Source: an optimization exercise on an open RTL-to-GDS flow (aim: small area, a short achievable clock period and few clock cycles per item). Production flows keep margins and buffers that such runs may drop.
RTL that was checked went through simulation tests only; none was proved equivalent to the original.
The series may have gaps, and a smaller design here may also do less where the tests do not look.
For runs 3 and 5, only the layout was checked, not whether the RTL still works.

[flow/flow/run.sh]
#!/bin/bash
set -euo pipefail
MARGIN=${MARGIN:-7}
bash standard.sh \
  SETUP_SLACK_MARGIN=$MARGIN \
  "BUFFER_PORTS_ARGS=-buffer_cell sky130_fd_sc_hd__buf_1" \
  finish > flow_make.log 2>&1
[flow/standard.sh]
#!/bin/bash
# synth_recipe.tcl (not shown) runs the flow's synth.tcl, then flattens the netlist and writes it again
# the make line also repeats each setting of config.mk as NAME=value (left out here)
make -C /OpenROAD-flow-scripts/flow DESIGN_CONFIG=/design/flow/config.mk WORK_HOME=/design/flow/orfs CLKGATE_MAP_FILE= SYNTH_SCRIPT=/design/flow/synth_recipe.tcl "${@:-finish}"
[flow/config.mk]
export PLATFORM = sky130hd
export DESIGN_NAME = btc_sha256d
export DESIGN_NICKNAME = btc_sha256d
export VERILOG_FILES = /design/flow/design.v
export SDC_FILE = /design/flow/constraint.sdc
export NUM_CORES = 8
export LEC_CHECK = 0
export CAP_MARGIN = 20
export CORE_MARGIN = 2
export CORE_UTILIZATION = 45
export SLEW_MARGIN = 20
[flow/constraint.sdc]
create_clock -name core_clock -period 12.0 [get_ports {clk}]
set_input_delay 2.4000 -clock core_clock [delete_from_list [all_inputs] [get_ports {clk}]]
set_output_delay 2.4000 -clock core_clock [all_outputs]
set_load 0.01 [all_outputs]
[flow/design.v]
`timescale 1ns / 1ps
module btc_sha256d(
    input clk,
    input rst_n,
    input start,
    input [639:0] header,
    output done,
    output [255:0] hash
    );
    localparam [31:0] IV0 = 32'h6a09e667, IV1 = 32'hbb67ae85,
                      IV2 = 32'h3c6ef372, IV3 = 32'ha54ff53a,
                      IV4 = 32'h510e527f, IV5 = 32'h9b05688c,
                      IV6 = 32'h1f83d9ab, IV7 = 32'h5be0cd19;
    function [31:0] kn;
        input [5:0] i;
        begin
            case (i)
                6'd0: kn = 32'h71374491; 6'd1: kn = 32'hb5c0fbcf; 6'd2: kn = 32'he9b5dba5; 6'd3: kn = 32'h3956c25b;
                6'd4: kn = 32'h59f111f1; 6'd5: kn = 32'h923f82a4; 6'd6: kn = 32'hab1c5ed5; 6'd7: kn = 32'hd807aa98;
                6'd8: kn = 32'h12835b01; 6'd9: kn = 32'h243185be; 6'd10: kn = 32'h550c7dc3; 6'd11: kn = 32'h72be5d74;
                6'd12: kn = 32'h80deb1fe; 6'd13: kn = 32'h9bdc06a7; 6'd14: kn = 32'hc19bf174; 6'd15: kn = 32'he49b69c1;
                6'd16: kn = 32'hefbe4786; 6'd17: kn = 32'h0fc19dc6; 6'd18: kn = 32'h240ca1cc; 6'd19: kn = 32'h2de92c6f;
                6'd20: kn = 32'h4a7484aa; 6'd21: kn = 32'h5cb0a9dc; 6'd22: kn = 32'h76f988da; 6'd23: kn = 32'h983e5152;
                6'd24: kn = 32'ha831c66d; 6'd25: kn = 32'hb00327c8; 6'd26: kn = 32'hbf597fc7; 6'd27: kn = 32'hc6e00bf3;
                6'd28: kn = 32'hd5a79147; 6'd29: kn = 32'h06ca6351; 6'd30: kn = 32'h14292967; 6'd31: kn = 32'h27b70a85;
                6'd32: kn = 32'h2e1b2138; 6'd33: kn = 32'h4d2c6dfc; 6'd34: kn = 32'h53380d13; 6'd35: kn = 32'h650a7354;
                6'd36: kn = 32'h766a0abb; 6'd37: kn = 32'h81c2c92e; 6'd38: kn = 32'h92722c85; 6'd39: kn = 32'ha2bfe8a1;
                6'd40: kn = 32'ha81a664b; 6'd41: kn = 32'hc24b8b70; 6'd42: kn = 32'hc76c51a3; 6'd43: kn = 32'hd192e819;
                6'd44: kn = 32'hd6990624; 6'd45: kn = 32'hf40e3585; 6'd46: kn = 32'h106aa070; 6'd47: kn = 32'h19a4c116;
                6'd48: kn = 32'h1e376c08; 6'd49: kn = 32'h2748774c; 6'd50: kn = 32'h34b0bcb5; 6'd51: kn = 32'h391c0cb3;
                6'd52: kn = 32'h4ed8aa4a; 6'd53: kn = 32'h5b9cca4f; 6'd54: kn = 32'h682e6ff3; 6'd55: kn = 32'h748f82ee;
                6'd56: kn = 32'h78a5636f; 6'd57: kn = 32'h84c87814; 6'd58: kn = 32'h8cc70208; 6'd59: kn = 32'h90befffa;
                6'd60: kn = 32'ha4506ceb; 6'd61: kn = 32'hbef9a3f7; 6'd62: kn = 32'hc67178f2; default: kn = 32'h428a2f98;
            endcase
        end
    endfunction
    localparam NF = 39;
    localparam F_RND = 0, F_FF = 1, F_SHA = 2, F_SHE = 3, F_LD = 4, F_FFIV = 5, F_EP = 6,
               F_USEW = 7, F_USEY = 8, F_WRY = 9, F_SCHED = 10, F_80 = 11, F_280 = 12,
               F_100 = 13, F_FFA = 14, F_X1 = 15, F_X3 = 16, F_Y0 = 17, F_Y2 = 18, F_H = 19;
    function [NF-1:0] cflags;
        input r;
        input [1:0] bk;
        input [6:0] tt;
        reg q1, q2, q3, rnd, ff, t63_66;
        integer i;
        begin
            q1 = bk == 2'd1; q2 = bk == 2'd2; q3 = bk == 2'd3;
            rnd = r & ~tt[6];
            ff = r & (tt[6:2] == 5'b10000);
            t63_66 = tt == 7'd63 | tt == 7'd64 | tt == 7'd65 | tt == 7'd66;
            cflags = {NF{1'b0}};
            cflags[F_RND] = rnd;
            cflags[F_FF] = ff;
            cflags[F_SHA] = rnd | ff;
            cflags[F_SHE] = rnd | ff | (r & tt == 7'd68);
            cflags[F_LD] = r & tt == 7'd127;
            cflags[F_FFIV] = ff & q2;
            cflags[F_EP] = ff & ~q2;
            cflags[F_USEW] = r & (tt == 7'd127 | tt == 7'd68 | (tt == 7'd67 & q1) | tt < 7'd63);
            cflags[F_USEY] = r & q2 & t63_66;
            cflags[F_WRY] = r & t63_66;
            cflags[F_SCHED] = rnd & tt >= 7'd14;
            cflags[F_80] = r & ((q2 & tt == 7'd2) | (q3 & tt == 7'd6));
            cflags[F_280] = r & q2 & tt == 7'd13;
            cflags[F_100] = r & q3 & tt == 7'd13;
            cflags[F_FFA] = r & q2 & tt == 7'd67;
            cflags[F_X1] = r & ((q2 & tt == 7'd68) | (q3 & tt == 7'd1));
            cflags[F_X3] = r & q3 & tt == 7'd0;
            cflags[F_Y0] = r & q3 & (tt == 7'd2 | tt == 7'd4);
            cflags[F_Y2] = r & q3 & (tt == 7'd3 | tt == 7'd5);
            cflags[F_H + 0] = ~r;
            cflags[F_H + 1] = r & tt == 7'd127;
            for (i = 2; i < 16; i = i + 1)
                cflags[F_H + i] = r & q1 & (tt == i - 2);
            cflags[F_H + 16] = r & q1 & tt == 7'd66;
            cflags[F_H + 17] = r & q1 & tt == 7'd67;
            cflags[F_H + 18] = r & q2 & tt == 7'd0;
            cflags[F_H + 19] = r & q2 & tt == 7'd1;
        end
    endfunction
    function [31:0] kyf;
        input [1:0] bk;
        input [6:0] tt;
        begin
            if (tt == 7'd127) kyf = 32'h9e6afcb1;                  
            else if (tt < 7'd63) kyf = kn(tt[5:0]);
            else if (tt == 7'd68 | (tt == 7'd67 & bk == 2'd1)) kyf = kn(6'd63);
            else if (bk == 2'd2 | tt == 7'd67) kyf = 32'd0;
            else if (tt == 7'd63) kyf = IV7;
            else if (tt == 7'd64) kyf = IV6;
            else if (tt == 7'd65) kyf = IV5;
            else kyf = IV4;
        end
    endfunction
    reg run, done_r;
    reg [1:0] blk;
    reg [6:0] t;
    reg [NF-1:0] fl;
    reg [31:0] kyr;
    wire acc = start & ~run;
    wire b2 = blk == 2'd2;
    wire t67 = t == 7'd67;
    reg r_run, r_done;
    reg [1:0] r_blk;
    reg [6:0] r_t;
    always @* begin
        r_run = run; r_done = done_r; r_blk = blk; r_t = t;
        if (run) begin
            if ((blk == 2'd1 & t67) | (b2 & t == 7'd68)) begin
                r_t = 7'd0; r_blk = blk + 2'd1;
            end else if (blk == 2'd3 & t67) begin
                r_run = 1'b0; r_done = 1'b1;
            end else
                r_t = t + 7'd1;
        end
    end
    always @(posedge clk) begin
        if (!rst_n) begin
            run <= 1'b0;
            done_r <= 1'b0;
            fl <= cflags(1'b0, 2'd0, 7'd0);
        end else if (acc) begin
            run <= 1'b1;
            done_r <= 1'b0;
            blk <= 2'd1;
            t <= 7'd127;
            fl <= cflags(1'b1, 2'd1, 7'd127);
            kyr <= kyf(2'd1, 7'd127);
        end else begin
            run <= r_run;
            done_r <= r_done;
            blk <= r_blk;
            t <= r_t;
            fl <= cflags(r_run, r_blk, r_t);
            kyr <= kyf(r_blk, r_t);
        end
    end
    assign done = done_r;
    wire f_rnd = fl[F_RND], f_ff = fl[F_FF], f_shift_a = fl[F_SHA], f_shift_e = fl[F_SHE],
         f_ld = fl[F_LD], f_ffiv = fl[F_FFIV], f_e_p = fl[F_EP], f_use_w = fl[F_USEW],
         f_use_y = fl[F_USEY], wr_y = fl[F_WRY], sel_sched = fl[F_SCHED], sel_80 = fl[F_80],
         sel_280 = fl[F_280], sel_100 = fl[F_100], sel_ffa = fl[F_FFA], sel_x1 = fl[F_X1],
         sel_x3 = fl[F_X3], sel_y0 = fl[F_Y0], sel_y2 = fl[F_Y2];
    wire [19:0] hsel = fl[F_H +: 20];
    reg [31:0] a, b, c, d, e, f, g, p;
    reg [511:0] wv;                          
    reg [31:0] xr0, xr1, xr2, xr3, yr0, yr1, yr2, yr3;
    wire [31:0] w0 = wv[31:0], w1 = wv[63:32], w9 = wv[319:288],
                w14 = wv[479:448], w15 = wv[511:480];
    reg [31:0] ivx;
    always @* begin
        case (t[1:0])
            2'd0: ivx = IV3;
            2'd1: ivx = IV2;
            2'd2: ivx = IV1;
            default: ivx = IV0;
        endcase
    end
    wire [31:0] xop = b2 ? xr3 : ivx;
    wire [31:0] S0 = {a[1:0], a[31:2]} ^ {a[12:0], a[31:13]} ^ {a[21:0], a[31:22]};
    wire [31:0] S1 = {e[5:0], e[31:6]} ^ {e[10:0], e[31:11]} ^ {e[24:0], e[31:25]};
    wire [31:0] ch = (e & f) ^ (~e & g);
    wire [31:0] mj = (a & b) ^ (a & c) ^ (b & c);
    wire [31:0] x1s = p ^ S1 ^ ch;
    wire [31:0] x1c = {(p[30:0] & S1[30:0]) | (p[30:0] & ch[30:0]) | (S1[30:0] & ch[30:0]), 1'b0};
    wire [31:0] ys = f_ff ? xop : x1s;
    wire [31:0] yc = f_ff ? 32'd0 : x1c;
    wire [31:0] xes = ys ^ yc ^ d;
    wire [31:0] xec = {(ys[30:0] & yc[30:0]) | (ys[30:0] & d[30:0]) | (yc[30:0] & d[30:0]), 1'b0};
    wire [31:0] x2s = x1s ^ x1c ^ S0;
    wire [31:0] x2c = {(x1s[30:0] & x1c[30:0]) | (x1s[30:0] & S0[30:0]) | (x1c[30:0] & S0[30:0]), 1'b0};
    wire [31:0] x3s = x2s ^ x2c ^ mj;
    wire [31:0] x3c = {(x2s[30:0] & x2c[30:0]) | (x2s[30:0] & mj[30:0]) | (x2c[30:0] & mj[30:0]), 1'b0};
    wire [31:0] a_new = x3s + x3c;
    wire [31:0] e_new = xes + xec;
    wire [31:0] s0 = {w1[6:0], w1[31:7]} ^ {w1[17:0], w1[31:18]} ^ {3'b0, w1[31:3]};
    wire [31:0] s1 = {w14[16:0], w14[31:17]} ^ {w14[18:0], w14[31:19]} ^ {10'b0, w14[31:10]};
    wire [31:0] sched = s1 + w9 + s0 + w0;
    wire [31:0] wy = ({32{f_use_w}} & w15) | ({32{f_use_y}} & yr3);
    wire [31:0] pre = (g & {32{~f_ld}}) + kyr + wy;
    reg [31:0] ive;
    always @* begin
        case (t[1:0])                        
            2'd1: ive = IV7;
            2'd2: ive = IV6;
            2'd3: ive = IV5;
            default: ive = IV4;
        endcase
    end
    wire [31:0] hw [0:19];
    genvar gi;
    generate
        for (gi = 0; gi < 20; gi = gi + 1) begin : hwords
            assign hw[gi] = header[639 - 32*gi -: 32];
        end
    endgenerate
    reg [31:0] wnext;
    integer k;
    always @* begin
        wnext = ({32{sel_sched}} & sched) | ({32{sel_ffa}} & e_new) |
                ({32{sel_x1}} & xr1) | ({32{sel_x3}} & xr3) |
                ({32{sel_y0}} & yr0) | ({32{sel_y2}} & yr2);
        wnext[31] = wnext[31] | sel_80;
        wnext[9] = wnext[9] | sel_280;
        wnext[7] = wnext[7] | sel_280;
        wnext[8] = wnext[8] | sel_100;
        for (k = 0; k < 20; k = k + 1)
            wnext = wnext | ({32{hsel[k]}} & hw[k]);
    end
    always @(posedge clk) begin
        wv <= {wnext, wv[511:32]};
        xr0 <= f_ff ? e_new : xr3;
        xr1 <= xr0; xr2 <= xr1; xr3 <= xr2;
        yr0 <= wr_y ? pre : yr3;
        yr1 <= yr0; yr2 <= yr1; yr3 <= yr2;
        if (f_ld) begin
            a <= IV0; b <= IV1; c <= IV2; d <= IV3;
        end else if (f_shift_a) begin
            a <= f_rnd ? a_new : (f_ffiv ? ivx : e_new);
            b <= a; c <= b; d <= c;
        end
        if (f_ld) begin
            e <= IV4; f <= IV5; g <= IV6;
        end else if (f_shift_e) begin
            e <= f_rnd ? e_new : (f_e_p ? p : ive);
            f <= e; g <= f;
        end
        if (run) p <= pre;
    end
    assign hash = {p[7:0], p[15:8], p[23:16], p[31:24], g[7:0], g[15:8], g[23:16], g[31:24],
                   f[7:0], f[15:8], f[23:16], f[31:24], e[7:0], e[15:8], e[23:16], e[31:24],
                   d[7:0], d[15:8], d[23:16], d[31:24], c[7:0], c[15:8], c[23:16], c[31:24],
                   b[7:0], b[15:8], b[23:16], b[31:24], a[7:0], a[15:8], a[23:16], a[31:24]};
endmodule
run_1/clock_map.png
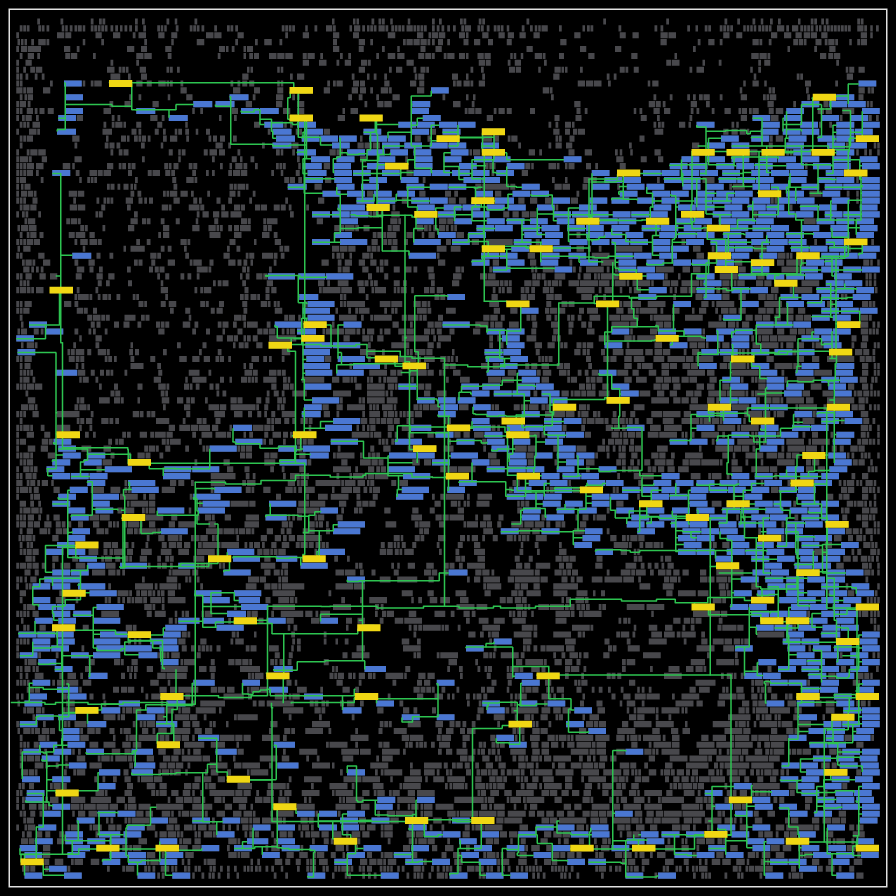
Key: green = clock wires [length 13,000 um]; blue = flip-flops [count 1,105]; yellow = cells driving clock nets [count 110]
There are 111 routed clock nets.

run_1/pins.png
Pins as bars across the die edge, other pins in gray.
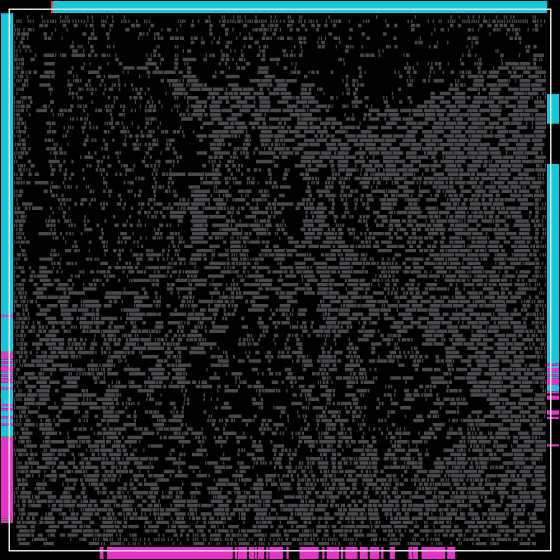
Key: magenta = hash [pins 256, direction output, edge 187 south, 55 west, 14 east]; cyan = header [pins 640, direction input, edge 344 north, 182 west, 114 east]; red = rst_n [pins 1, direction input, edge north]
All pins by edge: 345 north, 240 west, 187 south, 128 east.
Die Wd: 346 um
PortBufs: 899
Die Y: 346 um

run_1/drive_strength.png
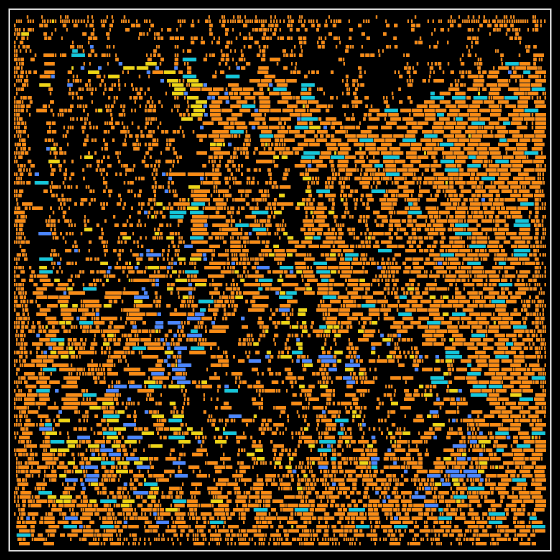
Key: blue = drive 3 to 4 [cells 199, most used buf_4]; orange = drive 1 or less [cells 5,609, most used dfxtp_1]; cyan = drive 6 and up [cells 163, most used clkbuf_16]; yellow = drive 2 [cells 245, most used dfxtp_2]
post-route setup slack: 6890 ps
post-route cell area: 62,700 sq um
Area Growth Syn to Fin: 19.2%
Buffers excl. clock: 1,026

==> summary.md, run 1 <==
| Metric | Value |
|---|---|
| CP Launch Type | flop |
| Metal2 WL | ~120,000 um |
| Top_reg_cell synth | dfxtp_1 |
| Root buf cell | clkbuf_16 |
| Tmin final | ~5000 ps |
| Area contributors post-synth | dfxtp_1, fa_1, edfxtp_1 |
| Most frequent cell after synthesis | dfxtp_1 |
| HP Start | xr0[10]$_DFF_P_ |
| CP max stage delay | between 700 and 800 ps |
| H-tree depth | 3 |
| Status | timing/DRC/antenna clean |
| RSZ-0062 raised after global routing | yes |
| WL/cell | around 37 um |
| Biggest regs | wv (512), fl (38) |
| Final Net Count | around 7.1k |
| Fin crit share | 0.426 |
| Final setup vio count | 0 |
| Class of the worst hold path | reg -> reg |
| WL final | 288,000 um |
| Initial antenna violation count | 37 |
| Starting density of the core | 0.453 |
| Reg2Reg Setup Slack | a little under 7000 ps |
| Asr flop ratio synth | 0 |
| Clock buffer depth | 3 |
| Largest reg by FF count | wv |
| Clock latency on the worst-skew pair | 750 ps |
| Maxcap violations | 0 |
| Sink Count | roughly 1.1k |
| First-pass GRT wire length | around 380,000 um |
| Gate Count Post-Synth | 5,322 |
| Worst hold margin | between 300 and 400 ps |
| Vias per Instance | ~6.4 |
| R2r startpoint | e[9]$_SDFFE_PP1P_ |
| Worst Reg-to-Reg Cells | 17 |
| Slew @ Worst Pin | ~1200 ps |
| CTS Buf Count | 110 |
| Syn nets | roughly 6.3k |
| Largest delay contributor family on the critical path | adder cells |
| Core area | ~120,000 sq um |
| Metal-1 WL | around 110,000 um |
| Worst EP required | 12,630 ps |
| Placed cell area | about 57,000 sq um |
| Layout Skew | about 53 ps |
| Share of layout cells above drive strength 1 | 0.0977 |
Testbench counts for the RTL of run 1, summed over its fixed seeds: cycles 9,936, hashes 48.
## run 1: worst max path at each step
stage	end	from	slack (ps)	cells after the start
after global routing	a[29]$_SDFFE_PP1P_	e[9]$_SDFFE_PP1P_	6810	17
after global placement	wv[495]$_DFF_P_	blk[0]$_SDFFCE_PP1P_	5050	16
after CTS	wv[499]$_DFF_P_	e[1]$_SDFFE_PP1P_	7000	15
after floorplan	wv[505]$_DFF_P_	blk[0]$_SDFFCE_PP1P_	7140	19
after detailed placement	e[25]$_SDFFE_PP0P_	blk[0]$_SDFFCE_PP1P_	6090	17
final	a[29]$_SDFFE_PP1P_	e[9]$_SDFFE_PP1P_	6890	17
## run 1: cell type report
type	count	area [sq um]
sequential	1105	23000
timing repair buffer	1026	4390
fill	10600	53400
clock buffer	150	3120
tap	1524	1910
inverter	382	1440
multi-input combinational	3494	27900
antenna	19	47.5
clock inverter	59	852
## run 1: through the flow
| stage | setup WS [ps] |
|---|---|
| 5_1_grt | 6810 |
| 2_1_floorplan | 7140 |
| 3_3_place_gp | 5050 |
| 6_report | 6890 |
| 3_5_place_dp | 6090 |
| 4_1_cts | 7000 |
## run 1: layout by cell type (no fill, tap or decap), types with 138 or more instances in the layout
cell,synthesis,final
inv_1,374,369
dfxtp_1,1032,966
buf_1,44,898
nand2_1,293,293
ha_1,155,138
xnor2_1,250,240
o21ai_0,195,178
nor2_1,342,340
a21oi_1,265,247
a22oi_1,291,291
fa_1,217,201
## run 1: cells by family after synthesis
| kind of cell | synth area share |
|---|---|
| AO/OA/AOI/OAI | 0.193 |
| multiplexers | 0.0360 |
| flip-flops | 0.434 |
| buffers and inverters | 0.0529 |
| AND/OR/NAND/NOR | 0.101 |
| XOR/XNOR | 0.0571 |
| adder cells (fa/ha/maj) | 0.126 |
## run 1: per-layer routing
metal	track usage	vias up
met5	0	-
met4	0.248	26
met3	0.185	826
met2	0.654	3547
met1	0.597	24500
li1	-	20400
## run 1: repair_timing
action,CTS,global route
pin swaps,13,33
cloned,0,0
hold buffers,0,0
endpoints found under the setup margin,111,81
resized for setup,117,127
buffers inserted,13,30
run_1/final_routing.png
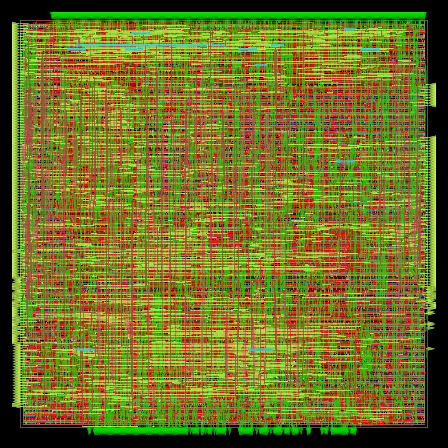

==> run 1 -> run 2 <==
==> flow/flow/run.sh (replaced) <==
#!/bin/bash
set -euo pipefail
MARGIN=${MARGIN:-8}
bash standard.sh \
  SETUP_SLACK_MARGIN=$MARGIN \
  "BUFFER_PORTS_ARGS=-buffer_cell sky130_fd_sc_hd__buf_1" \
  finish > flow_make.log 2>&1
run_2/final_routing.png
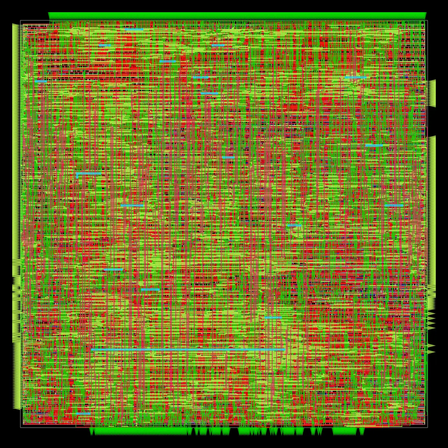
WL met3: 42,800 um
metal2 WL: 122,000 um
WL/cell: 38.7 um

run_2/clock_map.png
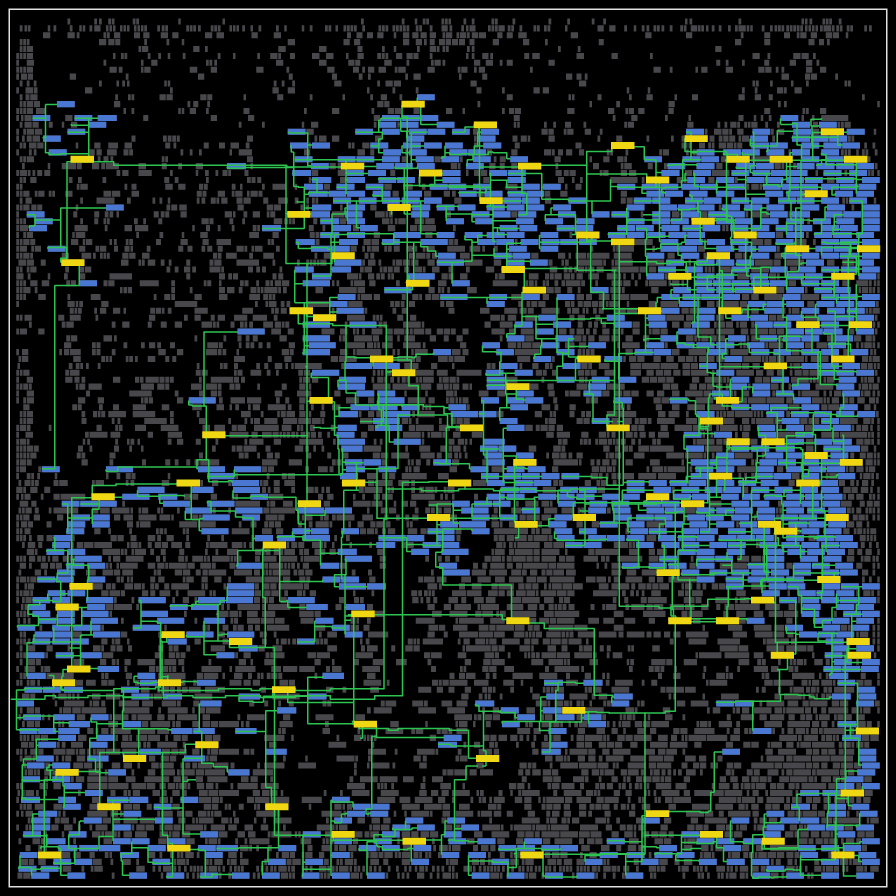
Key: green = clock wires [length 13,600 um]; blue = flip-flops [count 1,105]; yellow = cells driving clock nets [count 108]
Position of the flops: widely spread.
Layout Skew: 62.3 ps

==> run 2 against run 1 <==
Compared with the run above:
- still clean
- via count up 4.0%
- synthesized cell count did not move
- die area unchanged
- sequential cell count unchanged
- area after synthesis unchanged
- routed wire length increased by 6.2%
- clock skew up 9.5 ps
- critical path depth fell by 1
- register-to-register slack improved by 90 ps
- largest cell class unchanged
- highest routed layer unchanged
==> summary.md, run 2 <==
| Metric | Value |
|---|---|
| WL final | about 310,000 um |
| Post-route cell area | 66,400 sq um |
| Die Wd | roughly 350 um |
| Final Net Count | between 7k and 8k |
| CP startpoint | e[12]$_SDFFE_PP1P_ |
| CTS Buf Count | about 110 |
| PortBufs | around 900 |
| Placed cell area | between 50,000 and 60,000 sq um |
| Largest delay contributor family on the critical path | adder cells |
| R2r startpoint | e[12]$_SDFFE_PP1P_ |
| GRT busiest layer | met2 |
| CP Launch Type | flop |
| Maxcap violations | 0 |
| First-pass GRT wire length | roughly 400,000 um |
| CP endpoint | a[29]$_SDFFE_PP1P_ |
| Most frequent cells in the layout | dfxtp_1, buf_1, inv_1 |
| Met1 GRT Util | 0.644 |
| Root buf cell | clkbuf_16 |
| RSZ-0062 raised after global routing | yes |
| Syn nets | roughly 6.3k |
| Largest reg by FF count | wv |
| Area Growth Syn to Fin | 26.2% |
| Final setup vio count | 0 |
| Worst path depth | 16 |
| Filler cell count in the final layout | 10.0k |
| Starting density of the core | 0.453 |
| Met3 Usage GRT | 0.183 |
| H-tree depth | 3 |
| Share of layout cells above drive strength 1 | 0.167 |
| Clock buffer depth | 3 |
| Asr flop ratio synth | 0 |
| Commonest non-fill, non-tap cell in the layout | dfxtp_1 |
| Reg2Reg Setup Slack | between 6000 and 7000 ps |
| Most frequent cell after synthesis | dfxtp_1 |
| Gate Count Post-Synth | 5,322 |
| Clock latency on the worst-skew pair | between 700 and 800 ps |
| CP max stage delay | 780 ps |
| Status | timing/DRC/antenna clean |
| Die Y | between 300 and 400 um |
| Biggest regs | wv (512), fl (38) |
| Worst EP required | 12,590 ps |
| Cts hold-fix bufs | 0 |
| Met2 usage | 0.672 |
| Top_reg_cell synth | dfxtp_1 |
| Slew @ Worst Pin | roughly 1200 ps |
## run 2: worst register-to-register path, delay by kind of cell (launching register included)
| family | cells | cell delay [ps] |
|---|---|---|
| compound gates | 6 | 1340 |
| fa+ha+maj | 4 | 2070 |
| buf+inv | 3 | 370 |
| flops | 1 | 380 |
| mux | 1 | 200 |
| simple gates | 2 | 490 |
## run 2: how the worst min path moves through the flow
stage                                from         endpoint  slack [ps]  cells after the start
final                     yr1[28]$_DFF_P_  yr2[28]$_DFF_P_         280                      0
after global routing      xr0[18]$_DFF_P_  xr1[18]$_DFF_P_         290                      0
after CTS                 xr0[18]$_DFF_P_  xr1[18]$_DFF_P_         280                      0
after detailed placement  wv[136]$_DFF_P_  wv[104]$_DFF_P_         310                      0
after global placement    xr2[25]$_DFF_P_  xr3[25]$_DFF_P_         310                      0
after floorplan           wv[132]$_DFF_P_  wv[100]$_DFF_P_         310                      0
## run 2: what timing repair did
action,CTS,global route
pin swaps,129,143
cloned,1,1
setup endpoints to repair,225,174
gates resized for setup,493,299
setup buffers,117,78
## run 2: stage by stage
stage	worst slack [ps]	util	hold WS, ps
6_report	6980	0.572	284
5_1_grt	6890	0.572	288
4_1_cts	7050	0.555	284
3_5_place_dp	6580	0.496	312
3_3_place_gp	5090	0.496	310
2_1_floorplan	7600	-	310
## run 2: area by class of cell
| class | count | area (sq um) | area share |
|---|---|---|---|
| sequential | 1105 | 23000 | 0.347 |
| antenna | 16 | 40.0 | 0.000603 |
| clock buffer | 140 | 3040 | 0.0457 |
| clock inverter | 61 | 763 | 0.0115 |
| multi-input combinational | 3495 | 30100 | 0.453 |
| tap | 1524 | 1910 | 0.0287 |
| timing repair buffer | 1174 | 6070 | 0.0914 |
| inverter | 382 | 1470 | 0.0221 |
## run 2: per-layer routing
| layer | up-vias | part of all wire |
|---|---|---|
| met3 | 954 | 0.14 |
| met1 | 25400 | 0.39 |
| met5 | - | 0.0013 |
| met4 | 38 | 0.073 |
| li1 | 20700 | - |
| met2 | 4158 | 0.40 |
## run 2: cell families after synthesis
logic type               synth area share
AO/OA/AOI/OAI                       0.193
XOR/XNOR                           0.0571
adder cells (fa/ha/maj)             0.126
buffers and inverters              0.0529
flip-flops                          0.434
multiplexers                       0.0360
AND/OR/NAND/NOR                     0.101
run_2/pins.png
Pins as bars across the die edge, other pins in gray.
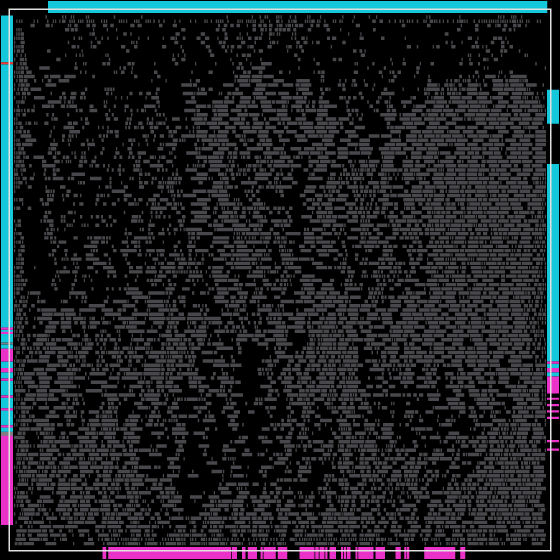

==> run 2 -> run 3 <==
--- a/flow/design.v
+++ b/flow/design.v
@@ -119,7 +119,10 @@
         if (!rst_n) begin
             run <= 1'b0;
             done_r <= 1'b0;
+            blk <= r_blk;
+            t <= r_t;
             fl <= cflags(1'b0, 2'd0, 7'd0);
+            kyr <= kyf(r_blk, r_t);
         end else if (acc) begin
             run <= 1'b1;
             done_r <= 1'b0;
==> flow/flow/run.sh (replaced) <==
#!/bin/bash
set -euo pipefail
MARGIN=${MARGIN:-7}
bash standard.sh \
  SETUP_SLACK_MARGIN=$MARGIN \
  "BUFFER_PORTS_ARGS=-buffer_cell sky130_fd_sc_hd__buf_1" \
  finish > flow_make.log 2>&1
--- a/flow/config.mk
+++ b/flow/config.mk
@@ -8,4 +8,6 @@
 export CAP_MARGIN = 20
 export CORE_MARGIN = 2
 export CORE_UTILIZATION = 45
+export CTS_CLUSTER_DIAMETER = 120
+export CTS_CLUSTER_SIZE = 24
 export SLEW_MARGIN = 20
run_3/pins.png
Pins as bars across the die edge, other pins in gray.
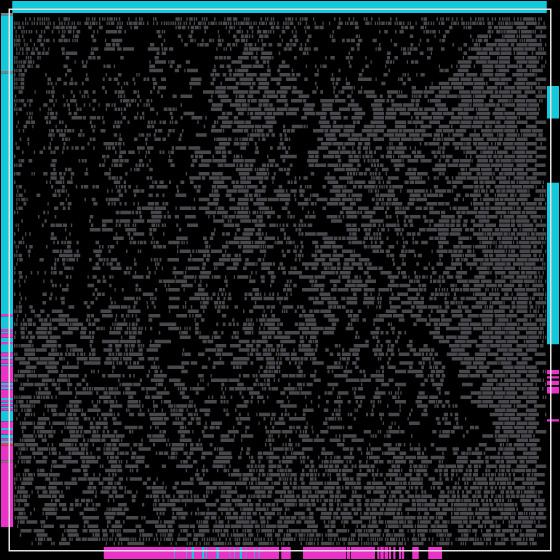
Key: red = rst_n [pins 1, direction input, edge west]; cyan = header [pins 640, direction input, edge 367 north, 167 west, 90 east, 16 south]; magenta = hash [pins 256, direction output, edge 179 south, 68 west, 9 east]
Die Wd: 342 um
Die Y: 342 um

run_3/final_routing.png
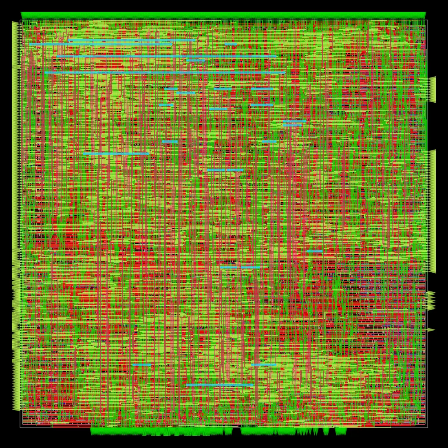
Metal-1 WL: 117,000 um
top sig layer: met5

==> run 3 against run 2 <==
Compared with the run above:
- via count down 3.4%
- utilization down 4.3 points
- clock skew down 12 ps
- setup slack worse by 270 ps
- first-iteration DRC count up 2.5%
- routed wire length up 2.4%
- count of clock-buffer cells in the layout down 76
- die area down 2.5%
==> summary.md, run 3 <==
| Metric | Value |
|---|---|
| Status | timing/DRC/antenna clean |
| CP Launch Type | flop |
| CTS Buf Count | 53 |
| Clock latency on the worst-skew pair | 730 ps |
| Top_reg_cell synth | dfxtp_1 |
| Vias per Instance | 6.60 |
| Most frequent cell after synthesis | dfxtp_1 |
| Largest reg by FF count | wv |
| Root buf cell | clkbuf_16 |
| Simple-gate portion of the synthesized area | 0.0913 |
| Worst Reg-to-Reg Cells | 17 |
| Biggest regs | wv (512), fl (38) |
| Worst EP required | 12,620 ps |
| Tmin final | approximately 5300 ps |
| Metal2 WL | approximately 120,000 um |
| Final Net Count | 6,976 |
| Most frequent cells in the layout | dfxtp_1, buf_1, inv_1 |
| Fin crit share | 0.440 |
| WL met3 | about 50,000 um |
| Layout Skew | 49.8 ps |
| RSZ-0062 raised after global routing | yes |
| Slew @ Worst Pin | 1270 ps |
| Achievable Freq | roughly 0.19 GHz |
| R2r startpoint | e[30]$_SDFFE_PP1P_ |
| Synth Area in Compound Gates | 0.170 |
| XOR/XNOR Fraction of Synth Area | 0.0615 |
| WL final | about 310,000 um |
| Clock buffer depth | 3 |
| Initial antenna violation count | 70 |
| WHS Endpoint | wv[149]$_DFF_P_ |
| Reg2Reg Setup Slack | 6710 ps |
| Class of the worst hold path | reg -> reg |
| Syn nets | around 6.2k |
| Area contributors post-synth | dfxtp_1, fa_1, mux2i_1 |
| Hold Path Stages | 0 |
| PortBufs | 899 |
| Starting density of the core | 0.455 |
| First-pass GRT wire length | roughly 400,000 um |
| Sink Count | approximately 1.1k |
| Largest family of logic cells by synthesized area | compound AO/OA/AOI/OAI gates |
| Post-Syn Area | between 50,000 and 60,000 sq um |
| Asr flop ratio synth | 0 |
| Final design utilization | 0.529 |
| Final setup vio count | 0 |
| Share of layout cells above drive strength 1 | 0.0905 |
| Mux contribution to synthesized area | 0.0571 |
| Synth Area in Adders | 0.132 |
| Area Growth Syn to Fin | 16.4% |
| Gate Count Post-Synth | approximately 5.2k |
| Maxcap violations | 0 |
| H-tree depth | 2 |
| Core area | around 110,000 sq um |
| HP Start | wv[181]$_DFF_P_ |
| WL/cell | roughly 42 um |
| Commonest non-fill, non-tap cell in the layout | dfxtp_1 |
| Worst hold margin | roughly 310 ps |
-- run 3: worst max-delay path: stages, from the launching register on --
cell and delay [ps]:
dfxtp_4 410, xor2_2 170, xnor2_2 340, fa_1 500
mux2i_1 200, fa_2 520, ha_4 290, nand4_1 140
buf_4 160, a2111oi_2 50, a2111o_1 400, a211oi_4 180
buf_6 160, a21boi_2 80, xnor2_1 920, a211oi_1 380
a21oi_1 230, nor2_1 50
-- run 3: how the worst max path moves through the flow --
stage	startpoint	endpoint	cells after the start
global placement	e[22]$_SDFFE_PP0P_	wv[501]$_DFF_P_	14
global route	e[26]$_SDFFE_PP0P_	a[29]$_SDFFE_PP1P_	18
floorplan	e[1]$_SDFFE_PP1P_	a[29]$_SDFFE_PP1P_	17
finish	e[30]$_SDFFE_PP1P_	e[25]$_SDFFE_PP0P_	17
detailed placement	e[15]$_SDFFE_PP0P_	wv[510]$_DFF_P_	16
CTS	e[22]$_SDFFE_PP0P_	a[29]$_SDFFE_PP1P_	17
-- run 3: final cells by class --
class,instances,area (sq um)
inverters,365,1380
flip-flops and latches,1105,22600
clock inverters,8,159
diodes,44,110
clock buffers,64,1380
repair buffers,1048,4640
well taps,1500,1880
fillers,10300,53100
multi-input cells,3377,27500
-- run 3: what timing repair did --
action | 4_1_cts | 5_1_grt
cloned | 0 | 0
hold buffers | 0 | 0
resized for setup | 156 | 160
setup endpoints to repair | 125 | 101
pin swaps | 22 | 59
setup buffers | 19 | 34
-- run 3: metal layers --
layer	up-vias	track usage
met5	-	0.0392
met4	52	0.313
met3	966	0.241
met2	4239	0.692
met1	24600	0.657
li1	19700	-
-- run 3: cell families after synthesis --
logic type	after synthesis
XOR/XNOR	360
buffers and inverters	685
multiplexers	286
adder cells (fa/ha/maj)	415
AO/OA/AOI/OAI	1272
AND/OR/NAND/NOR	1044
flip-flops	1105
-- run 3: per-stage QoR --
stage,instances,setup WS [ps],area (sq um)
final,7511,6710,59700
after global routing,7485,6750,59600
after CTS,7432,6770,58500
after detailed placement,7341,5870,56200
after global placement,7339,5070,56200
after floorplan,5167,7030,51300
run_3/clock_map.png
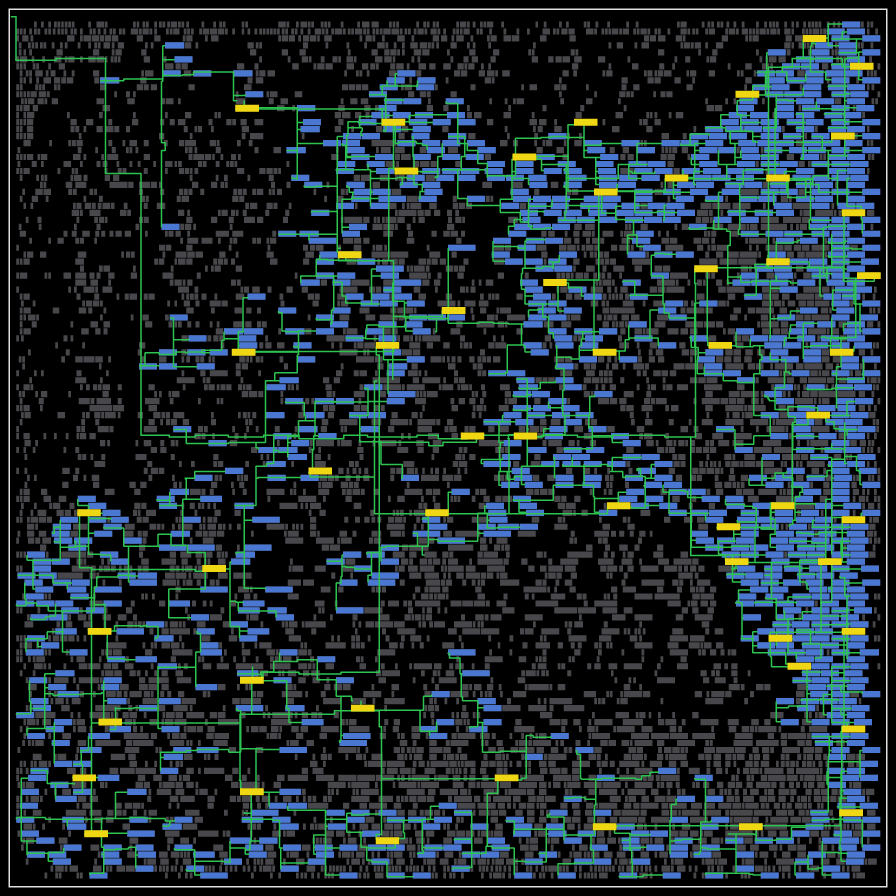

==> run 3 -> run 4 <==
--- a/flow/design.v
+++ b/flow/design.v
@@ -119,10 +119,7 @@
         if (!rst_n) begin
             run <= 1'b0;
             done_r <= 1'b0;
-            blk <= r_blk;
-            t <= r_t;
             fl <= cflags(1'b0, 2'd0, 7'd0);
-            kyr <= kyf(r_blk, r_t);
         end else if (acc) begin
             run <= 1'b1;
             done_r <= 1'b0;
==> flow/run.sh (new file) <==
#!/bin/bash
# synth_recipe.tcl (not shown) runs the flow's synth.tcl, then flattens the netlist and writes it again
# the make line also repeats each setting of config.mk as NAME=value (left out here)
make -C /OpenROAD-flow-scripts/flow DESIGN_CONFIG=/design/flow/config.mk WORK_HOME=/design/flow/orfs CLKGATE_MAP_FILE= SYNTH_SCRIPT=/design/flow/synth_recipe.tcl finish
--- a/flow/config.mk
+++ b/flow/config.mk
@@ -7,7 +7,6 @@
 export LEC_CHECK = 0
 export CAP_MARGIN = 20
 export CORE_MARGIN = 2
-export CORE_UTILIZATION = 45
-export CTS_CLUSTER_DIAMETER = 120
-export CTS_CLUSTER_SIZE = 24
+export CORE_UTILIZATION = 40
+export SETUP_SLACK_MARGIN = 5
 export SLEW_MARGIN = 20
removed: flow/flow/run.sh
removed: flow/standard.sh
run_4/clock_map.png
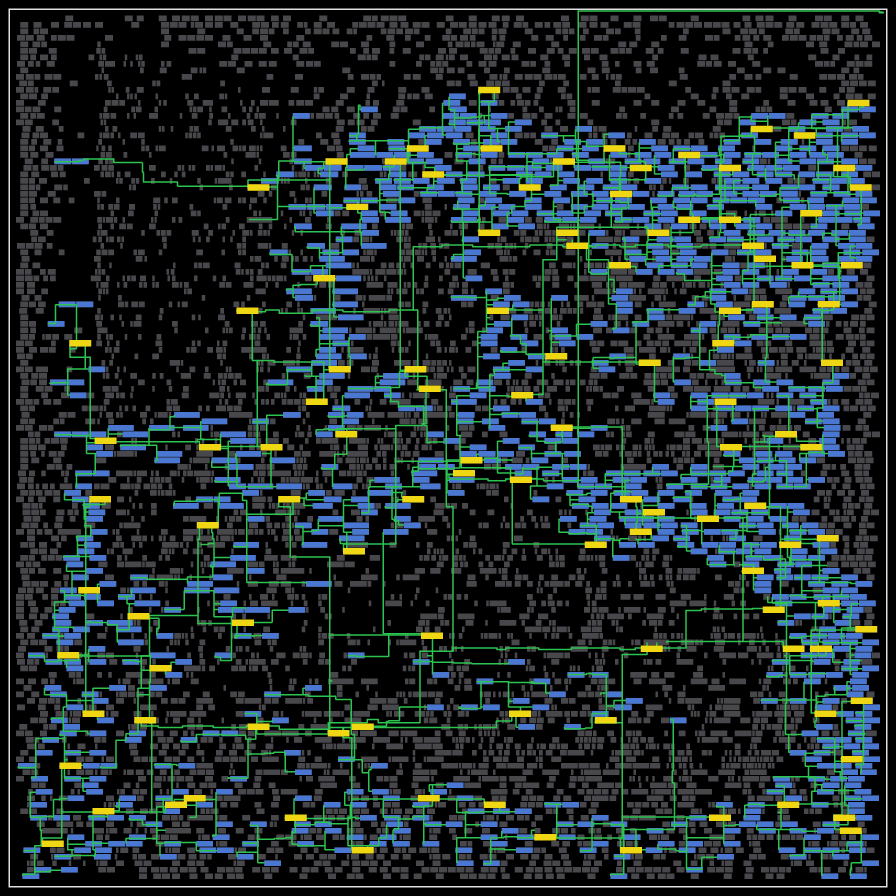
Key: yellow = cells driving clock nets [count 111]; blue = flip-flops [count 1,105]; green = clock wires [length 13,500 um]
There are 112 routed clock nets.
clock latency on the worst-skew pair: 780 ps
Layout Skew: 51.0 ps

run_4/pins.png
Pins as bars across the die edge, other pins in gray.
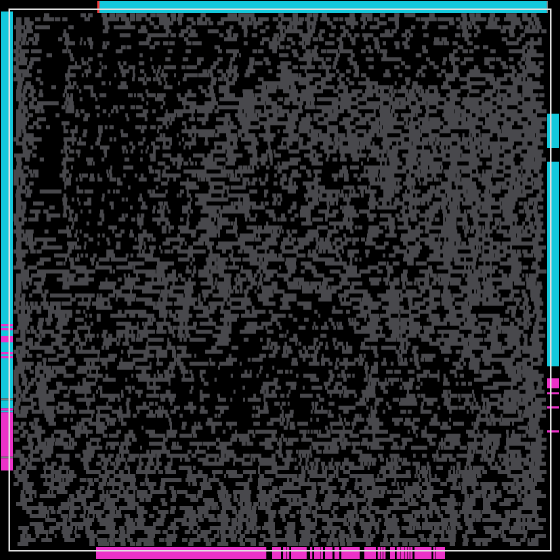
Key: cyan = header [pins 640, direction input, edge 330 north, 191 west, 119 east]; red = rst_n [pins 1, direction input, edge north]; magenta = hash [pins 256, direction output, edge 212 south, 36 west, 8 east]
All pins by edge: 332 north, 229 west, 212 south, 127 east.
Die Y: 367 um
Die Wd: 367 um

==> run 4 against run 3 <==
Compared with the run above:
- synthesized cell count rose by 3.0%
- still clean on timing, DRC and antenna
- via count decreased by 2.8%
- routed wire length shrank 3.8%
- largest cell class unchanged
- register-to-register slack worse by 840 ps
- maximum frequency shrank 14%
- design area rose by 13%
- die area up 15%
- sequential share of layout area fell by 3.8 points
- clock skew rose by 1.2 ps
==> summary.md, run 4 <==
| Metric | Value |
|---|---|
| Most frequent cells in the layout | dfxtp_1, clkdlybuf4s50_1, inv_1 |
| Initial antenna violation count | 34 |
| Most frequent cell after synthesis | dfxtp_1 |
| Asr flop ratio synth | 0 |
| First-pass GRT wire length | around 400,000 um |
| Maxcap violations | 0 |
| Status | timing/DRC/antenna clean |
| Slew @ Worst Pin | between 1000 and 1500 ps |
| Vias per Instance | 6.06 |
| CP startpoint | blk[0]$_SDFFCE_PP1P_ |
| Post-Syn Area | ~53,000 sq um |
| Filler cell count in the final layout | ~12k |
| Resize count post-CTS | 0 |
| Worst EP required | 12,610 ps |
| Fin crit share | 0.510 |
| Starting density of the core | 0.402 |
| Sink Count | 1,105 |
| Class of the worst hold path | reg -> reg |
| WL/cell | approximately 38 um |
| Cts hold-fix bufs | 0 |
| CTS Buf Count | approximately 110 |
| R2r startpoint | blk[0]$_SDFFCE_PP1P_ |
| H-tree depth | 3 |
Testbench counts for the RTL of run 4, summed over its fixed seeds: cycles 9,936, hashes 48.
run 4: worst min path at each step:
stage	start	end	depth (start not counted)
2_1_floorplan	wv[132]$_DFF_P_	wv[100]$_DFF_P_	0
3_3_place_gp	xr2[19]$_DFF_P_	xr3[19]$_DFF_P_	0
3_5_place_dp	wv[70]$_DFF_P_	wv[38]$_DFF_P_	0
4_1_cts	yr1[18]$_DFF_P_	yr2[18]$_DFF_P_	0
5_1_grt	yr1[18]$_DFF_P_	yr2[18]$_DFF_P_	0
6_report	yr1[18]$_DFF_P_	yr2[18]$_DFF_P_	0
run 4: worst max-delay path, cell delays in order (launching register included):
cell       delay, ps
edfxtp_1         500
inv_1            170
ha_2             220
buf_4            270
nor3_1           540
a21oi_1           80
nand2_1          120
o21ai_0          130
fa_1             520
ha_1             310
a21o_1           110
a21oi_1          110
o211ai_1         360
nand4_1          300
a211o_1          390
a31oi_1          240
xor2_1           340
a2111oi_1       1030
o21ai_0          200
run 4: cell type report:
| cell class | count | area [sq um] | area share |
|---|---|---|---|
| clock buffers | 156 | 3230 | 0.0481 |
| clock inverters | 50 | 634 | 0.00944 |
| flip-flops and latches | 1105 | 22900 | 0.341 |
| inverters | 382 | 1440 | 0.0214 |
| multi-input cells | 3494 | 27100 | 0.403 |
| well taps | 1755 | 2200 | 0.0327 |
| repair buffers | 992 | 9700 | 0.144 |
| diodes | 11 | 27.5 | 0.000410 |
run 4: cells by family (layout without fill, tap and decap cells):
group,count (synthesis),count (layout),synth area share
xor+xnor,342,342,0.0571
mux,184,184,0.0360
fa+ha+maj,404,404,0.126
buf+inv,723,1580,0.0529
compound gates,1444,1444,0.193
flops,1105,1105,0.434
other cells,0,11,0
simple gates,1120,1120,0.101
run 4: per-stage QoR:
| step | instance area, sq um | setup slack [ps] | cells | utilization |
|---|---|---|---|---|
| 2_1_floorplan | 52600 | 7140 | 5322 | - |
| 3_3_place_gp | 63200 | 5800 | 7723 | 0.483 |
| 3_5_place_dp | 63300 | 6070 | 7725 | 0.483 |
| 4_1_cts | 67100 | 6060 | 7931 | 0.513 |
| 5_1_grt | 67200 | 5720 | 7938 | 0.513 |
| 6_report | 67200 | 5880 | 7945 | 0.513 |
run 4: layer usage:
metal | track usage | up-vias
met2 | 0.632 | 3021
met4 | 0.205 | 28
li1 | - | 20400
met3 | 0.153 | 667
met1 | 0.565 | 24100
met5 | 0 | -
run_4/final_routing.png
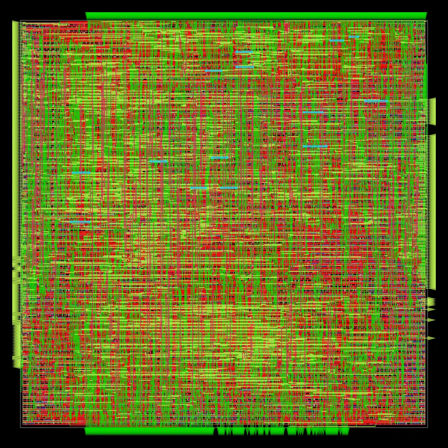

==> run 4 -> run 5 <==
--- a/flow/design.v
+++ b/flow/design.v
@@ -34,10 +34,10 @@
             endcase
         end
     endfunction
-    localparam NF = 39;
+    localparam NF = 40;
     localparam F_RND = 0, F_FF = 1, F_SHA = 2, F_SHE = 3, F_LD = 4, F_FFIV = 5, F_EP = 6,
                F_USEW = 7, F_USEY = 8, F_WRY = 9, F_SCHED = 10, F_80 = 11, F_280 = 12,
-               F_100 = 13, F_FFA = 14, F_X1 = 15, F_X3 = 16, F_Y0 = 17, F_Y2 = 18, F_H = 19;
+               F_100 = 13, F_FFA = 14, F_X1 = 15, F_X3 = 16, F_Y0 = 17, F_Y2 = 18, F_H = 19, F_XR = 39;
     function [NF-1:0] cflags;
         input r;
         input [1:0] bk;
@@ -65,6 +65,7 @@
             cflags[F_280] = r & q2 & tt == 7'd13;
             cflags[F_100] = r & q3 & tt == 7'd13;
             cflags[F_FFA] = r & q2 & tt == 7'd67;
+            cflags[F_XR] = q2;
             cflags[F_X1] = r & ((q2 & tt == 7'd68) | (q3 & tt == 7'd1));
             cflags[F_X3] = r & q3 & tt == 7'd0;
             cflags[F_Y0] = r & q3 & (tt == 7'd2 | tt == 7'd4);
@@ -119,7 +120,10 @@
         if (!rst_n) begin
             run <= 1'b0;
             done_r <= 1'b0;
+            blk <= r_blk;
+            t <= r_t;
             fl <= cflags(1'b0, 2'd0, 7'd0);
+            kyr <= kyf(r_blk, r_t);
         end else if (acc) begin
             run <= 1'b1;
             done_r <= 1'b0;
@@ -157,21 +161,25 @@
             default: ivx = IV0;
         endcase
     end
-    wire [31:0] xop = b2 ? xr3 : ivx;
+    wire [31:0] xop = fl[F_XR] ? xr3 : ivx;
     wire [31:0] S0 = {a[1:0], a[31:2]} ^ {a[12:0], a[31:13]} ^ {a[21:0], a[31:22]};
     wire [31:0] S1 = {e[5:0], e[31:6]} ^ {e[10:0], e[31:11]} ^ {e[24:0], e[31:25]};
     wire [31:0] ch = (e & f) ^ (~e & g);
     wire [31:0] mj = (a & b) ^ (a & c) ^ (b & c);
-    wire [31:0] x1s = p ^ S1 ^ ch;
-    wire [31:0] x1c = {(p[30:0] & S1[30:0]) | (p[30:0] & ch[30:0]) | (S1[30:0] & ch[30:0]), 1'b0};
-    wire [31:0] ys = f_ff ? xop : x1s;
-    wire [31:0] yc = f_ff ? 32'd0 : x1c;
-    wire [31:0] xes = ys ^ yc ^ d;
-    wire [31:0] xec = {(ys[30:0] & yc[30:0]) | (ys[30:0] & d[30:0]) | (yc[30:0] & d[30:0]), 1'b0};
-    wire [31:0] x2s = x1s ^ x1c ^ S0;
-    wire [31:0] x2c = {(x1s[30:0] & x1c[30:0]) | (x1s[30:0] & S0[30:0]) | (x1c[30:0] & S0[30:0]), 1'b0};
-    wire [31:0] x3s = x2s ^ x2c ^ mj;
-    wire [31:0] x3c = {(x2s[30:0] & x2c[30:0]) | (x2s[30:0] & mj[30:0]) | (x2c[30:0] & mj[30:0]), 1'b0};
+    wire [31:0] q  = p ^ S1;
+    wire [31:0] co = (q & ch) | (~q & p);
+    wire [31:0] ci = {co[30:0], 1'b0};
+    wire [31:0] xa = q ^ (ch ^ S0);
+    wire [31:0] cs_a = xa ^ ci;
+    wire [31:0] cc_a = (xa & ci) | (~xa & S0);
+    wire [31:0] ca = {cc_a[30:0], 1'b0};
+    wire [31:0] x3s = cs_a ^ ca ^ mj;
+    wire [31:0] x3c = {(cs_a[30:0] & ca[30:0]) | (cs_a[30:0] & mj[30:0]) | (ca[30:0] & mj[30:0]), 1'b0};
+    wire [31:0] xe = f_ff ? (xop ^ d) : (q ^ (ch ^ d));
+    wire [31:0] cie = f_ff ? 32'd0 : ci;
+    wire [31:0] xes = xe ^ cie;
+    wire [31:0] cc_e = (xe & cie) | (~xe & d);
+    wire [31:0] xec = {cc_e[30:0], 1'b0};
     wire [31:0] a_new = x3s + x3c;
     wire [31:0] e_new = xes + xec;
     wire [31:0] s0 = {w1[6:0], w1[31:7]} ^ {w1[17:0], w1[31:18]} ^ {3'b0, w1[31:3]};
==> flow/flow/run.sh (new file) <==
#!/bin/bash
set -euo pipefail
MARGIN=${MARGIN:-7}
bash standard.sh \
  SETUP_SLACK_MARGIN=$MARGIN \
  "BUFFER_PORTS_ARGS=-buffer_cell sky130_fd_sc_hd__buf_1" \
  finish > flow_make.log 2>&1
==> flow/standard.sh (new file) <==
#!/bin/bash
# synth_recipe.tcl (not shown) runs the flow's synth.tcl, then flattens the netlist and writes it again
# the make line also repeats each setting of config.mk as NAME=value (left out here)
make -C /OpenROAD-flow-scripts/flow DESIGN_CONFIG=/design/flow/config.mk WORK_HOME=/design/flow/orfs CLKGATE_MAP_FILE= SYNTH_SCRIPT=/design/flow/synth_recipe.tcl "${@:-finish}"
--- a/flow/config.mk
+++ b/flow/config.mk
@@ -7,6 +7,7 @@
 export LEC_CHECK = 0
 export CAP_MARGIN = 20
 export CORE_MARGIN = 2
-export CORE_UTILIZATION = 40
-export SETUP_SLACK_MARGIN = 5
+export CORE_UTILIZATION = 45
+export CTS_CLUSTER_DIAMETER = 120
+export CTS_CLUSTER_SIZE = 24
 export SLEW_MARGIN = 20
removed: flow/run.sh
run_5/final_routing.png
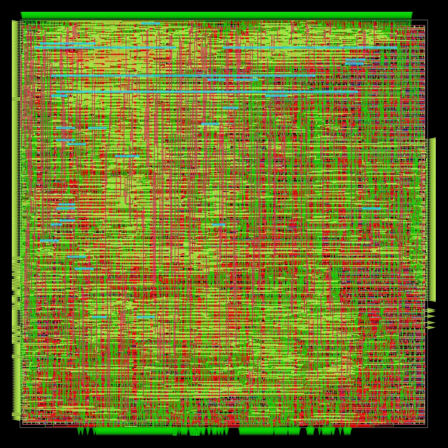
metal2 WL: 120,000 um
Metal-1 WL: 115,000 um
DR vias: 50.2k
WL met3: 46,000 um

==> run 5 against run 4 <==
Compared with the run above:
- routed wire length down 0.59%
- design area down 10%
- critical path type unchanged
- critical endpoint is now kyr[13]$_DFF_P_
- largest cell class unchanged
- highest routed layer unchanged
==> summary.md, run 5 <==
| Metric | Value |
|---|---|
| WHS Endpoint | yr2[15]$_DFF_P_ |
| Area Growth Syn to Fin | 15.5% |
| Reg2Reg Setup Slack | 6660 ps |
| Synth Area in Compound Gates | 0.187 |
| Slew @ Worst Pin | approximately 1300 ps |
| Achievable Freq | around 0.19 GHz |
| CP max stage delay | approximately 680 ps |
| PortBufs | 899 |
| Final Net Count | ~7k |
| Biggest regs | wv (512), fl (39) |
| Slowest stage cell, crit path | o41ai_4 |
| Top_reg_cell synth | dfxtp_1 |
| XOR/XNOR Fraction of Synth Area | 0.0849 |
| HP Start | yr1[15]$_DFF_P_ |
| Share of layout cells above drive strength 1 | 0.0793 |
| Class of the worst hold path | reg -> reg |
| Final std cells w/o fill | 7,772 |
| Commonest non-fill, non-tap cell in the layout | dfxtp_1 |
| Sink Count | around 1.1k |
| WL final | about 300,000 um |
| First-pass GRT wire length | between 300,000 and 400,000 um |
| Placed cell area | between 50,000 and 60,000 sq um |
| Largest delay contributor family on the critical path | simple AND/OR/NAND/NOR gates |
| Most frequent cells in the layout | dfxtp_1, buf_1, inv_1 |
| Area contributors post-synth | dfxtp_1, xnor2_1, fa_1 |
| Status | timing/DRC/antenna clean |
| Largest reg by FF count | wv |
| Gate Count Post-Synth | 5,434 |
| Fin crit share | 0.445 |
| Post-route cell area | 60,300 sq um |
| Buf+Inv Stages, Crit Path | 5 |
| Vias per Instance | 6.46 |
| Syn nets | 6,369 |
| RSZ-0062 raised after global routing | yes |
| Clock buffer depth | 3 |
| Starting density of the core | 0.455 |
| Mux contribution to synthesized area | 0.0520 |
| Placed Cells | approximately 7.6k |
| Asr flop ratio synth | 0 |
| Most frequent cell after synthesis | dfxtp_1 |
| Simple-gate portion of the synthesized area | 0.0971 |
| Largest family of logic cells by synthesized area | compound AO/OA/AOI/OAI gates |
| WL/cell | approximately 39 um |
| Worst Reg-to-Reg Cells | 17 |
| H-tree depth | 2 |
| Root buf cell | clkbuf_16 |
| Worst EP required | roughly 13,000 ps |
| Core area | 115,000 sq um |
| Synth Area in Adders | 0.0984 |
| Die Y | ~340 um |
| Final setup vio count | 0 |
run_5/clock_map.png
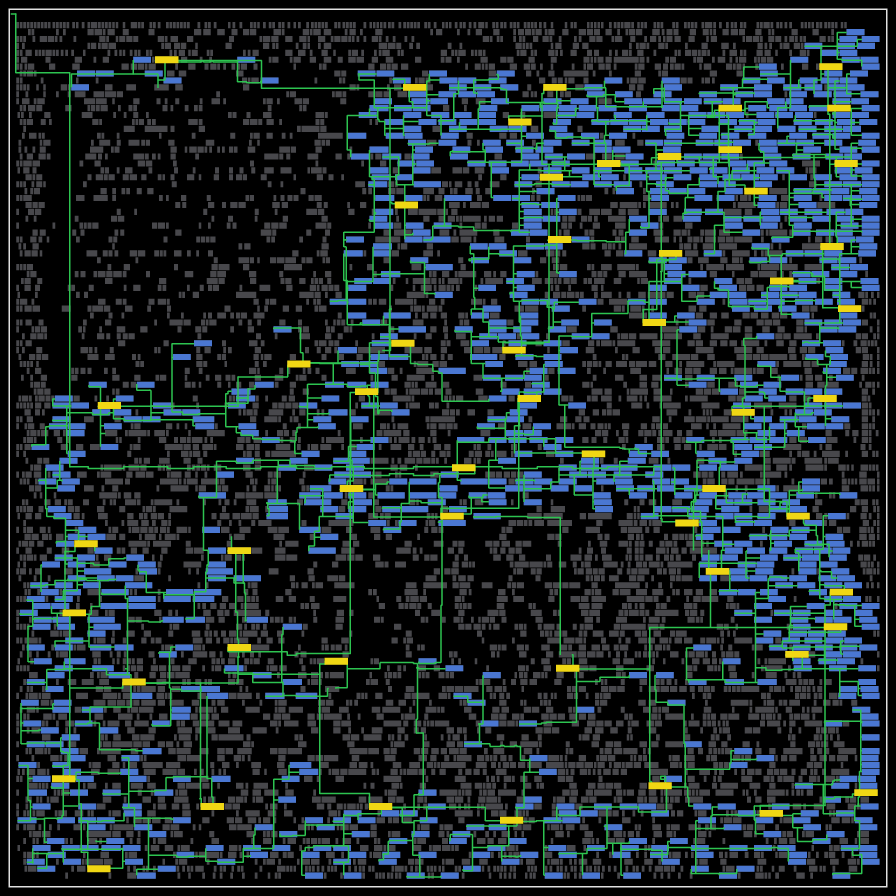
Key: green = clock wires [length 11,900 um]; yellow = cells driving clock nets [count 54]; blue = flip-flops [count 1,106]
There are 55 routed clock nets.
clock latency on the worst-skew pair: 740 ps
Layout Skew: 44.3 ps

run 5: cell types whose count changed after synthesis, sizes merged, moves of 66 or more:
cell   change
fa        -89
a211o     -88
xnor2    +102
mux2i     +66
and2      -69
run 5: logic make-up (layout without fill, tap and decap cells):
| logic type | Yosys count | count (layout) |
|---|---|---|
| AOI/OAI and AO/OA | 1417 | 1417 |
| xor gates and xnor gates | 500 | 500 |
| adders and majority gates | 344 | 344 |
| buffers and inverters | 693 | 1476 |
| DFF | 1106 | 1106 |
| muxes | 263 | 263 |
| other | 0 | 43 |
| and+or+nand+nor | 1111 | 1111 |
run 5: repair_timing:
item	4_1_cts	5_1_grt
endpoints found under the setup margin	115	97
hold buffers	0	0
pin swaps	12	30
setup buffers	11	22
resized for setup	113	130
run 5: final cells by class:
class,instances,area [sq um]
Clock inverter,8,163
Timing Repair Buffer,1041,4560
Fill cell,10700,54300
Multi-Input combinational cell,3635,28200
Sequential cell,1106,22600
Inverter,362,1370
Clock buffer,65,1400
Antenna cell,43,108
Tap cell,1512,1890
run 5: worst max path at each step:
stage / start / end / slack (ps) / cells after the start
5_1_grt: t[0]$_DFF_P_ / kyr[24]$_DFF_P_ / 6840 / 16
4_1_cts: e[30]$_SDFFE_PP1P_ / e[31]$_SDFFE_PP0P_ / 6900 / 17
3_5_place_dp: e[6]$_SDFFE_PP1P_ / e[31]$_SDFFE_PP0P_ / 6090 / 18
6_report: t[0]$_DFF_P_ / kyr[13]$_DFF_P_ / 6660 / 17
2_1_floorplan: e[11]$_SDFFE_PP0P_ / wv[495]$_DFF_P_ / 7180 / 20
3_3_place_gp: e[26]$_SDFFE_PP0P_ / a[19]$_SDFFE_PP1P_ / 5740 / 17
run 5: layer usage:
metal / wire length [um] / vias up / GRT usage
met5: 1110 / - / 0.0637
met4: 17900 / 60 / 0.229
met3: 46000 / 842 / 0.237
met2: 120000 / 3897 / 0.667
met1: 115000 / 24700 / 0.619
li1: - / 20700 / -
run 5: worst register-to-register path: stages, from the launching register on:
cell     delay, ps
dfxtp_2        390
inv_1          190
ha_1           450
nand3_1        240
a21oi_1        280
o21ai_1        170
nand2_1        240
and2_1         150
buf_4          330
inv_2          290
ha_1           280
buf_4          210
inv_1          270
nor2_1         270
nor3_2         430
nor3_1         160
o41ai_4        680
nand3_1        190
run 5: metrics by stage:
stage	hold slack (ps)	utilization
after floorplan	310	-
after global placement	310	0.498
after detailed placement	312	0.499
after CTS	321	0.518
after global routing	333	0.525
final	323	0.526
run_5/met4.png
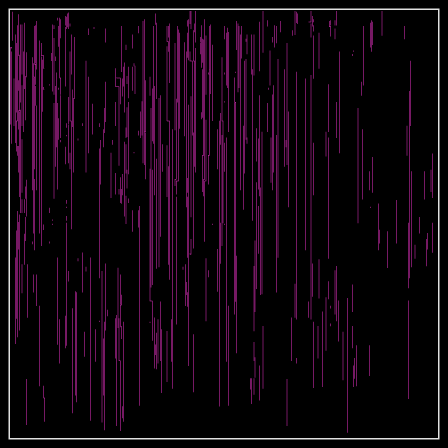

==> run 5 -> run 6 <==
--- a/flow/design.v
+++ b/flow/design.v
@@ -96,7 +96,7 @@
     endfunction
     reg run, done_r;
     reg [1:0] blk;
-    reg [6:0] t;
+    reg [6:0] t, tn;         
     reg [NF-1:0] fl;
     reg [31:0] kyr;
     wire acc = start & ~run;
@@ -113,7 +113,7 @@
             end else if (blk == 2'd3 & t67) begin
                 r_run = 1'b0; r_done = 1'b1;
             end else
-                r_t = t + 7'd1;
+                r_t = tn;
         end
     end
     always @(posedge clk) begin
@@ -122,6 +122,7 @@
             done_r <= 1'b0;
             blk <= r_blk;
             t <= r_t;
+            tn <= r_t + 7'd1;
             fl <= cflags(1'b0, 2'd0, 7'd0);
             kyr <= kyf(r_blk, r_t);
         end else if (acc) begin
@@ -129,6 +130,7 @@
             done_r <= 1'b0;
             blk <= 2'd1;
             t <= 7'd127;
+            tn <= 7'd0;
             fl <= cflags(1'b1, 2'd1, 7'd127);
             kyr <= kyf(2'd1, 7'd127);
         end else begin
@@ -136,6 +138,7 @@
             done_r <= r_done;
             blk <= r_blk;
             t <= r_t;
+            tn <= r_t + 7'd1;
             fl <= cflags(r_run, r_blk, r_t);
             kyr <= kyf(r_blk, r_t);
         end
run_6/met4.png
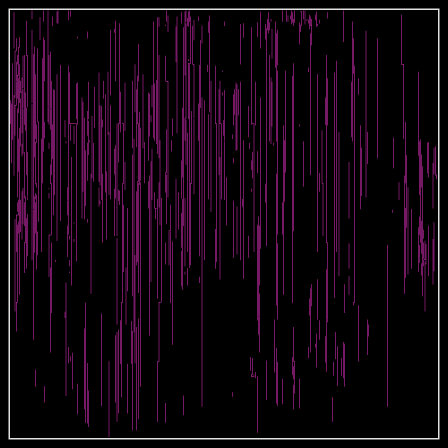
The layer holds 6.9% of the routed length. 330 nets have wire on it. The wires run mostly vertical.
WL final: 305,000 um
DR vias: 51.6k

==> run 6 against run 5 <==
Compared with the run above:
- worst hold slack worse by 2.3 ps
- design area is 2.0% higher
- routed wire length is 2.0% higher
- global-route usage is 0.11 points lower
- first-iteration DRC count is 7.2% higher
- clock skew is 12 ps higher
- critical path type unchanged
- critical endpoint is now a[26]$_SDFFE_PP0P_
- highest routed layer unchanged
==> summary.md, run 6 <==
| Metric | Value |
|---|---|
| Fin crit share | 0.420 |
| Placed cell area | 58,000 sq um |
| Commonest non-fill, non-tap cell in the layout | dfxtp_1 |
| Core area | around 120,000 sq um |
| Tmin final | about 5000 ps |
| Clock latency on the worst-skew pair | ~750 ps |
| Final Net Count | between 7k and 8k |
| H-tree depth | 2 |
| Initial antenna violation count | between 60 and 70 |
| Most frequent cells in the layout | dfxtp_1, buf_1, inv_1 |
| HP Start | wv[332]$_DFF_P_ |
| WL/cell | 38.6 um |
| Gate Count Post-Synth | between 5k and 6k |
| Starting density of the core | 0.452 |
| Final std cells w/o fill | roughly 7.9k |
| Area Growth Syn to Fin | 15.7% |
| CP Launch Type | flop |
| Asr flop ratio synth | 0 |
| Class of the worst hold path | reg -> reg |
| Final design utilization | 0.523 |
| CTS Buf Count | 54 |
| Sink Count | roughly 1.1k |
| Biggest regs | wv (512), fl (39) |
| First-pass GRT wire length | about 400,000 um |
| Maxcap violations | 0 |
| Syn nets | ~6.5k |
| Post-route cell area | between 60,000 and 70,000 sq um |
| Most frequent cell after synthesis | dfxtp_1 |
| Status | timing/DRC/antenna clean |
| Final setup vio count | 0 |
| R2r startpoint | p[18]$_DFFE_PP_ |
Testbench counts for the RTL of run 6, summed over its fixed seeds: cycles 9,936, hashes 48.
run_6/pins.png
Pins as bars across the die edge, other pins in gray.
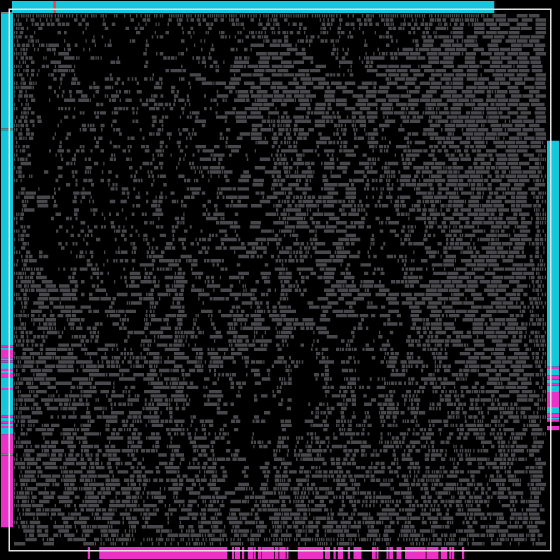
Key: magenta = hash [pins 256, direction output, edge 184 south, 56 west, 16 east]; cyan = header [pins 640, direction input, edge 336 north, 185 west, 119 east]; red = rst_n [pins 1, direction input, edge north]
All pins by edge: 337 north, 244 west, 184 south, 135 east.
Die Wd: 348 um
Die Y: 348 um

-- run 6: path summary, 6_finish.rpt --
kind	slack [ps]	cells after the start	end
setup / recovery	6960	16	a[26]$_SDFFE_PP0P_
hold / removal	320	0	wv[300]$_DFF_P_
setup reg to reg	6960	16	a[26]$_SDFFE_PP0P_
hold reg to reg	320	0	wv[300]$_DFF_P_
-- run 6: what timing repair did --
item                                    CTS  global route
pin swaps                                13            35
endpoints found under the setup margin  146           100
hold buffers                              0             0
hold endpoints to repair                  0             0
gates cloned                              0             1
resized for setup                       137           146
buffers inserted                         14            35
-- run 6: area by class of cell --
| class | instances | area, sq um |
|---|---|---|
| Antenna cell | 44 | 110 |
| Clock buffer | 67 | 1400 |
| Clock inverter | 7 | 161 |
| Fill cell | 11000 | 56100 |
| Inverter | 379 | 1450 |
| Multi-Input combinational cell | 3718 | 29000 |
| Sequential cell | 1113 | 22700 |
| Tap cell | 1536 | 1920 |
| Timing Repair Buffer | 1054 | 4690 |
-- run 6: metrics by stage --
stage | setup WS, ps | hold WS, ps
2_1_floorplan | 7270 | 310
3_3_place_gp | 5750 | 310
3_5_place_dp | 5910 | 312
4_1_cts | 6870 | 299
5_1_grt | 6940 | 327
6_report | 6960 | 321
-- run 6: cell families after synthesis --
kind of cell               after synthesis  share of synthesized area
DFF                                   1113                      0.425
adders and majority gates              343                     0.0964
buffers and inverters                  721                     0.0528
AOI/OAI and AO/OA                     1455                      0.192
muxes                                  263                     0.0506
xor gates and xnor gates               497                     0.0832
and+or+nand+nor                       1159                      0.100
-- run 6: per-layer routing --
metal,track usage,up-vias,part of all wire
met5,0.0176,-,0.0016
met4,0.270,46,0.069
met3,0.220,965,0.15
met2,0.660,4048,0.39
met1,0.620,25400,0.38
li1,-,21100,-
-- run 6: critical path: stages (launching register included) --
cell	delay [ps]
edfxtp_1	660
inv_1	150
maj3_1	560
nand2_1	210
inv_1	50
nor2_1	220
o21ai_0	140
xnor2_1	170
ha_1	450
a21o_1	230
a21oi_1	280
o211ai_1	180
a221o_1	390
a211oi_1	420
and2_2	420
a22oi_1	140
a211oi_1	250
run_6/clock_map.png
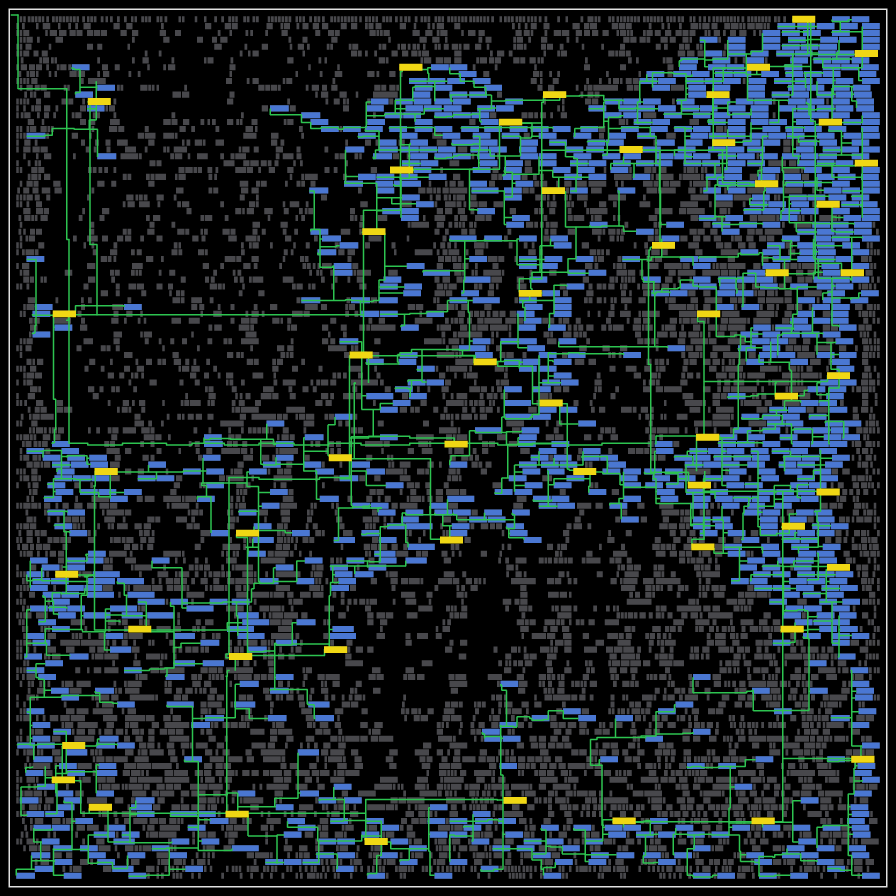

==> run 6 -> run 7 <==
==> flow/flow/run.sh (replaced) <==
#!/bin/bash
set -euo pipefail
MARGIN=${MARGIN:-8}
bash standard.sh \
  SETUP_SLACK_MARGIN=$MARGIN \
  "BUFFER_PORTS_ARGS=-buffer_cell sky130_fd_sc_hd__buf_1" \
  finish > flow_make.log 2>&1
run_7/clock_map.png
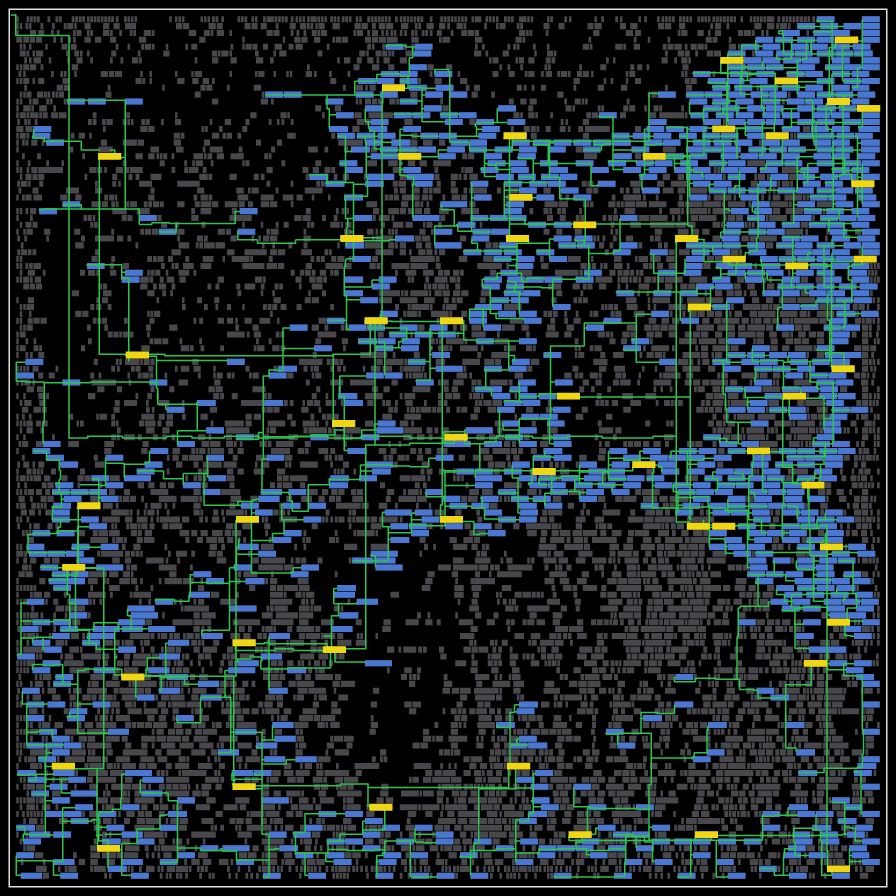
Key: green = clock wires [length 12,400 um]; blue = flip-flops [count 1,113]; yellow = cells driving clock nets [count 54]
Position of the flops: widely spread.
clock latency on the worst-skew pair: 750 ps
Layout Skew: 42.2 ps

run_7/drive_strength.png
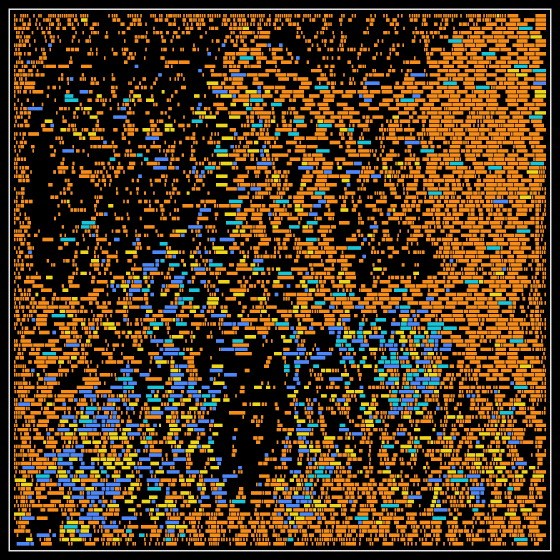
Key: yellow = drive 2 [cells 431, most used xnor2_2]; cyan = drive 6 and up [cells 187, most used buf_6]; orange = drive 1 or less [cells 5,459, most used dfxtp_1]; blue = drive 3 to 4 [cells 462, most used buf_4]
Area Growth Syn to Fin: 23.9%
post-route cell area: 65,900 sq um
Buffers excl. clock: 1,252
post-route setup slack: 7200 ps

==> run 7 against run 6 <==
Compared with the run above:
- worst hold slack worse by 3.1 ps
- first-iteration DRC count down 2.1%
- final cell count grew 2.5%
- utilization up 3.7 points
- critical path type unchanged
- setup slack improved by 240 ps
==> summary.md, run 7 <==
| Metric | Value |
|---|---|
| First-pass GRT wire length | slightly above 400,000 um |
| Buf+Inv Stages, Crit Path | 3 |
| Commonest non-fill, non-tap cell in the layout | dfxtp_1 |
| Sink Count | 1,113 |
| Die Y | between 300 and 400 um |
| Die Wd | 348 um |
| WL final | 319,000 um |
| Initial antenna violation count | 65 |
| Final setup vio count | 0 |
| Tmin final | approximately 4800 ps |
| H-tree depth | 2 |
| Asr flop ratio synth | 0 |
| Worst EP required | roughly 13,000 ps |
| Most frequent cells in the layout | dfxtp_1, buf_1, inv_1 |
| Top_reg_cell synth | dfxtp_1 |
| RSZ-0062 raised after global routing | yes |
| Achievable Freq | between 0.2 and 0.25 GHz |
| CTS Buf Count | 54 |
| R2r startpoint | e[11]$_SDFFE_PP0P_ |
| Status | timing/DRC/antenna clean |
| CP startpoint | e[11]$_SDFFE_PP0P_ |
| CP max stage delay | approximately 470 ps |
| Post-Syn Area | 53,200 sq um |
[run 7: changes by cell type in the layout (fill, tap and decap cells not counted), moves of 32 or more]
cell,change
o21ai_0,-53
buf_6,+69
buf_4,+106
ha_1,-36
xnor2_1,-32
[run 7: path summary, 6_finish.rpt]
| check | end | cells past startpoint | slack [ps] |
|---|---|---|---|
| worst min-delay path | wv[67]$_DFF_P_ | 0 | 320 |
| worst max-delay path | e[24]$_SDFFE_PP1P_ | 20 | 7200 |
| worst min register to register | wv[67]$_DFF_P_ | 0 | 320 |
| worst max register to register | e[24]$_SDFFE_PP1P_ | 20 | 7200 |
[run 7: area by class of cell]
| cell class | count | share of cell area |
|---|---|---|
| multi-input cells | 3717 | 0.472 |
| clock inverters | 9 | 0.00258 |
| inverters | 379 | 0.0224 |
| diodes | 40 | 0.00152 |
| flip-flops and latches | 1113 | 0.346 |
| repair inverters | 2 | 0.000266 |
| clock buffers | 67 | 0.0212 |
| repair buffers | 1252 | 0.104 |
| well taps | 1536 | 0.0292 |
[run 7: kinds of logic (layout without fill, tap and decap cells)]
group                      count (synthesis)  in the layout  share of synthesized area
AOI/OAI and AO/OA                       1455           1455                      0.192
xor gates and xnor gates                 497            497                     0.0832
adders and majority gates                343            343                     0.0964
buffers and inverters                    721           1709                     0.0528
DFF                                     1113           1113                      0.425
muxes                                    263            263                     0.0506
other                                      0             40                          0
and+or+nand+nor                         1159           1159                      0.100
[run 7: metal layers]
metal  GRT usage  share of wire
met1       0.642           0.38
met2       0.680           0.39
met5      0.0492         0.0023
met4       0.283          0.070
met3       0.243           0.16
[run 7: worst register-to-register path: cells and delay by family (launching register included)]
family / cells / cell delay, ps
XOR/XNOR: 2 / 330
AO/OA/AOI/OAI: 9 / 2000
buffers and inverters: 3 / 420
adder cells (fa/ha/maj): 3 / 870
AND/OR/NAND/NOR: 3 / 710
flip-flops: 1 / 410
[run 7: repair_timing]
action	in CTS	in global routing
gates resized for setup	613	232
endpoints found under the setup margin	244	171
gates cloned	4	0
pin swaps	174	132
setup buffers	169	72
[run 7: metrics by stage]
step | instances | cell area [sq um] | hold WS (ps) | util
6_report | 8115 | 65900 | 318 | 0.560
5_1_grt | 8089 | 65800 | 308 | 0.560
4_1_cts | 8003 | 64200 | 311 | 0.545
3_5_place_dp | 7754 | 58300 | 312 | 0.495
3_3_place_gp | 7754 | 58200 | 310 | 0.495
2_1_floorplan | 5551 | 53500 | 310 | -
run_7/met4.png
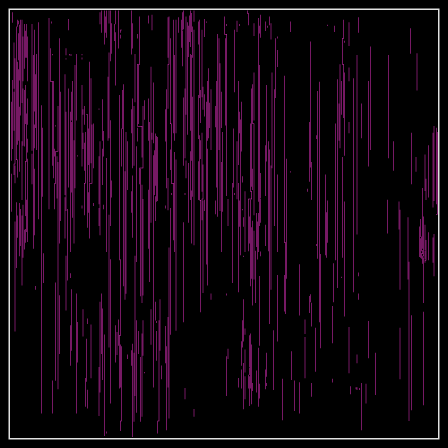

==> run 7 -> run 8 <==
==> flow/flow/run.sh (replaced) <==
#!/bin/bash
set -euo pipefail
MARGIN=${MARGIN:-8.5}
bash standard.sh \
  SETUP_SLACK_MARGIN=$MARGIN \
  "BUFFER_PORTS_ARGS=-buffer_cell sky130_fd_sc_hd__buf_1" \
  finish > flow_make.log 2>&1
run_8/met4.png
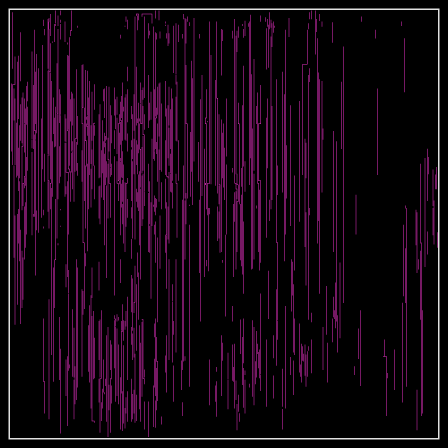
484 nets have wire on it. The longest straight run is 208 um. The layer holds 8.1% of the routed length. The layer carries 26.2 mm of wire.
DR vias: 55.6k
WL final: 323,000 um

==> run 8 against run 7 <==
Compared with the run above:
- global-route usage down 0.096 points
- still clean on timing, DRC and antenna
- first-iteration DRC count grew 1.6%
- critical endpoint is now a[23]$_SDFFE_PP0P_
- largest cell class unchanged
- highest routed layer unchanged
- non-clock buffer count rose by 312
- die area stayed put
- count of clock-buffer cells in the layout fell by 6
==> summary.md, run 8 <==
| Metric | Value |
|---|---|
| RSZ-0062 raised after global routing | yes |
| Core area | between 100,000 and 150,000 sq um |
| Gate Count Post-Synth | between 5k and 6k |
| Class of the worst hold path | reg -> reg |
| Syn avg cell area | approximately 9.6 sq um |
| Final Net Count | 7,769 |
| Asr flop ratio synth | 0 |
| Layout Skew | roughly 47 ps |
| Worst EP required | roughly 13,000 ps |
| Biggest regs | wv (512), fl (39) |
| Slew @ Worst Pin | approximately 1200 ps |
| CTS Buf Count | 54 |
| Clock buffer depth | 3 |
| Post-Syn Area | between 50,000 and 60,000 sq um |
| Die Wd | ~350 um |
| Root buf cell | clkbuf_16 |
| CP startpoint | e[25]$_SDFFE_PP0P_ |
| Tmin final | between 4000 and 5000 ps |
| Top_reg_cell synth | dfxtp_1 |
| Area contributors post-synth | dfxtp_1, xnor2_1, fa_1 |
| Starting density of the core | 0.452 |
| CP Launch Type | flop |
| Status | timing/DRC/antenna clean |
| Clock latency on the worst-skew pair | around 750 ps |
| Sink Count | between 1k and 1.5k |
| Cells along the critical path | xnor2_2 > xnor2_1 > ha_1 > nor2b_4 > nor2_4 > xor2_2 > xnor2_1 > fa_1 > ha_2 > inv_2 > fa_2 > nor2b_4 > o31ai_4 > a2111oi_4 > buf_4 > o2111ai_2 > a21boi_1 > o21a_1 > o32ai_2 > mux2_4 > a211oi_2 |
| CP max stage delay | just over 500 ps |
| Share of layout cells above drive strength 1 | 0.299 |
| Vias per Instance | ~6.6 |
| Slowest stage cell, crit path | fa_1 |
| Area Growth Syn to Fin | 37.4% |
| Die Y | between 300 and 400 um |
| Initial antenna violation count | 55 |
| Achievable Freq | ~0.20 GHz |
| WL/cell | 38.4 um |
| Largest reg by FF count | wv |
| Most frequent cell after synthesis | dfxtp_1 |
| Final setup vio count | 0 |
| R2r startpoint | e[25]$_SDFFE_PP0P_ |
| Capture point of the worst reg-to-reg path | a[23]$_SDFFE_PP0P_ |
| Reg2Reg Setup Slack | just over 7000 ps |
| Maxcap violations | 0 |
| H-tree depth | 2 |
run_8/pins.png
Pins as bars across the die edge, other pins in gray.
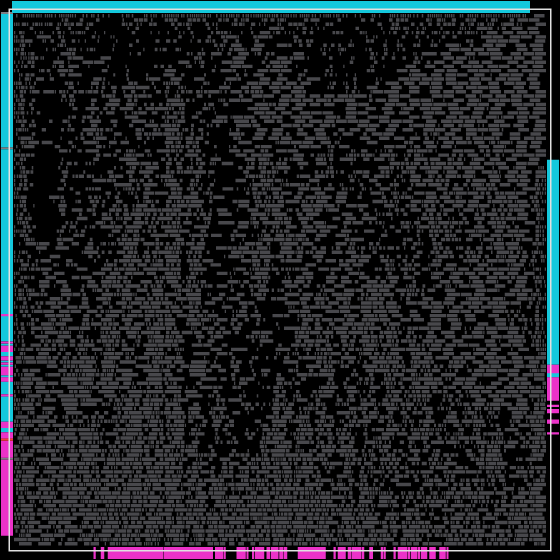
Key: magenta = hash [pins 256, direction output, edge 170 south, 65 west, 21 east]; red = rst_n [pins 1, direction input, edge west]; cyan = header [pins 640, direction input, edge 362 north, 179 west, 99 east]
All pins by edge: 362 north, 248 west, 170 south, 120 east.

## run 8: through the flow
stage | setup WS [ps] | area, sq um | utilization | instances | hold WS, ps
5_1_grt | 7070 | 73000 | 0.621 | 8392 | 319
2_1_floorplan | 7720 | 53800 | - | 5551 | 310
3_3_place_gp | 6060 | 58400 | 0.497 | 7748 | 310
6_report | 7090 | 73100 | 0.621 | 8422 | 315
3_5_place_dp | 6110 | 58400 | 0.497 | 7748 | 312
4_1_cts | 7430 | 68900 | 0.586 | 8184 | 304
## run 8: area by class of cell
cell class | instances | area [sq um]
Sequential cell | 1113 | 23400
Tap cell | 1536 | 1920
Multi-Input combinational cell | 3720 | 33300
Clock buffer | 61 | 1390
Fill cell | 9718 | 44500
Clock inverter | 11 | 191
Timing Repair inverter | 2 | 25.0
Antenna cell | 36 | 90.1
Timing Repair Buffer | 1564 | 11200
Inverter | 379 | 1510
## run 8: what timing repair did
action | in CTS | in global routing
resized for setup | 1569 | 477
cloned | 8 | 12
setup buffers | 356 | 189
endpoints found under the setup margin | 482 | 462
pin swaps | 249 | 275
## run 8: cell families after synthesis
group	synth area share
simple gates	0.100
flops	0.425
fa+ha+maj	0.0964
xor+xnor	0.0832
mux	0.0506
compound gates	0.192
buf+inv	0.0528
## run 8: metal layers
layer,track usage,vias up,part of all wire
met3,0.233,1307,0.16
met4,0.297,46,0.081
met2,0.693,4891,0.39
met5,0.0144,-,0.0020
met1,0.633,27200,0.36
li1,-,22200,-
## run 8: critical path, delay by kind of cell (launching register included)
| kind | cells | cell delay (ps) |
|---|---|---|
| XOR/XNOR | 4 | 660 |
| adder cells (fa/ha/maj) | 4 | 1380 |
| flip-flops | 1 | 390 |
| multiplexers | 1 | 310 |
| buffers and inverters | 2 | 230 |
| AND/OR/NAND/NOR | 3 | 520 |
| AO/OA/AOI/OAI | 7 | 1330 |
## run 8: how the worst min path moves through the flow
stage,from,to,slack (ps),depth (start not counted)
after floorplan,wv[72]$_DFF_P_,wv[40]$_DFF_P_,310,0
after global placement,xr2[27]$_DFF_P_,xr3[27]$_DFF_P_,310,0
after detailed placement,wv[170]$_DFF_P_,wv[138]$_DFF_P_,310,0
after CTS,xr0[24]$_DFF_P_,xr1[24]$_DFF_P_,300,0
after global routing,xr2[27]$_DFF_P_,xr3[27]$_DFF_P_,320,0
final,wv[372]$_DFF_P_,wv[340]$_DFF_P_,310,0
run_8/clock_map.png
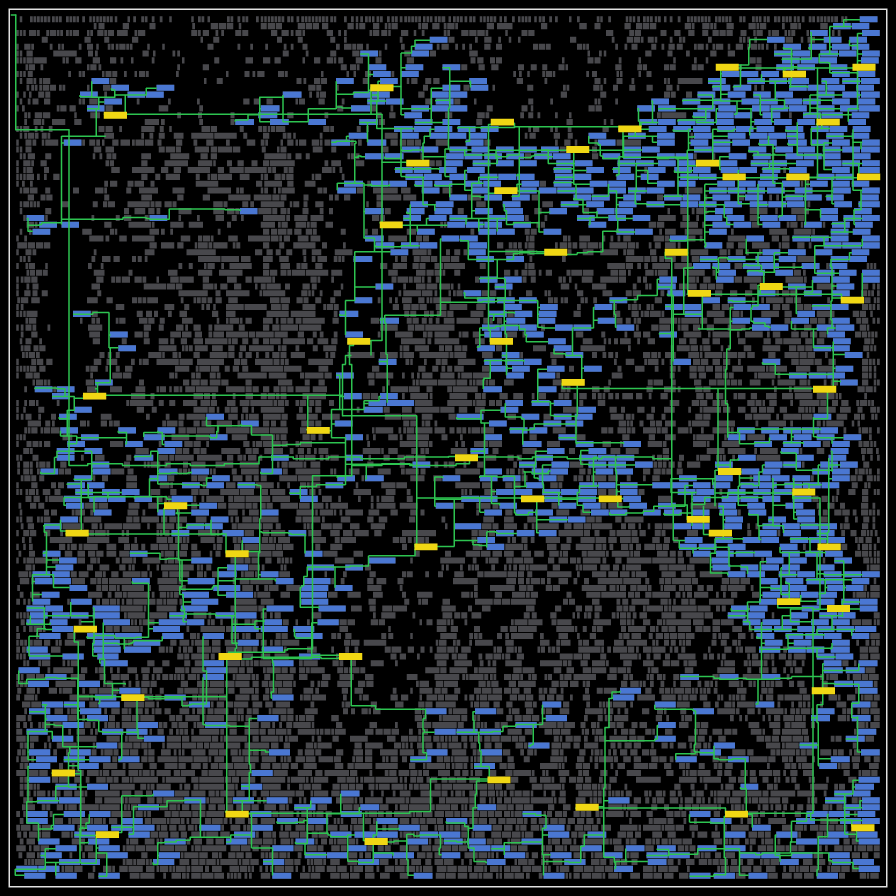

==> run 8 -> run 9 <==
==> flow/flow/run.sh (replaced) <==
#!/bin/bash
set -euo pipefail
MARGIN=${MARGIN:-7.5}
bash standard.sh \
  SETUP_SLACK_MARGIN=$MARGIN \
  "BUFFER_PORTS_ARGS=-buffer_cell sky130_fd_sc_hd__buf_1" \
  finish > flow_make.log 2>&1
--- a/flow/config.mk
+++ b/flow/config.mk
@@ -10,4 +10,5 @@
 export CORE_UTILIZATION = 45
 export CTS_CLUSTER_DIAMETER = 120
 export CTS_CLUSTER_SIZE = 24
+export PLACE_DENSITY = 0.75
 export SLEW_MARGIN = 20
run_9/clock_map.png
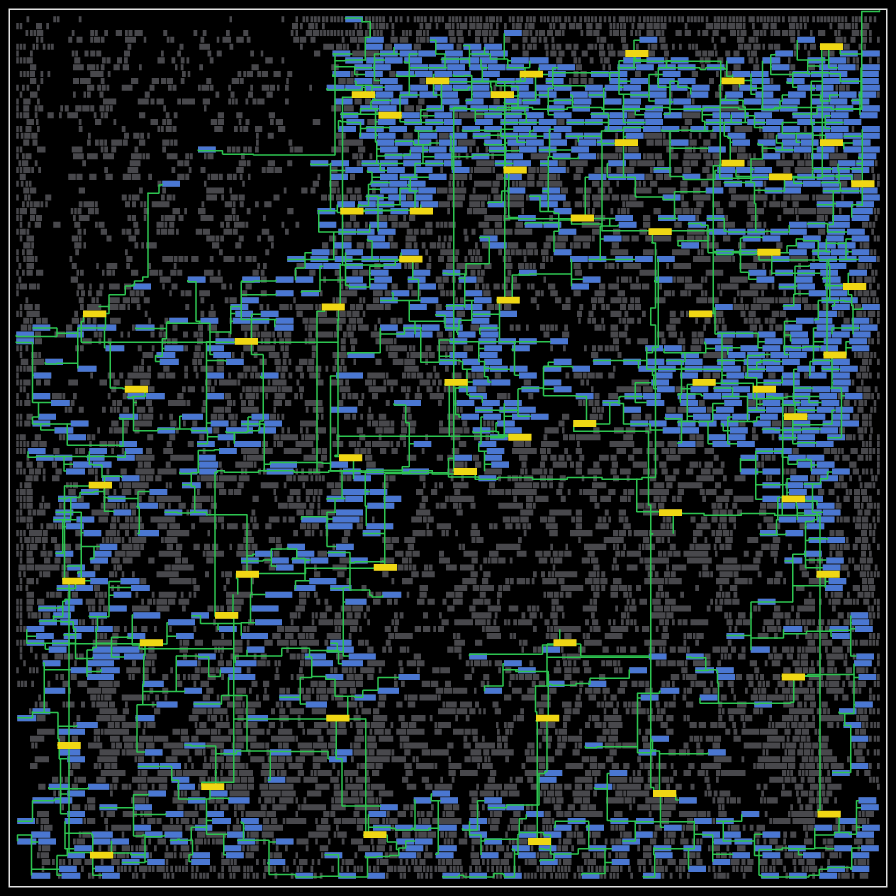
Key: blue = flip-flops [count 1,113]; yellow = cells driving clock nets [count 56]; green = clock wires [length 12,400 um]
There are 57 routed clock nets. Position of the flops: widely spread.
clock latency on the worst-skew pair: 760 ps

run_9/drive_strength.png
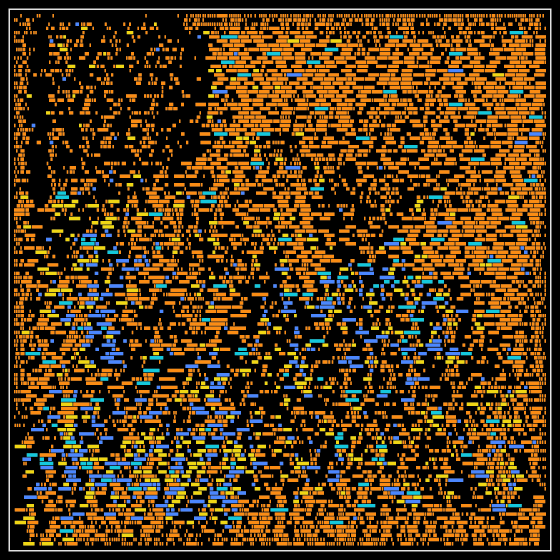
Key: cyan = drive 6 and up [cells 121, most used clkbuf_16]; orange = drive 1 or less [cells 5,520, most used dfxtp_1]; yellow = drive 2 [cells 420, most used xnor2_2]; blue = drive 3 to 4 [cells 406, most used buf_4]
post-route cell area: 64,700 sq um
Buffers excl. clock: 1,182

==> run 9 against run 8 <==
Compared with the run above:
- still clean on timing, DRC and antenna
- design area shrank 11%
- via count shrank 5.4%
- area after synthesis is the same
- non-clock buffer count is 382 lower
- routed wire length down 1.4%
- utilization shrank 7.1 points
- count of clock-buffer cells in the layout grew 3
- maximum frequency up 1.1%
- final cell count fell by 4.4%
- synthesized cell count did not move
- highest routed layer unchanged
==> summary.md, run 9 <==
| Metric | Value |
|---|---|
| Status | timing/DRC/antenna clean |
| Maxcap violations | 0 |
| Clock buffer depth | 3 |
| Vias per Instance | around 6.5 |
| Sink Count | 1,113 |
| Tmin final | between 4000 and 5000 ps |
| Asr flop ratio synth | 0 |
| Most frequent cell after synthesis | dfxtp_1 |
| Layout Skew | ~65 ps |
| Starting density of the core | 0.452 |
| Class of the worst hold path | reg -> reg |
| Commonest non-fill, non-tap cell in the layout | dfxtp_1 |
| WL/cell | a little under 40 um |
| Slew @ Worst Pin | about 1400 ps |
| R2r startpoint | e[20]$_SDFFE_PP0P_ |
| Met1 GRT Util | 0.640 |
| Achievable Freq | roughly 0.2 GHz |
| Largest reg by FF count | wv |
| Die Wd | 348 um |
| Area contributors post-synth | dfxtp_1, xnor2_1, fa_1 |
| Syn avg cell area | about 9.6 sq um |
| Post-Syn Area | between 50,000 and 60,000 sq um |
| Capture point of the worst reg-to-reg path | e[24]$_SDFFE_PP1P_ |
| Met2 usage | 0.693 |
| Initial antenna violation count | a little over 100 |
| GRT busiest layer | met2 |
| Share of layout cells above drive strength 1 | 0.146 |
| Biggest regs | wv (512), fl (39) |
| Core area | 118,000 sq um |
| Die Y | roughly 350 um |
| WHS Endpoint | wv[254]$_DFF_P_ |
| Filler cell count in the final layout | 10.8k |
| Fin crit share | 0.404 |
| WL final | ~320,000 um |
| HP Start | wv[286]$_DFF_P_ |
| Final setup vio count | 0 |
| Worst Reg-to-Reg Cells | 18 |
| Most frequent cells in the layout | dfxtp_1, buf_1, inv_1 |
| CP Launch Type | flop |
| Hold Path Stages | 0 |
| Gate Count Post-Synth | roughly 5.6k |
| Final design utilization | 0.550 |
| Reg2Reg Setup Slack | 7150 ps |
| PortBufs | 899 |
| RSZ-0062 raised after global routing | yes |
| Root buf cell | clkbuf_16 |
run 9: worst max path at each step:
stage / start / end / slack, ps / cells past startpoint
2_1_floorplan: e[12]$_SDFFE_PP1P_ / a[23]$_SDFFE_PP0P_ / 7520 / 17
3_3_place_gp: e[14]$_SDFFE_PP1P_ / wv[500]$_DFF_P_ / 5420 / 14
3_5_place_dp: e[9]$_SDFFE_PP1P_ / wv[500]$_DFF_P_ / 5690 / 15
4_1_cts: e[25]$_SDFFE_PP0P_ / a[31]$_SDFFE_PP0P_ / 7350 / 21
5_1_grt: e[11]$_SDFFE_PP0P_ / a[17]$_SDFFE_PP0P_ / 7090 / 22
6_report: e[20]$_SDFFE_PP0P_ / e[24]$_SDFFE_PP1P_ / 7150 / 18
run 9: per-stage QoR:
stage | instance area (sq um) | instances | hold slack (ps) | setup WS (ps)
2_1_floorplan | 53200 | 5551 | 310 | 7520
3_3_place_gp | 58100 | 7749 | 310 | 5420
3_5_place_dp | 58100 | 7749 | 312 | 5690
4_1_cts | 62500 | 7923 | 281 | 7350
5_1_grt | 64600 | 8024 | 297 | 7090
6_report | 64700 | 8055 | 287 | 7150
run 9: area by class of cell:
type,instances,area share
clock buffer,64,0.0221
sequential,1113,0.353
inverter,379,0.0225
tap,1536,0.0297
clock inverter,12,0.00387
multi-input combinational,3717,0.475
timing repair buffer,1182,0.0924
antenna,52,0.00201
run 9: worst max-delay path, cell delays in order, from the launching register on:
cell and delay, ps:
dfxtp_4 400, xor2_4 200, xnor2_4 290, buf_6 150
nor2_4 40, a21oi_4 290, buf_6 150, nor2_2 50
maj3_1 390, ha_2 420, nand4_1 160, nor2_2 150
nand2_1 100, o21ai_4 420, buf_4 220, a211oi_1 80
a21oi_2 200, nand4_1 530, a221o_1 470
run 9: cells by family after synthesis:
group	synth area share
buffers and inverters	0.0528
AND/OR/NAND/NOR	0.100
multiplexers	0.0506
XOR/XNOR	0.0832
adder cells (fa/ha/maj)	0.0964
flip-flops	0.425
AO/OA/AOI/OAI	0.192
run 9: repair_timing:
item | in CTS | in global routing
hold buffers | 0 | 0
resized for setup | 412 | 257
pin swaps | 97 | 143
buffers inserted | 95 | 78
endpoints found under the setup margin | 182 | 98
gates cloned | 3 | 0
run 9: routing by layer:
layer | share of wire | vias up
li1 | - | 21400
met1 | 0.37 | 25800
met2 | 0.40 | 4346
met3 | 0.15 | 1039
met4 | 0.073 | 82
met5 | 0.0021 | -
run_9/pins.png
Pins as bars across the die edge, other pins in gray.
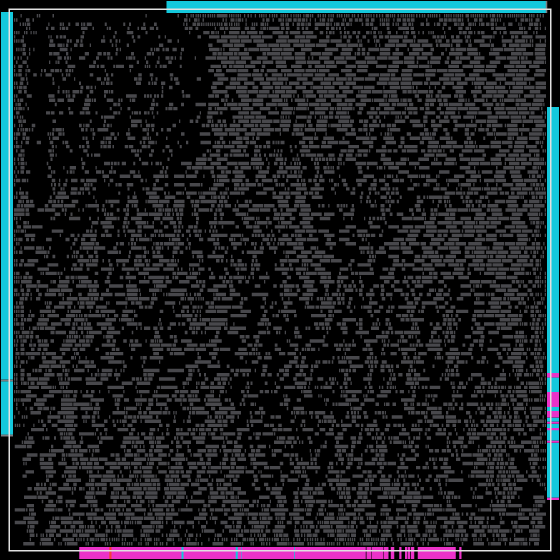

==> run 9 -> run 10 <==
--- a/flow/config.mk
+++ b/flow/config.mk
@@ -10,5 +10,4 @@
 export CORE_UTILIZATION = 45
 export CTS_CLUSTER_DIAMETER = 120
 export CTS_CLUSTER_SIZE = 24
-export PLACE_DENSITY = 0.75
 export SLEW_MARGIN = 20
run_10/pins.png
Pins as bars across the die edge, other pins in gray.
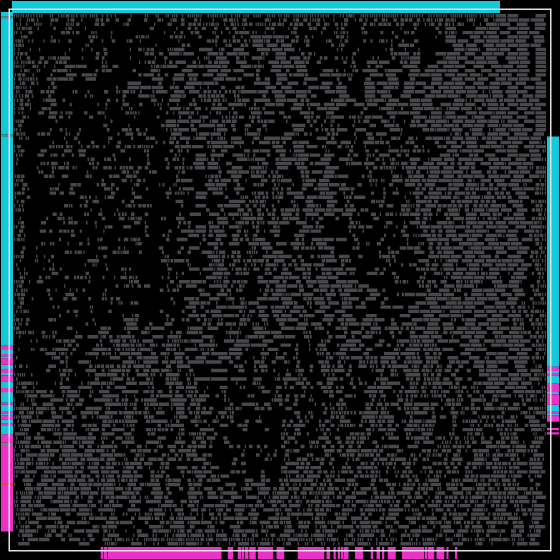
Key: red = rst_n [pins 1, direction input, edge west]; magenta = hash [pins 256, direction output, edge 176 south, 62 west, 18 east]; cyan = header [pins 640, direction input, edge 341 north, 180 west, 119 east]

run_10/met4.png
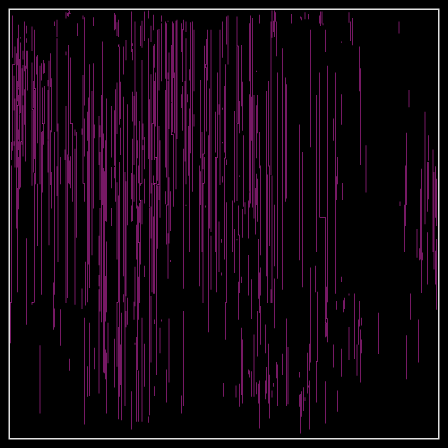
The layer holds 7.2% of the routed length. The layer carries 22.5 mm of wire. The longest straight run is 196 um. 353 nets have wire on it. The wires run mostly vertical.
DR vias: 52.0k
WL final: 311,000 um

==> run 10 against run 9 <==
Compared with the run above:
- worst hold slack improved by 15 ps
- clock skew rose by 6.8 ps
- global-route usage is 1.2 points lower
- utilization shrank 0.84 points
- final cell count shrank 0.62%
- routed wire length is 2.4% lower
- first-iteration DRC count shrank 8.4%
- critical endpoint is now a[23]$_SDFFE_PP0P_
==> summary.md, run 10 <==
| Metric | Value |
|---|---|
| Syn avg cell area | ~9.6 sq um |
| Max-slew violations | 0 |
| Root buf cell | clkbuf_16 |
| Gate Count Post-Synth | between 5k and 6k |
| Top_reg_cell synth | dfxtp_1 |
| Clock latency on the worst-skew pair | between 700 and 800 ps |
| Syn nets | about 6.5k |
| Sequential Area | roughly 23,000 sq um |
| Initial antenna violation count | 52 |
| Layout Skew | 71.8 ps |
| H-tree depth | 2 |
| RSZ-0062 raised after global routing | yes |
| Cts hold-fix bufs | 0 |
| Post-route setup slack | about 7200 ps |
| WL/cell | 38.8 um |
| Slew @ Worst Pin | 1370 ps |
| PortBufs | 899 |
| Clock buffer depth | 3 |
| Die Y | about 350 um |
| Share of layout cells above drive strength 1 | 0.131 |
| Slowest stage cell, crit path | fa_1 |
| Setup WS pre-CTS | between 6000 and 7000 ps |
| First-pass GRT wire length | 403,000 um |
| Post-Syn Area | between 50,000 and 60,000 sq um |
| Commonest non-fill, non-tap cell in the layout | dfxtp_1 |
| Core area | about 120,000 sq um |
| Met1 GRT Util | 0.632 |
| Sink Count | 1,113 |
| Most frequent cell after synthesis | dfxtp_1 |
| Final Net Count | 7,351 |
| Tmin final | 4760 ps |
| Multi-input logic area | ~30,000 sq um |
| Final setup vio count | 0 |
| Starting density of the core | 0.452 |
| Class of the worst hold path | reg -> reg |
| Status | timing/DRC/antenna clean |
| CP max stage delay | 470 ps |
| Worst EP required | 12,650 ps |
| Filler cell count in the final layout | approximately 11k |
| Biggest regs | wv (512), fl (39) |
| Maximum number of pins on one net before global-route repair | 98 |
| Fin crit share | 0.397 |
| CTS Buf Count | between 50 and 60 |
| GRT busiest layer | met2 |
| Asr flop ratio synth | 0 |
| Most frequent cells in the layout | dfxtp_1, buf_1, inv_1 |
| Met3 Usage GRT | 0.209 |
| CP Launch Type | flop |
| Area Growth Syn to Fin | 19.7% |
| Die Wd | approximately 350 um |
| Cells along the critical path | xor2_2 > xnor2_2 > buf_4 > xnor2_2 > xnor2_1 > xnor2_1 > fa_1 > inv_1 > ha_1 > a21oi_1 > o21ai_1 > a221o_1 > o2111ai_2 > a21boi_1 > o21a_1 > o32ai_2 > mux2_2 > a211oi_1 |
| Maxcap violations | 0 |
-- run 10: critical path, delay by kind of cell, from the launching register on --
kind | cells | cell delay [ps]
AOI/OAI and AO/OA | 8 | 1700
xor gates and xnor gates | 5 | 1160
adders and majority gates | 2 | 770
buffers and inverters | 2 | 230
DFF | 1 | 440
muxes | 1 | 370
-- run 10: timing repair --
| item | in CTS | in global routing |
|---|---|---|
| pin swaps | 93 | 92 |
| gates cloned | 1 | 1 |
| endpoints found under the setup margin | 186 | 111 |
| resized for setup | 368 | 211 |
| buffers inserted | 92 | 50 |
-- run 10: final timing paths --
path,from,end,slack (ps),cells past startpoint
max reg2reg,e[21]$_SDFFE_PP0P_,a[23]$_SDFFE_PP0P_,7240,18
min,xr2[10]$_DFF_P_,xr3[10]$_DFF_P_,300,0
min reg2reg,xr2[10]$_DFF_P_,xr3[10]$_DFF_P_,300,0
max,e[21]$_SDFFE_PP0P_,a[23]$_SDFFE_PP0P_,7240,18
-- run 10: metrics by stage --
stage | instances | instance area, sq um | utilization
after global placement | 7752 | 58000 | 0.493
after CTS | 7917 | 62100 | 0.528
after global routing | 7986 | 63600 | 0.541
final | 8005 | 63700 | 0.541
after detailed placement | 7752 | 58000 | 0.494
after floorplan | 5551 | 53200 | -
-- run 10: metal layers --
layer	wire [um]	part of all wire
met5	823	0.0026
met4	22500	0.072
met3	45500	0.15
met2	123000	0.40
met1	119000	0.38
-- run 10: layout make-up --
cell class,count,share of cell area
Inverter,379,0.0229
Sequential cell,1113,0.358
Antenna cell,36,0.00141
Timing Repair Buffer,1151,0.0889
Clock buffer,65,0.0215
Clock inverter,7,0.00198
Multi-Input combinational cell,3718,0.475
Tap cell,1536,0.0302
-- run 10: logic make-up after synthesis --
family          after synthesis  synth area share
fa+ha+maj                   343            0.0964
flops                      1113             0.425
xor+xnor                    497            0.0832
simple gates               1159             0.100
mux                         263            0.0506
buf+inv                     721            0.0528
compound gates             1455             0.192
run_10/clock_map.png
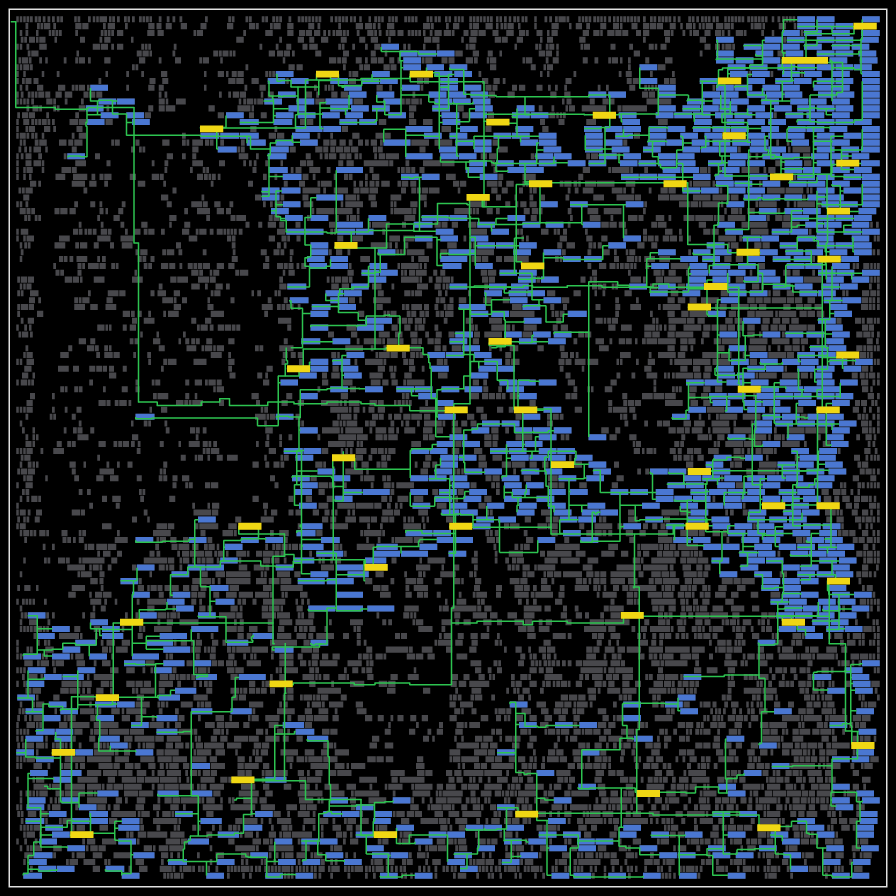

==> run 10 -> run 11 <==
--- a/flow/config.mk
+++ b/flow/config.mk
@@ -7,7 +7,7 @@
 export LEC_CHECK = 0
 export CAP_MARGIN = 20
 export CORE_MARGIN = 2
-export CORE_UTILIZATION = 45
+export CORE_UTILIZATION = 38
 export CTS_CLUSTER_DIAMETER = 120
 export CTS_CLUSTER_SIZE = 24
 export SLEW_MARGIN = 20
run_11/clock_map.png
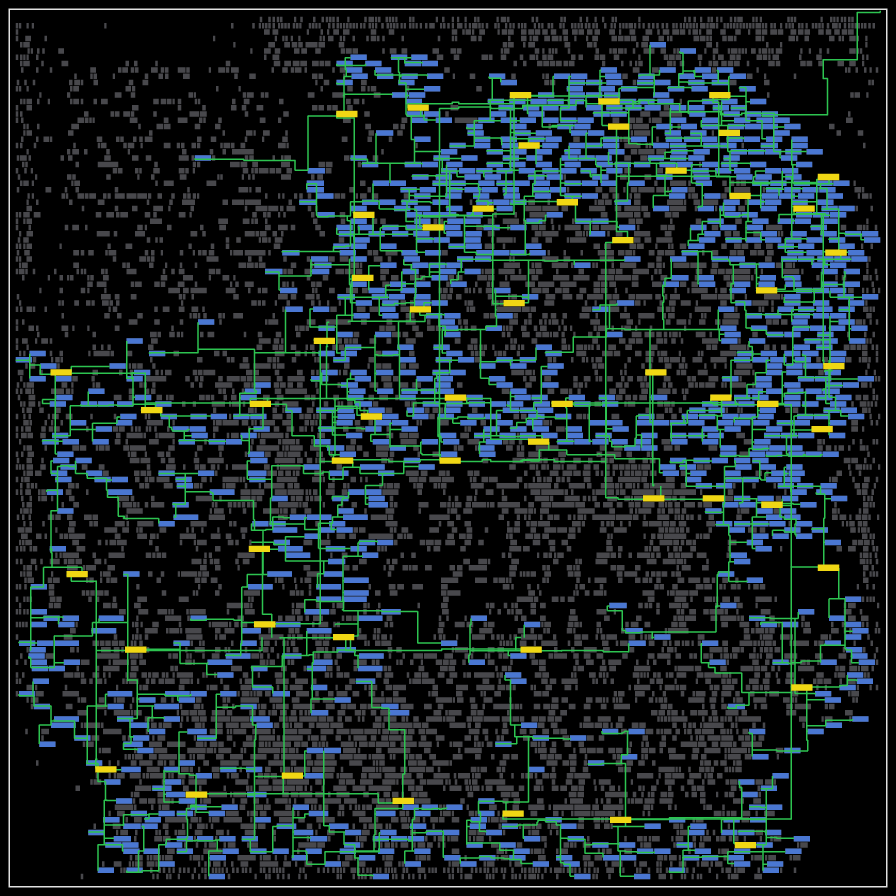
Key: green = clock wires [length 12,800 um]; yellow = cells driving clock nets [count 55]; blue = flip-flops [count 1,113]
Position of the flops: widely spread.
Layout Skew: 61.1 ps
clock latency on the worst-skew pair: 750 ps

==> run 11 against run 10 <==
Compared with the run above:
- count of clock-buffer cells in the layout decreased by 2
- still clean
- worst hold slack got worse by 2.2 ps
- via count decreased by 0.11%
- register-to-register slack improved by 70 ps
- global-route usage decreased by 5.0 points
- first-iteration DRC count decreased by 6.7%
- critical path depth increased by 2
- synthesized cell count unchanged
==> summary.md, run 11 <==
| Metric | Value |
|---|---|
| Class of the worst hold path | reg -> reg |
| Initial antenna violation count | just under 60 |
| R2r startpoint | e[12]$_SDFFE_PP1P_ |
| Slew @ Worst Pin | 1390 ps |
| Post-route cell area | around 65,000 sq um |
| Capture point of the worst reg-to-reg path | a[23]$_SDFFE_PP0P_ |
| Achievable Freq | about 0.21 GHz |
| Syn nets | 6,486 |
| PortBufs | approximately 900 |
| Fin crit share | 0.391 |
| Syn avg cell area | roughly 9.6 sq um |
| Final setup vio count | 0 |
| Max-slew violations | 0 |
| Post-Syn Area | about 53,000 sq um |
| Setup WS pre-CTS | 5390 ps |
| Post-route setup slack | between 7000 and 8000 ps |
| Maximum number of pins on one net before global-route repair | 124 |
| Most frequent cells in the layout | dfxtp_1, buf_1, inv_1 |
| Biggest regs | wv (512), fl (39) |
| Worst hold margin | 300 ps |
| Starting density of the core | 0.382 |
| Final Net Count | 7,383 |
| Status | timing/DRC/antenna clean |
| WHS Endpoint | yr2[19]$_DFF_P_ |
| WL/cell | about 39 um |
| Largest delay contributor family on the critical path | compound AO/OA/AOI/OAI gates |
| Root buf cell | clkbuf_16 |
| First-pass GRT wire length | ~420,000 um |
| Gate Count Post-Synth | approximately 5.6k |
| Reg2Reg Setup Slack | 7310 ps |
| Filler cell count in the final layout | about 14k |
| Tmin final | between 4000 and 5000 ps |
| CP Launch Type | flop |
| Clock buffer depth | 3 |
| Area Growth Syn to Fin | 21.5% |
run_11/final_routing.png
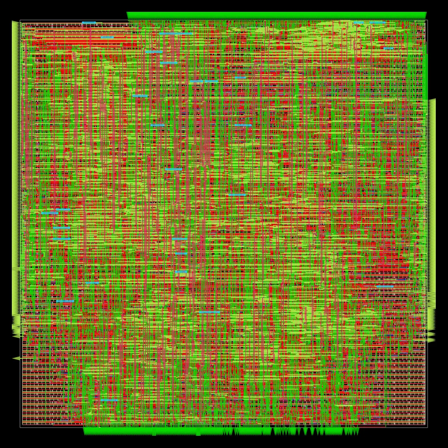
WL met3: 43,700 um
metal2 WL: 135,000 um

run 11: cell counts after synthesis:
No cell type changed its count.
run 11: how the worst max path moves through the flow:
stage | slack (ps) | depth (start not counted) | end | from
after floorplan | 7520 | 17 | a[23]$_SDFFE_PP0P_ | e[12]$_SDFFE_PP1P_
after global placement | 4570 | 14 | wv[500]$_DFF_P_ | fl[1]$_SDFF_PP0_
after detailed placement | 5390 | 14 | wv[500]$_DFF_P_ | fl[1]$_SDFF_PP0_
after CTS | 7380 | 21 | a[29]$_SDFFE_PP1P_ | e[25]$_SDFFE_PP0P_
after global routing | 7220 | 20 | a[23]$_SDFFE_PP0P_ | e[23]$_SDFFE_PP0P_
final | 7310 | 20 | a[23]$_SDFFE_PP0P_ | e[12]$_SDFFE_PP1P_
run 11: kinds of logic (layout without fill, tap and decap cells):
| family | Yosys count | in the layout | synth area share |
|---|---|---|---|
| AOI/OAI and AO/OA | 1455 | 1455 | 0.192 |
| xor gates and xnor gates | 497 | 497 | 0.0832 |
| adders and majority gates | 343 | 343 | 0.0964 |
| buffers and inverters | 721 | 1635 | 0.0528 |
| DFF | 1113 | 1113 | 0.425 |
| muxes | 263 | 263 | 0.0506 |
| other | 0 | 20 | 0 |
| and+or+nand+nor | 1159 | 1159 | 0.100 |
run 11: cell type report:
class	count	area share
Clock buffer	63	0.0219
Multi-Input combinational cell	3717	0.472
Clock inverter	11	0.00331
Inverter	379	0.0227
Timing Repair Buffer	1182	0.0906
Tap cell	1876	0.0363
Sequential cell	1113	0.353
Antenna cell	20	0.000775
run 11: what timing repair did:
| action | in CTS | in global routing |
|---|---|---|
| pin swaps | 106 | 81 |
| resized for setup | 415 | 181 |
| endpoints found under the setup margin | 195 | 117 |
| setup buffers | 109 | 51 |
| hold buffers | 0 | 0 |
| cloned | 1 | 1 |
run 11: stage by stage:
step | std cells | util
CTS | 8288 | 0.454
global route | 8348 | 0.464
floorplan | 5551 | -
detailed placement | 8104 | 0.421
global placement | 8103 | 0.420
finish | 8361 | 0.464
run 11: per-layer routing:
metal | wire [um] | vias up | share of wire | GRT usage
met1 | 127000 | 25800 | 0.39 | 0.575
li1 | - | 21300 | - | -
met4 | 22400 | 56 | 0.068 | 0.236
met3 | 43700 | 891 | 0.13 | 0.145
met2 | 135000 | 3849 | 0.41 | 0.636
met5 | 350 | - | 0.0011 | 0

==> layout pictures side by side <==
Metal 4.
image #1
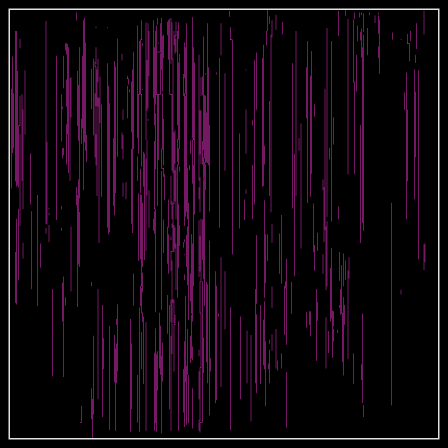
image #2
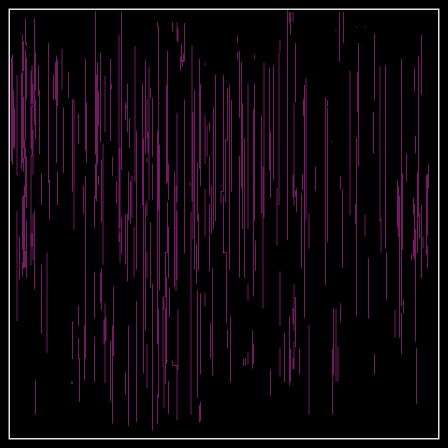
image #3
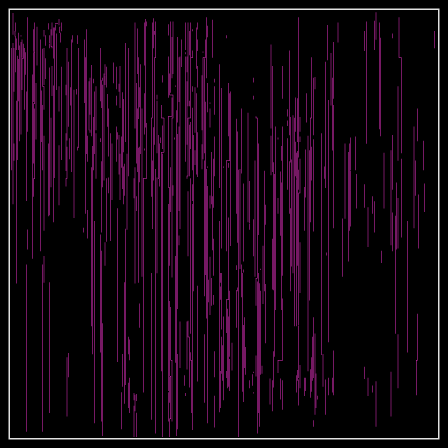
image #3: run 3
image #2: run 4
image #1: run 11

Key to image #1:
The layer holds 6.8% of the routed length. The layer carries 22.4 mm of wire. The wires run mostly vertical. 338 nets have wire on it. The longest straight run is 190 um.

static timing again, ports no longer ideal:
No port has a modelled driver above. Below, the same layouts with a new extraction and two added sets of constraints.
Step 1: set_driving_cell puts a clkbuf_16 on clk and a buf_2 on each other input, an assumption about the parent block.
Step 2 also shifts input and output timing later by t, the mid clock arrival at the registers, as if the neighbouring blocks saw the same clock.
Three values: no drivers, after step 1, after step 2; two values: the first two.
| run | shift t [ns] | setup slack, ns | worst register clock-pin slew, ns |
|---|---|---|---|
| run 1 | 0.799 | 6.891 / 6.891 / 6.811 | 0.07 / 0.07 |
| run 2 | 0.804 | 6.984 / 6.984 / 6.661 | 0.07 / 0.07 |
| run 3 | 0.800 | 6.715 / 6.715 / 6.417 | 0.12 / 0.12 |
| run 4 | 0.845 | 5.879 / 5.879 / 5.879 | 0.07 / 0.07 |
| run 5 | 0.800 | 6.662 / 6.662 / 6.662 | 0.12 / 0.12 |
| run 6 | 0.805 | 6.958 / 6.958 / 6.863 | 0.12 / 0.12 |
| run 7 | 0.811 | 7.198 / 7.198 / 6.872 | 0.12 / 0.12 |
| run 8 | 0.819 | 7.093 / 7.093 / 6.709 | 0.11 / 0.11 |
| run 9 | 0.815 | 7.147 / 7.147 / 6.632 | 0.12 / 0.12 |
| run 10 | 0.811 | 7.241 / 7.241 / 6.859 | 0.12 / 0.12 |
| run 11 | 0.814 | 7.307 / 7.307 / 6.678 | 0.12 / 0.12 |
After both steps setup and hold are still met in every run listed. The setup slack of run 11, which loses most, moves by 0.000 ns with the drivers and by -0.629 ns with both steps.
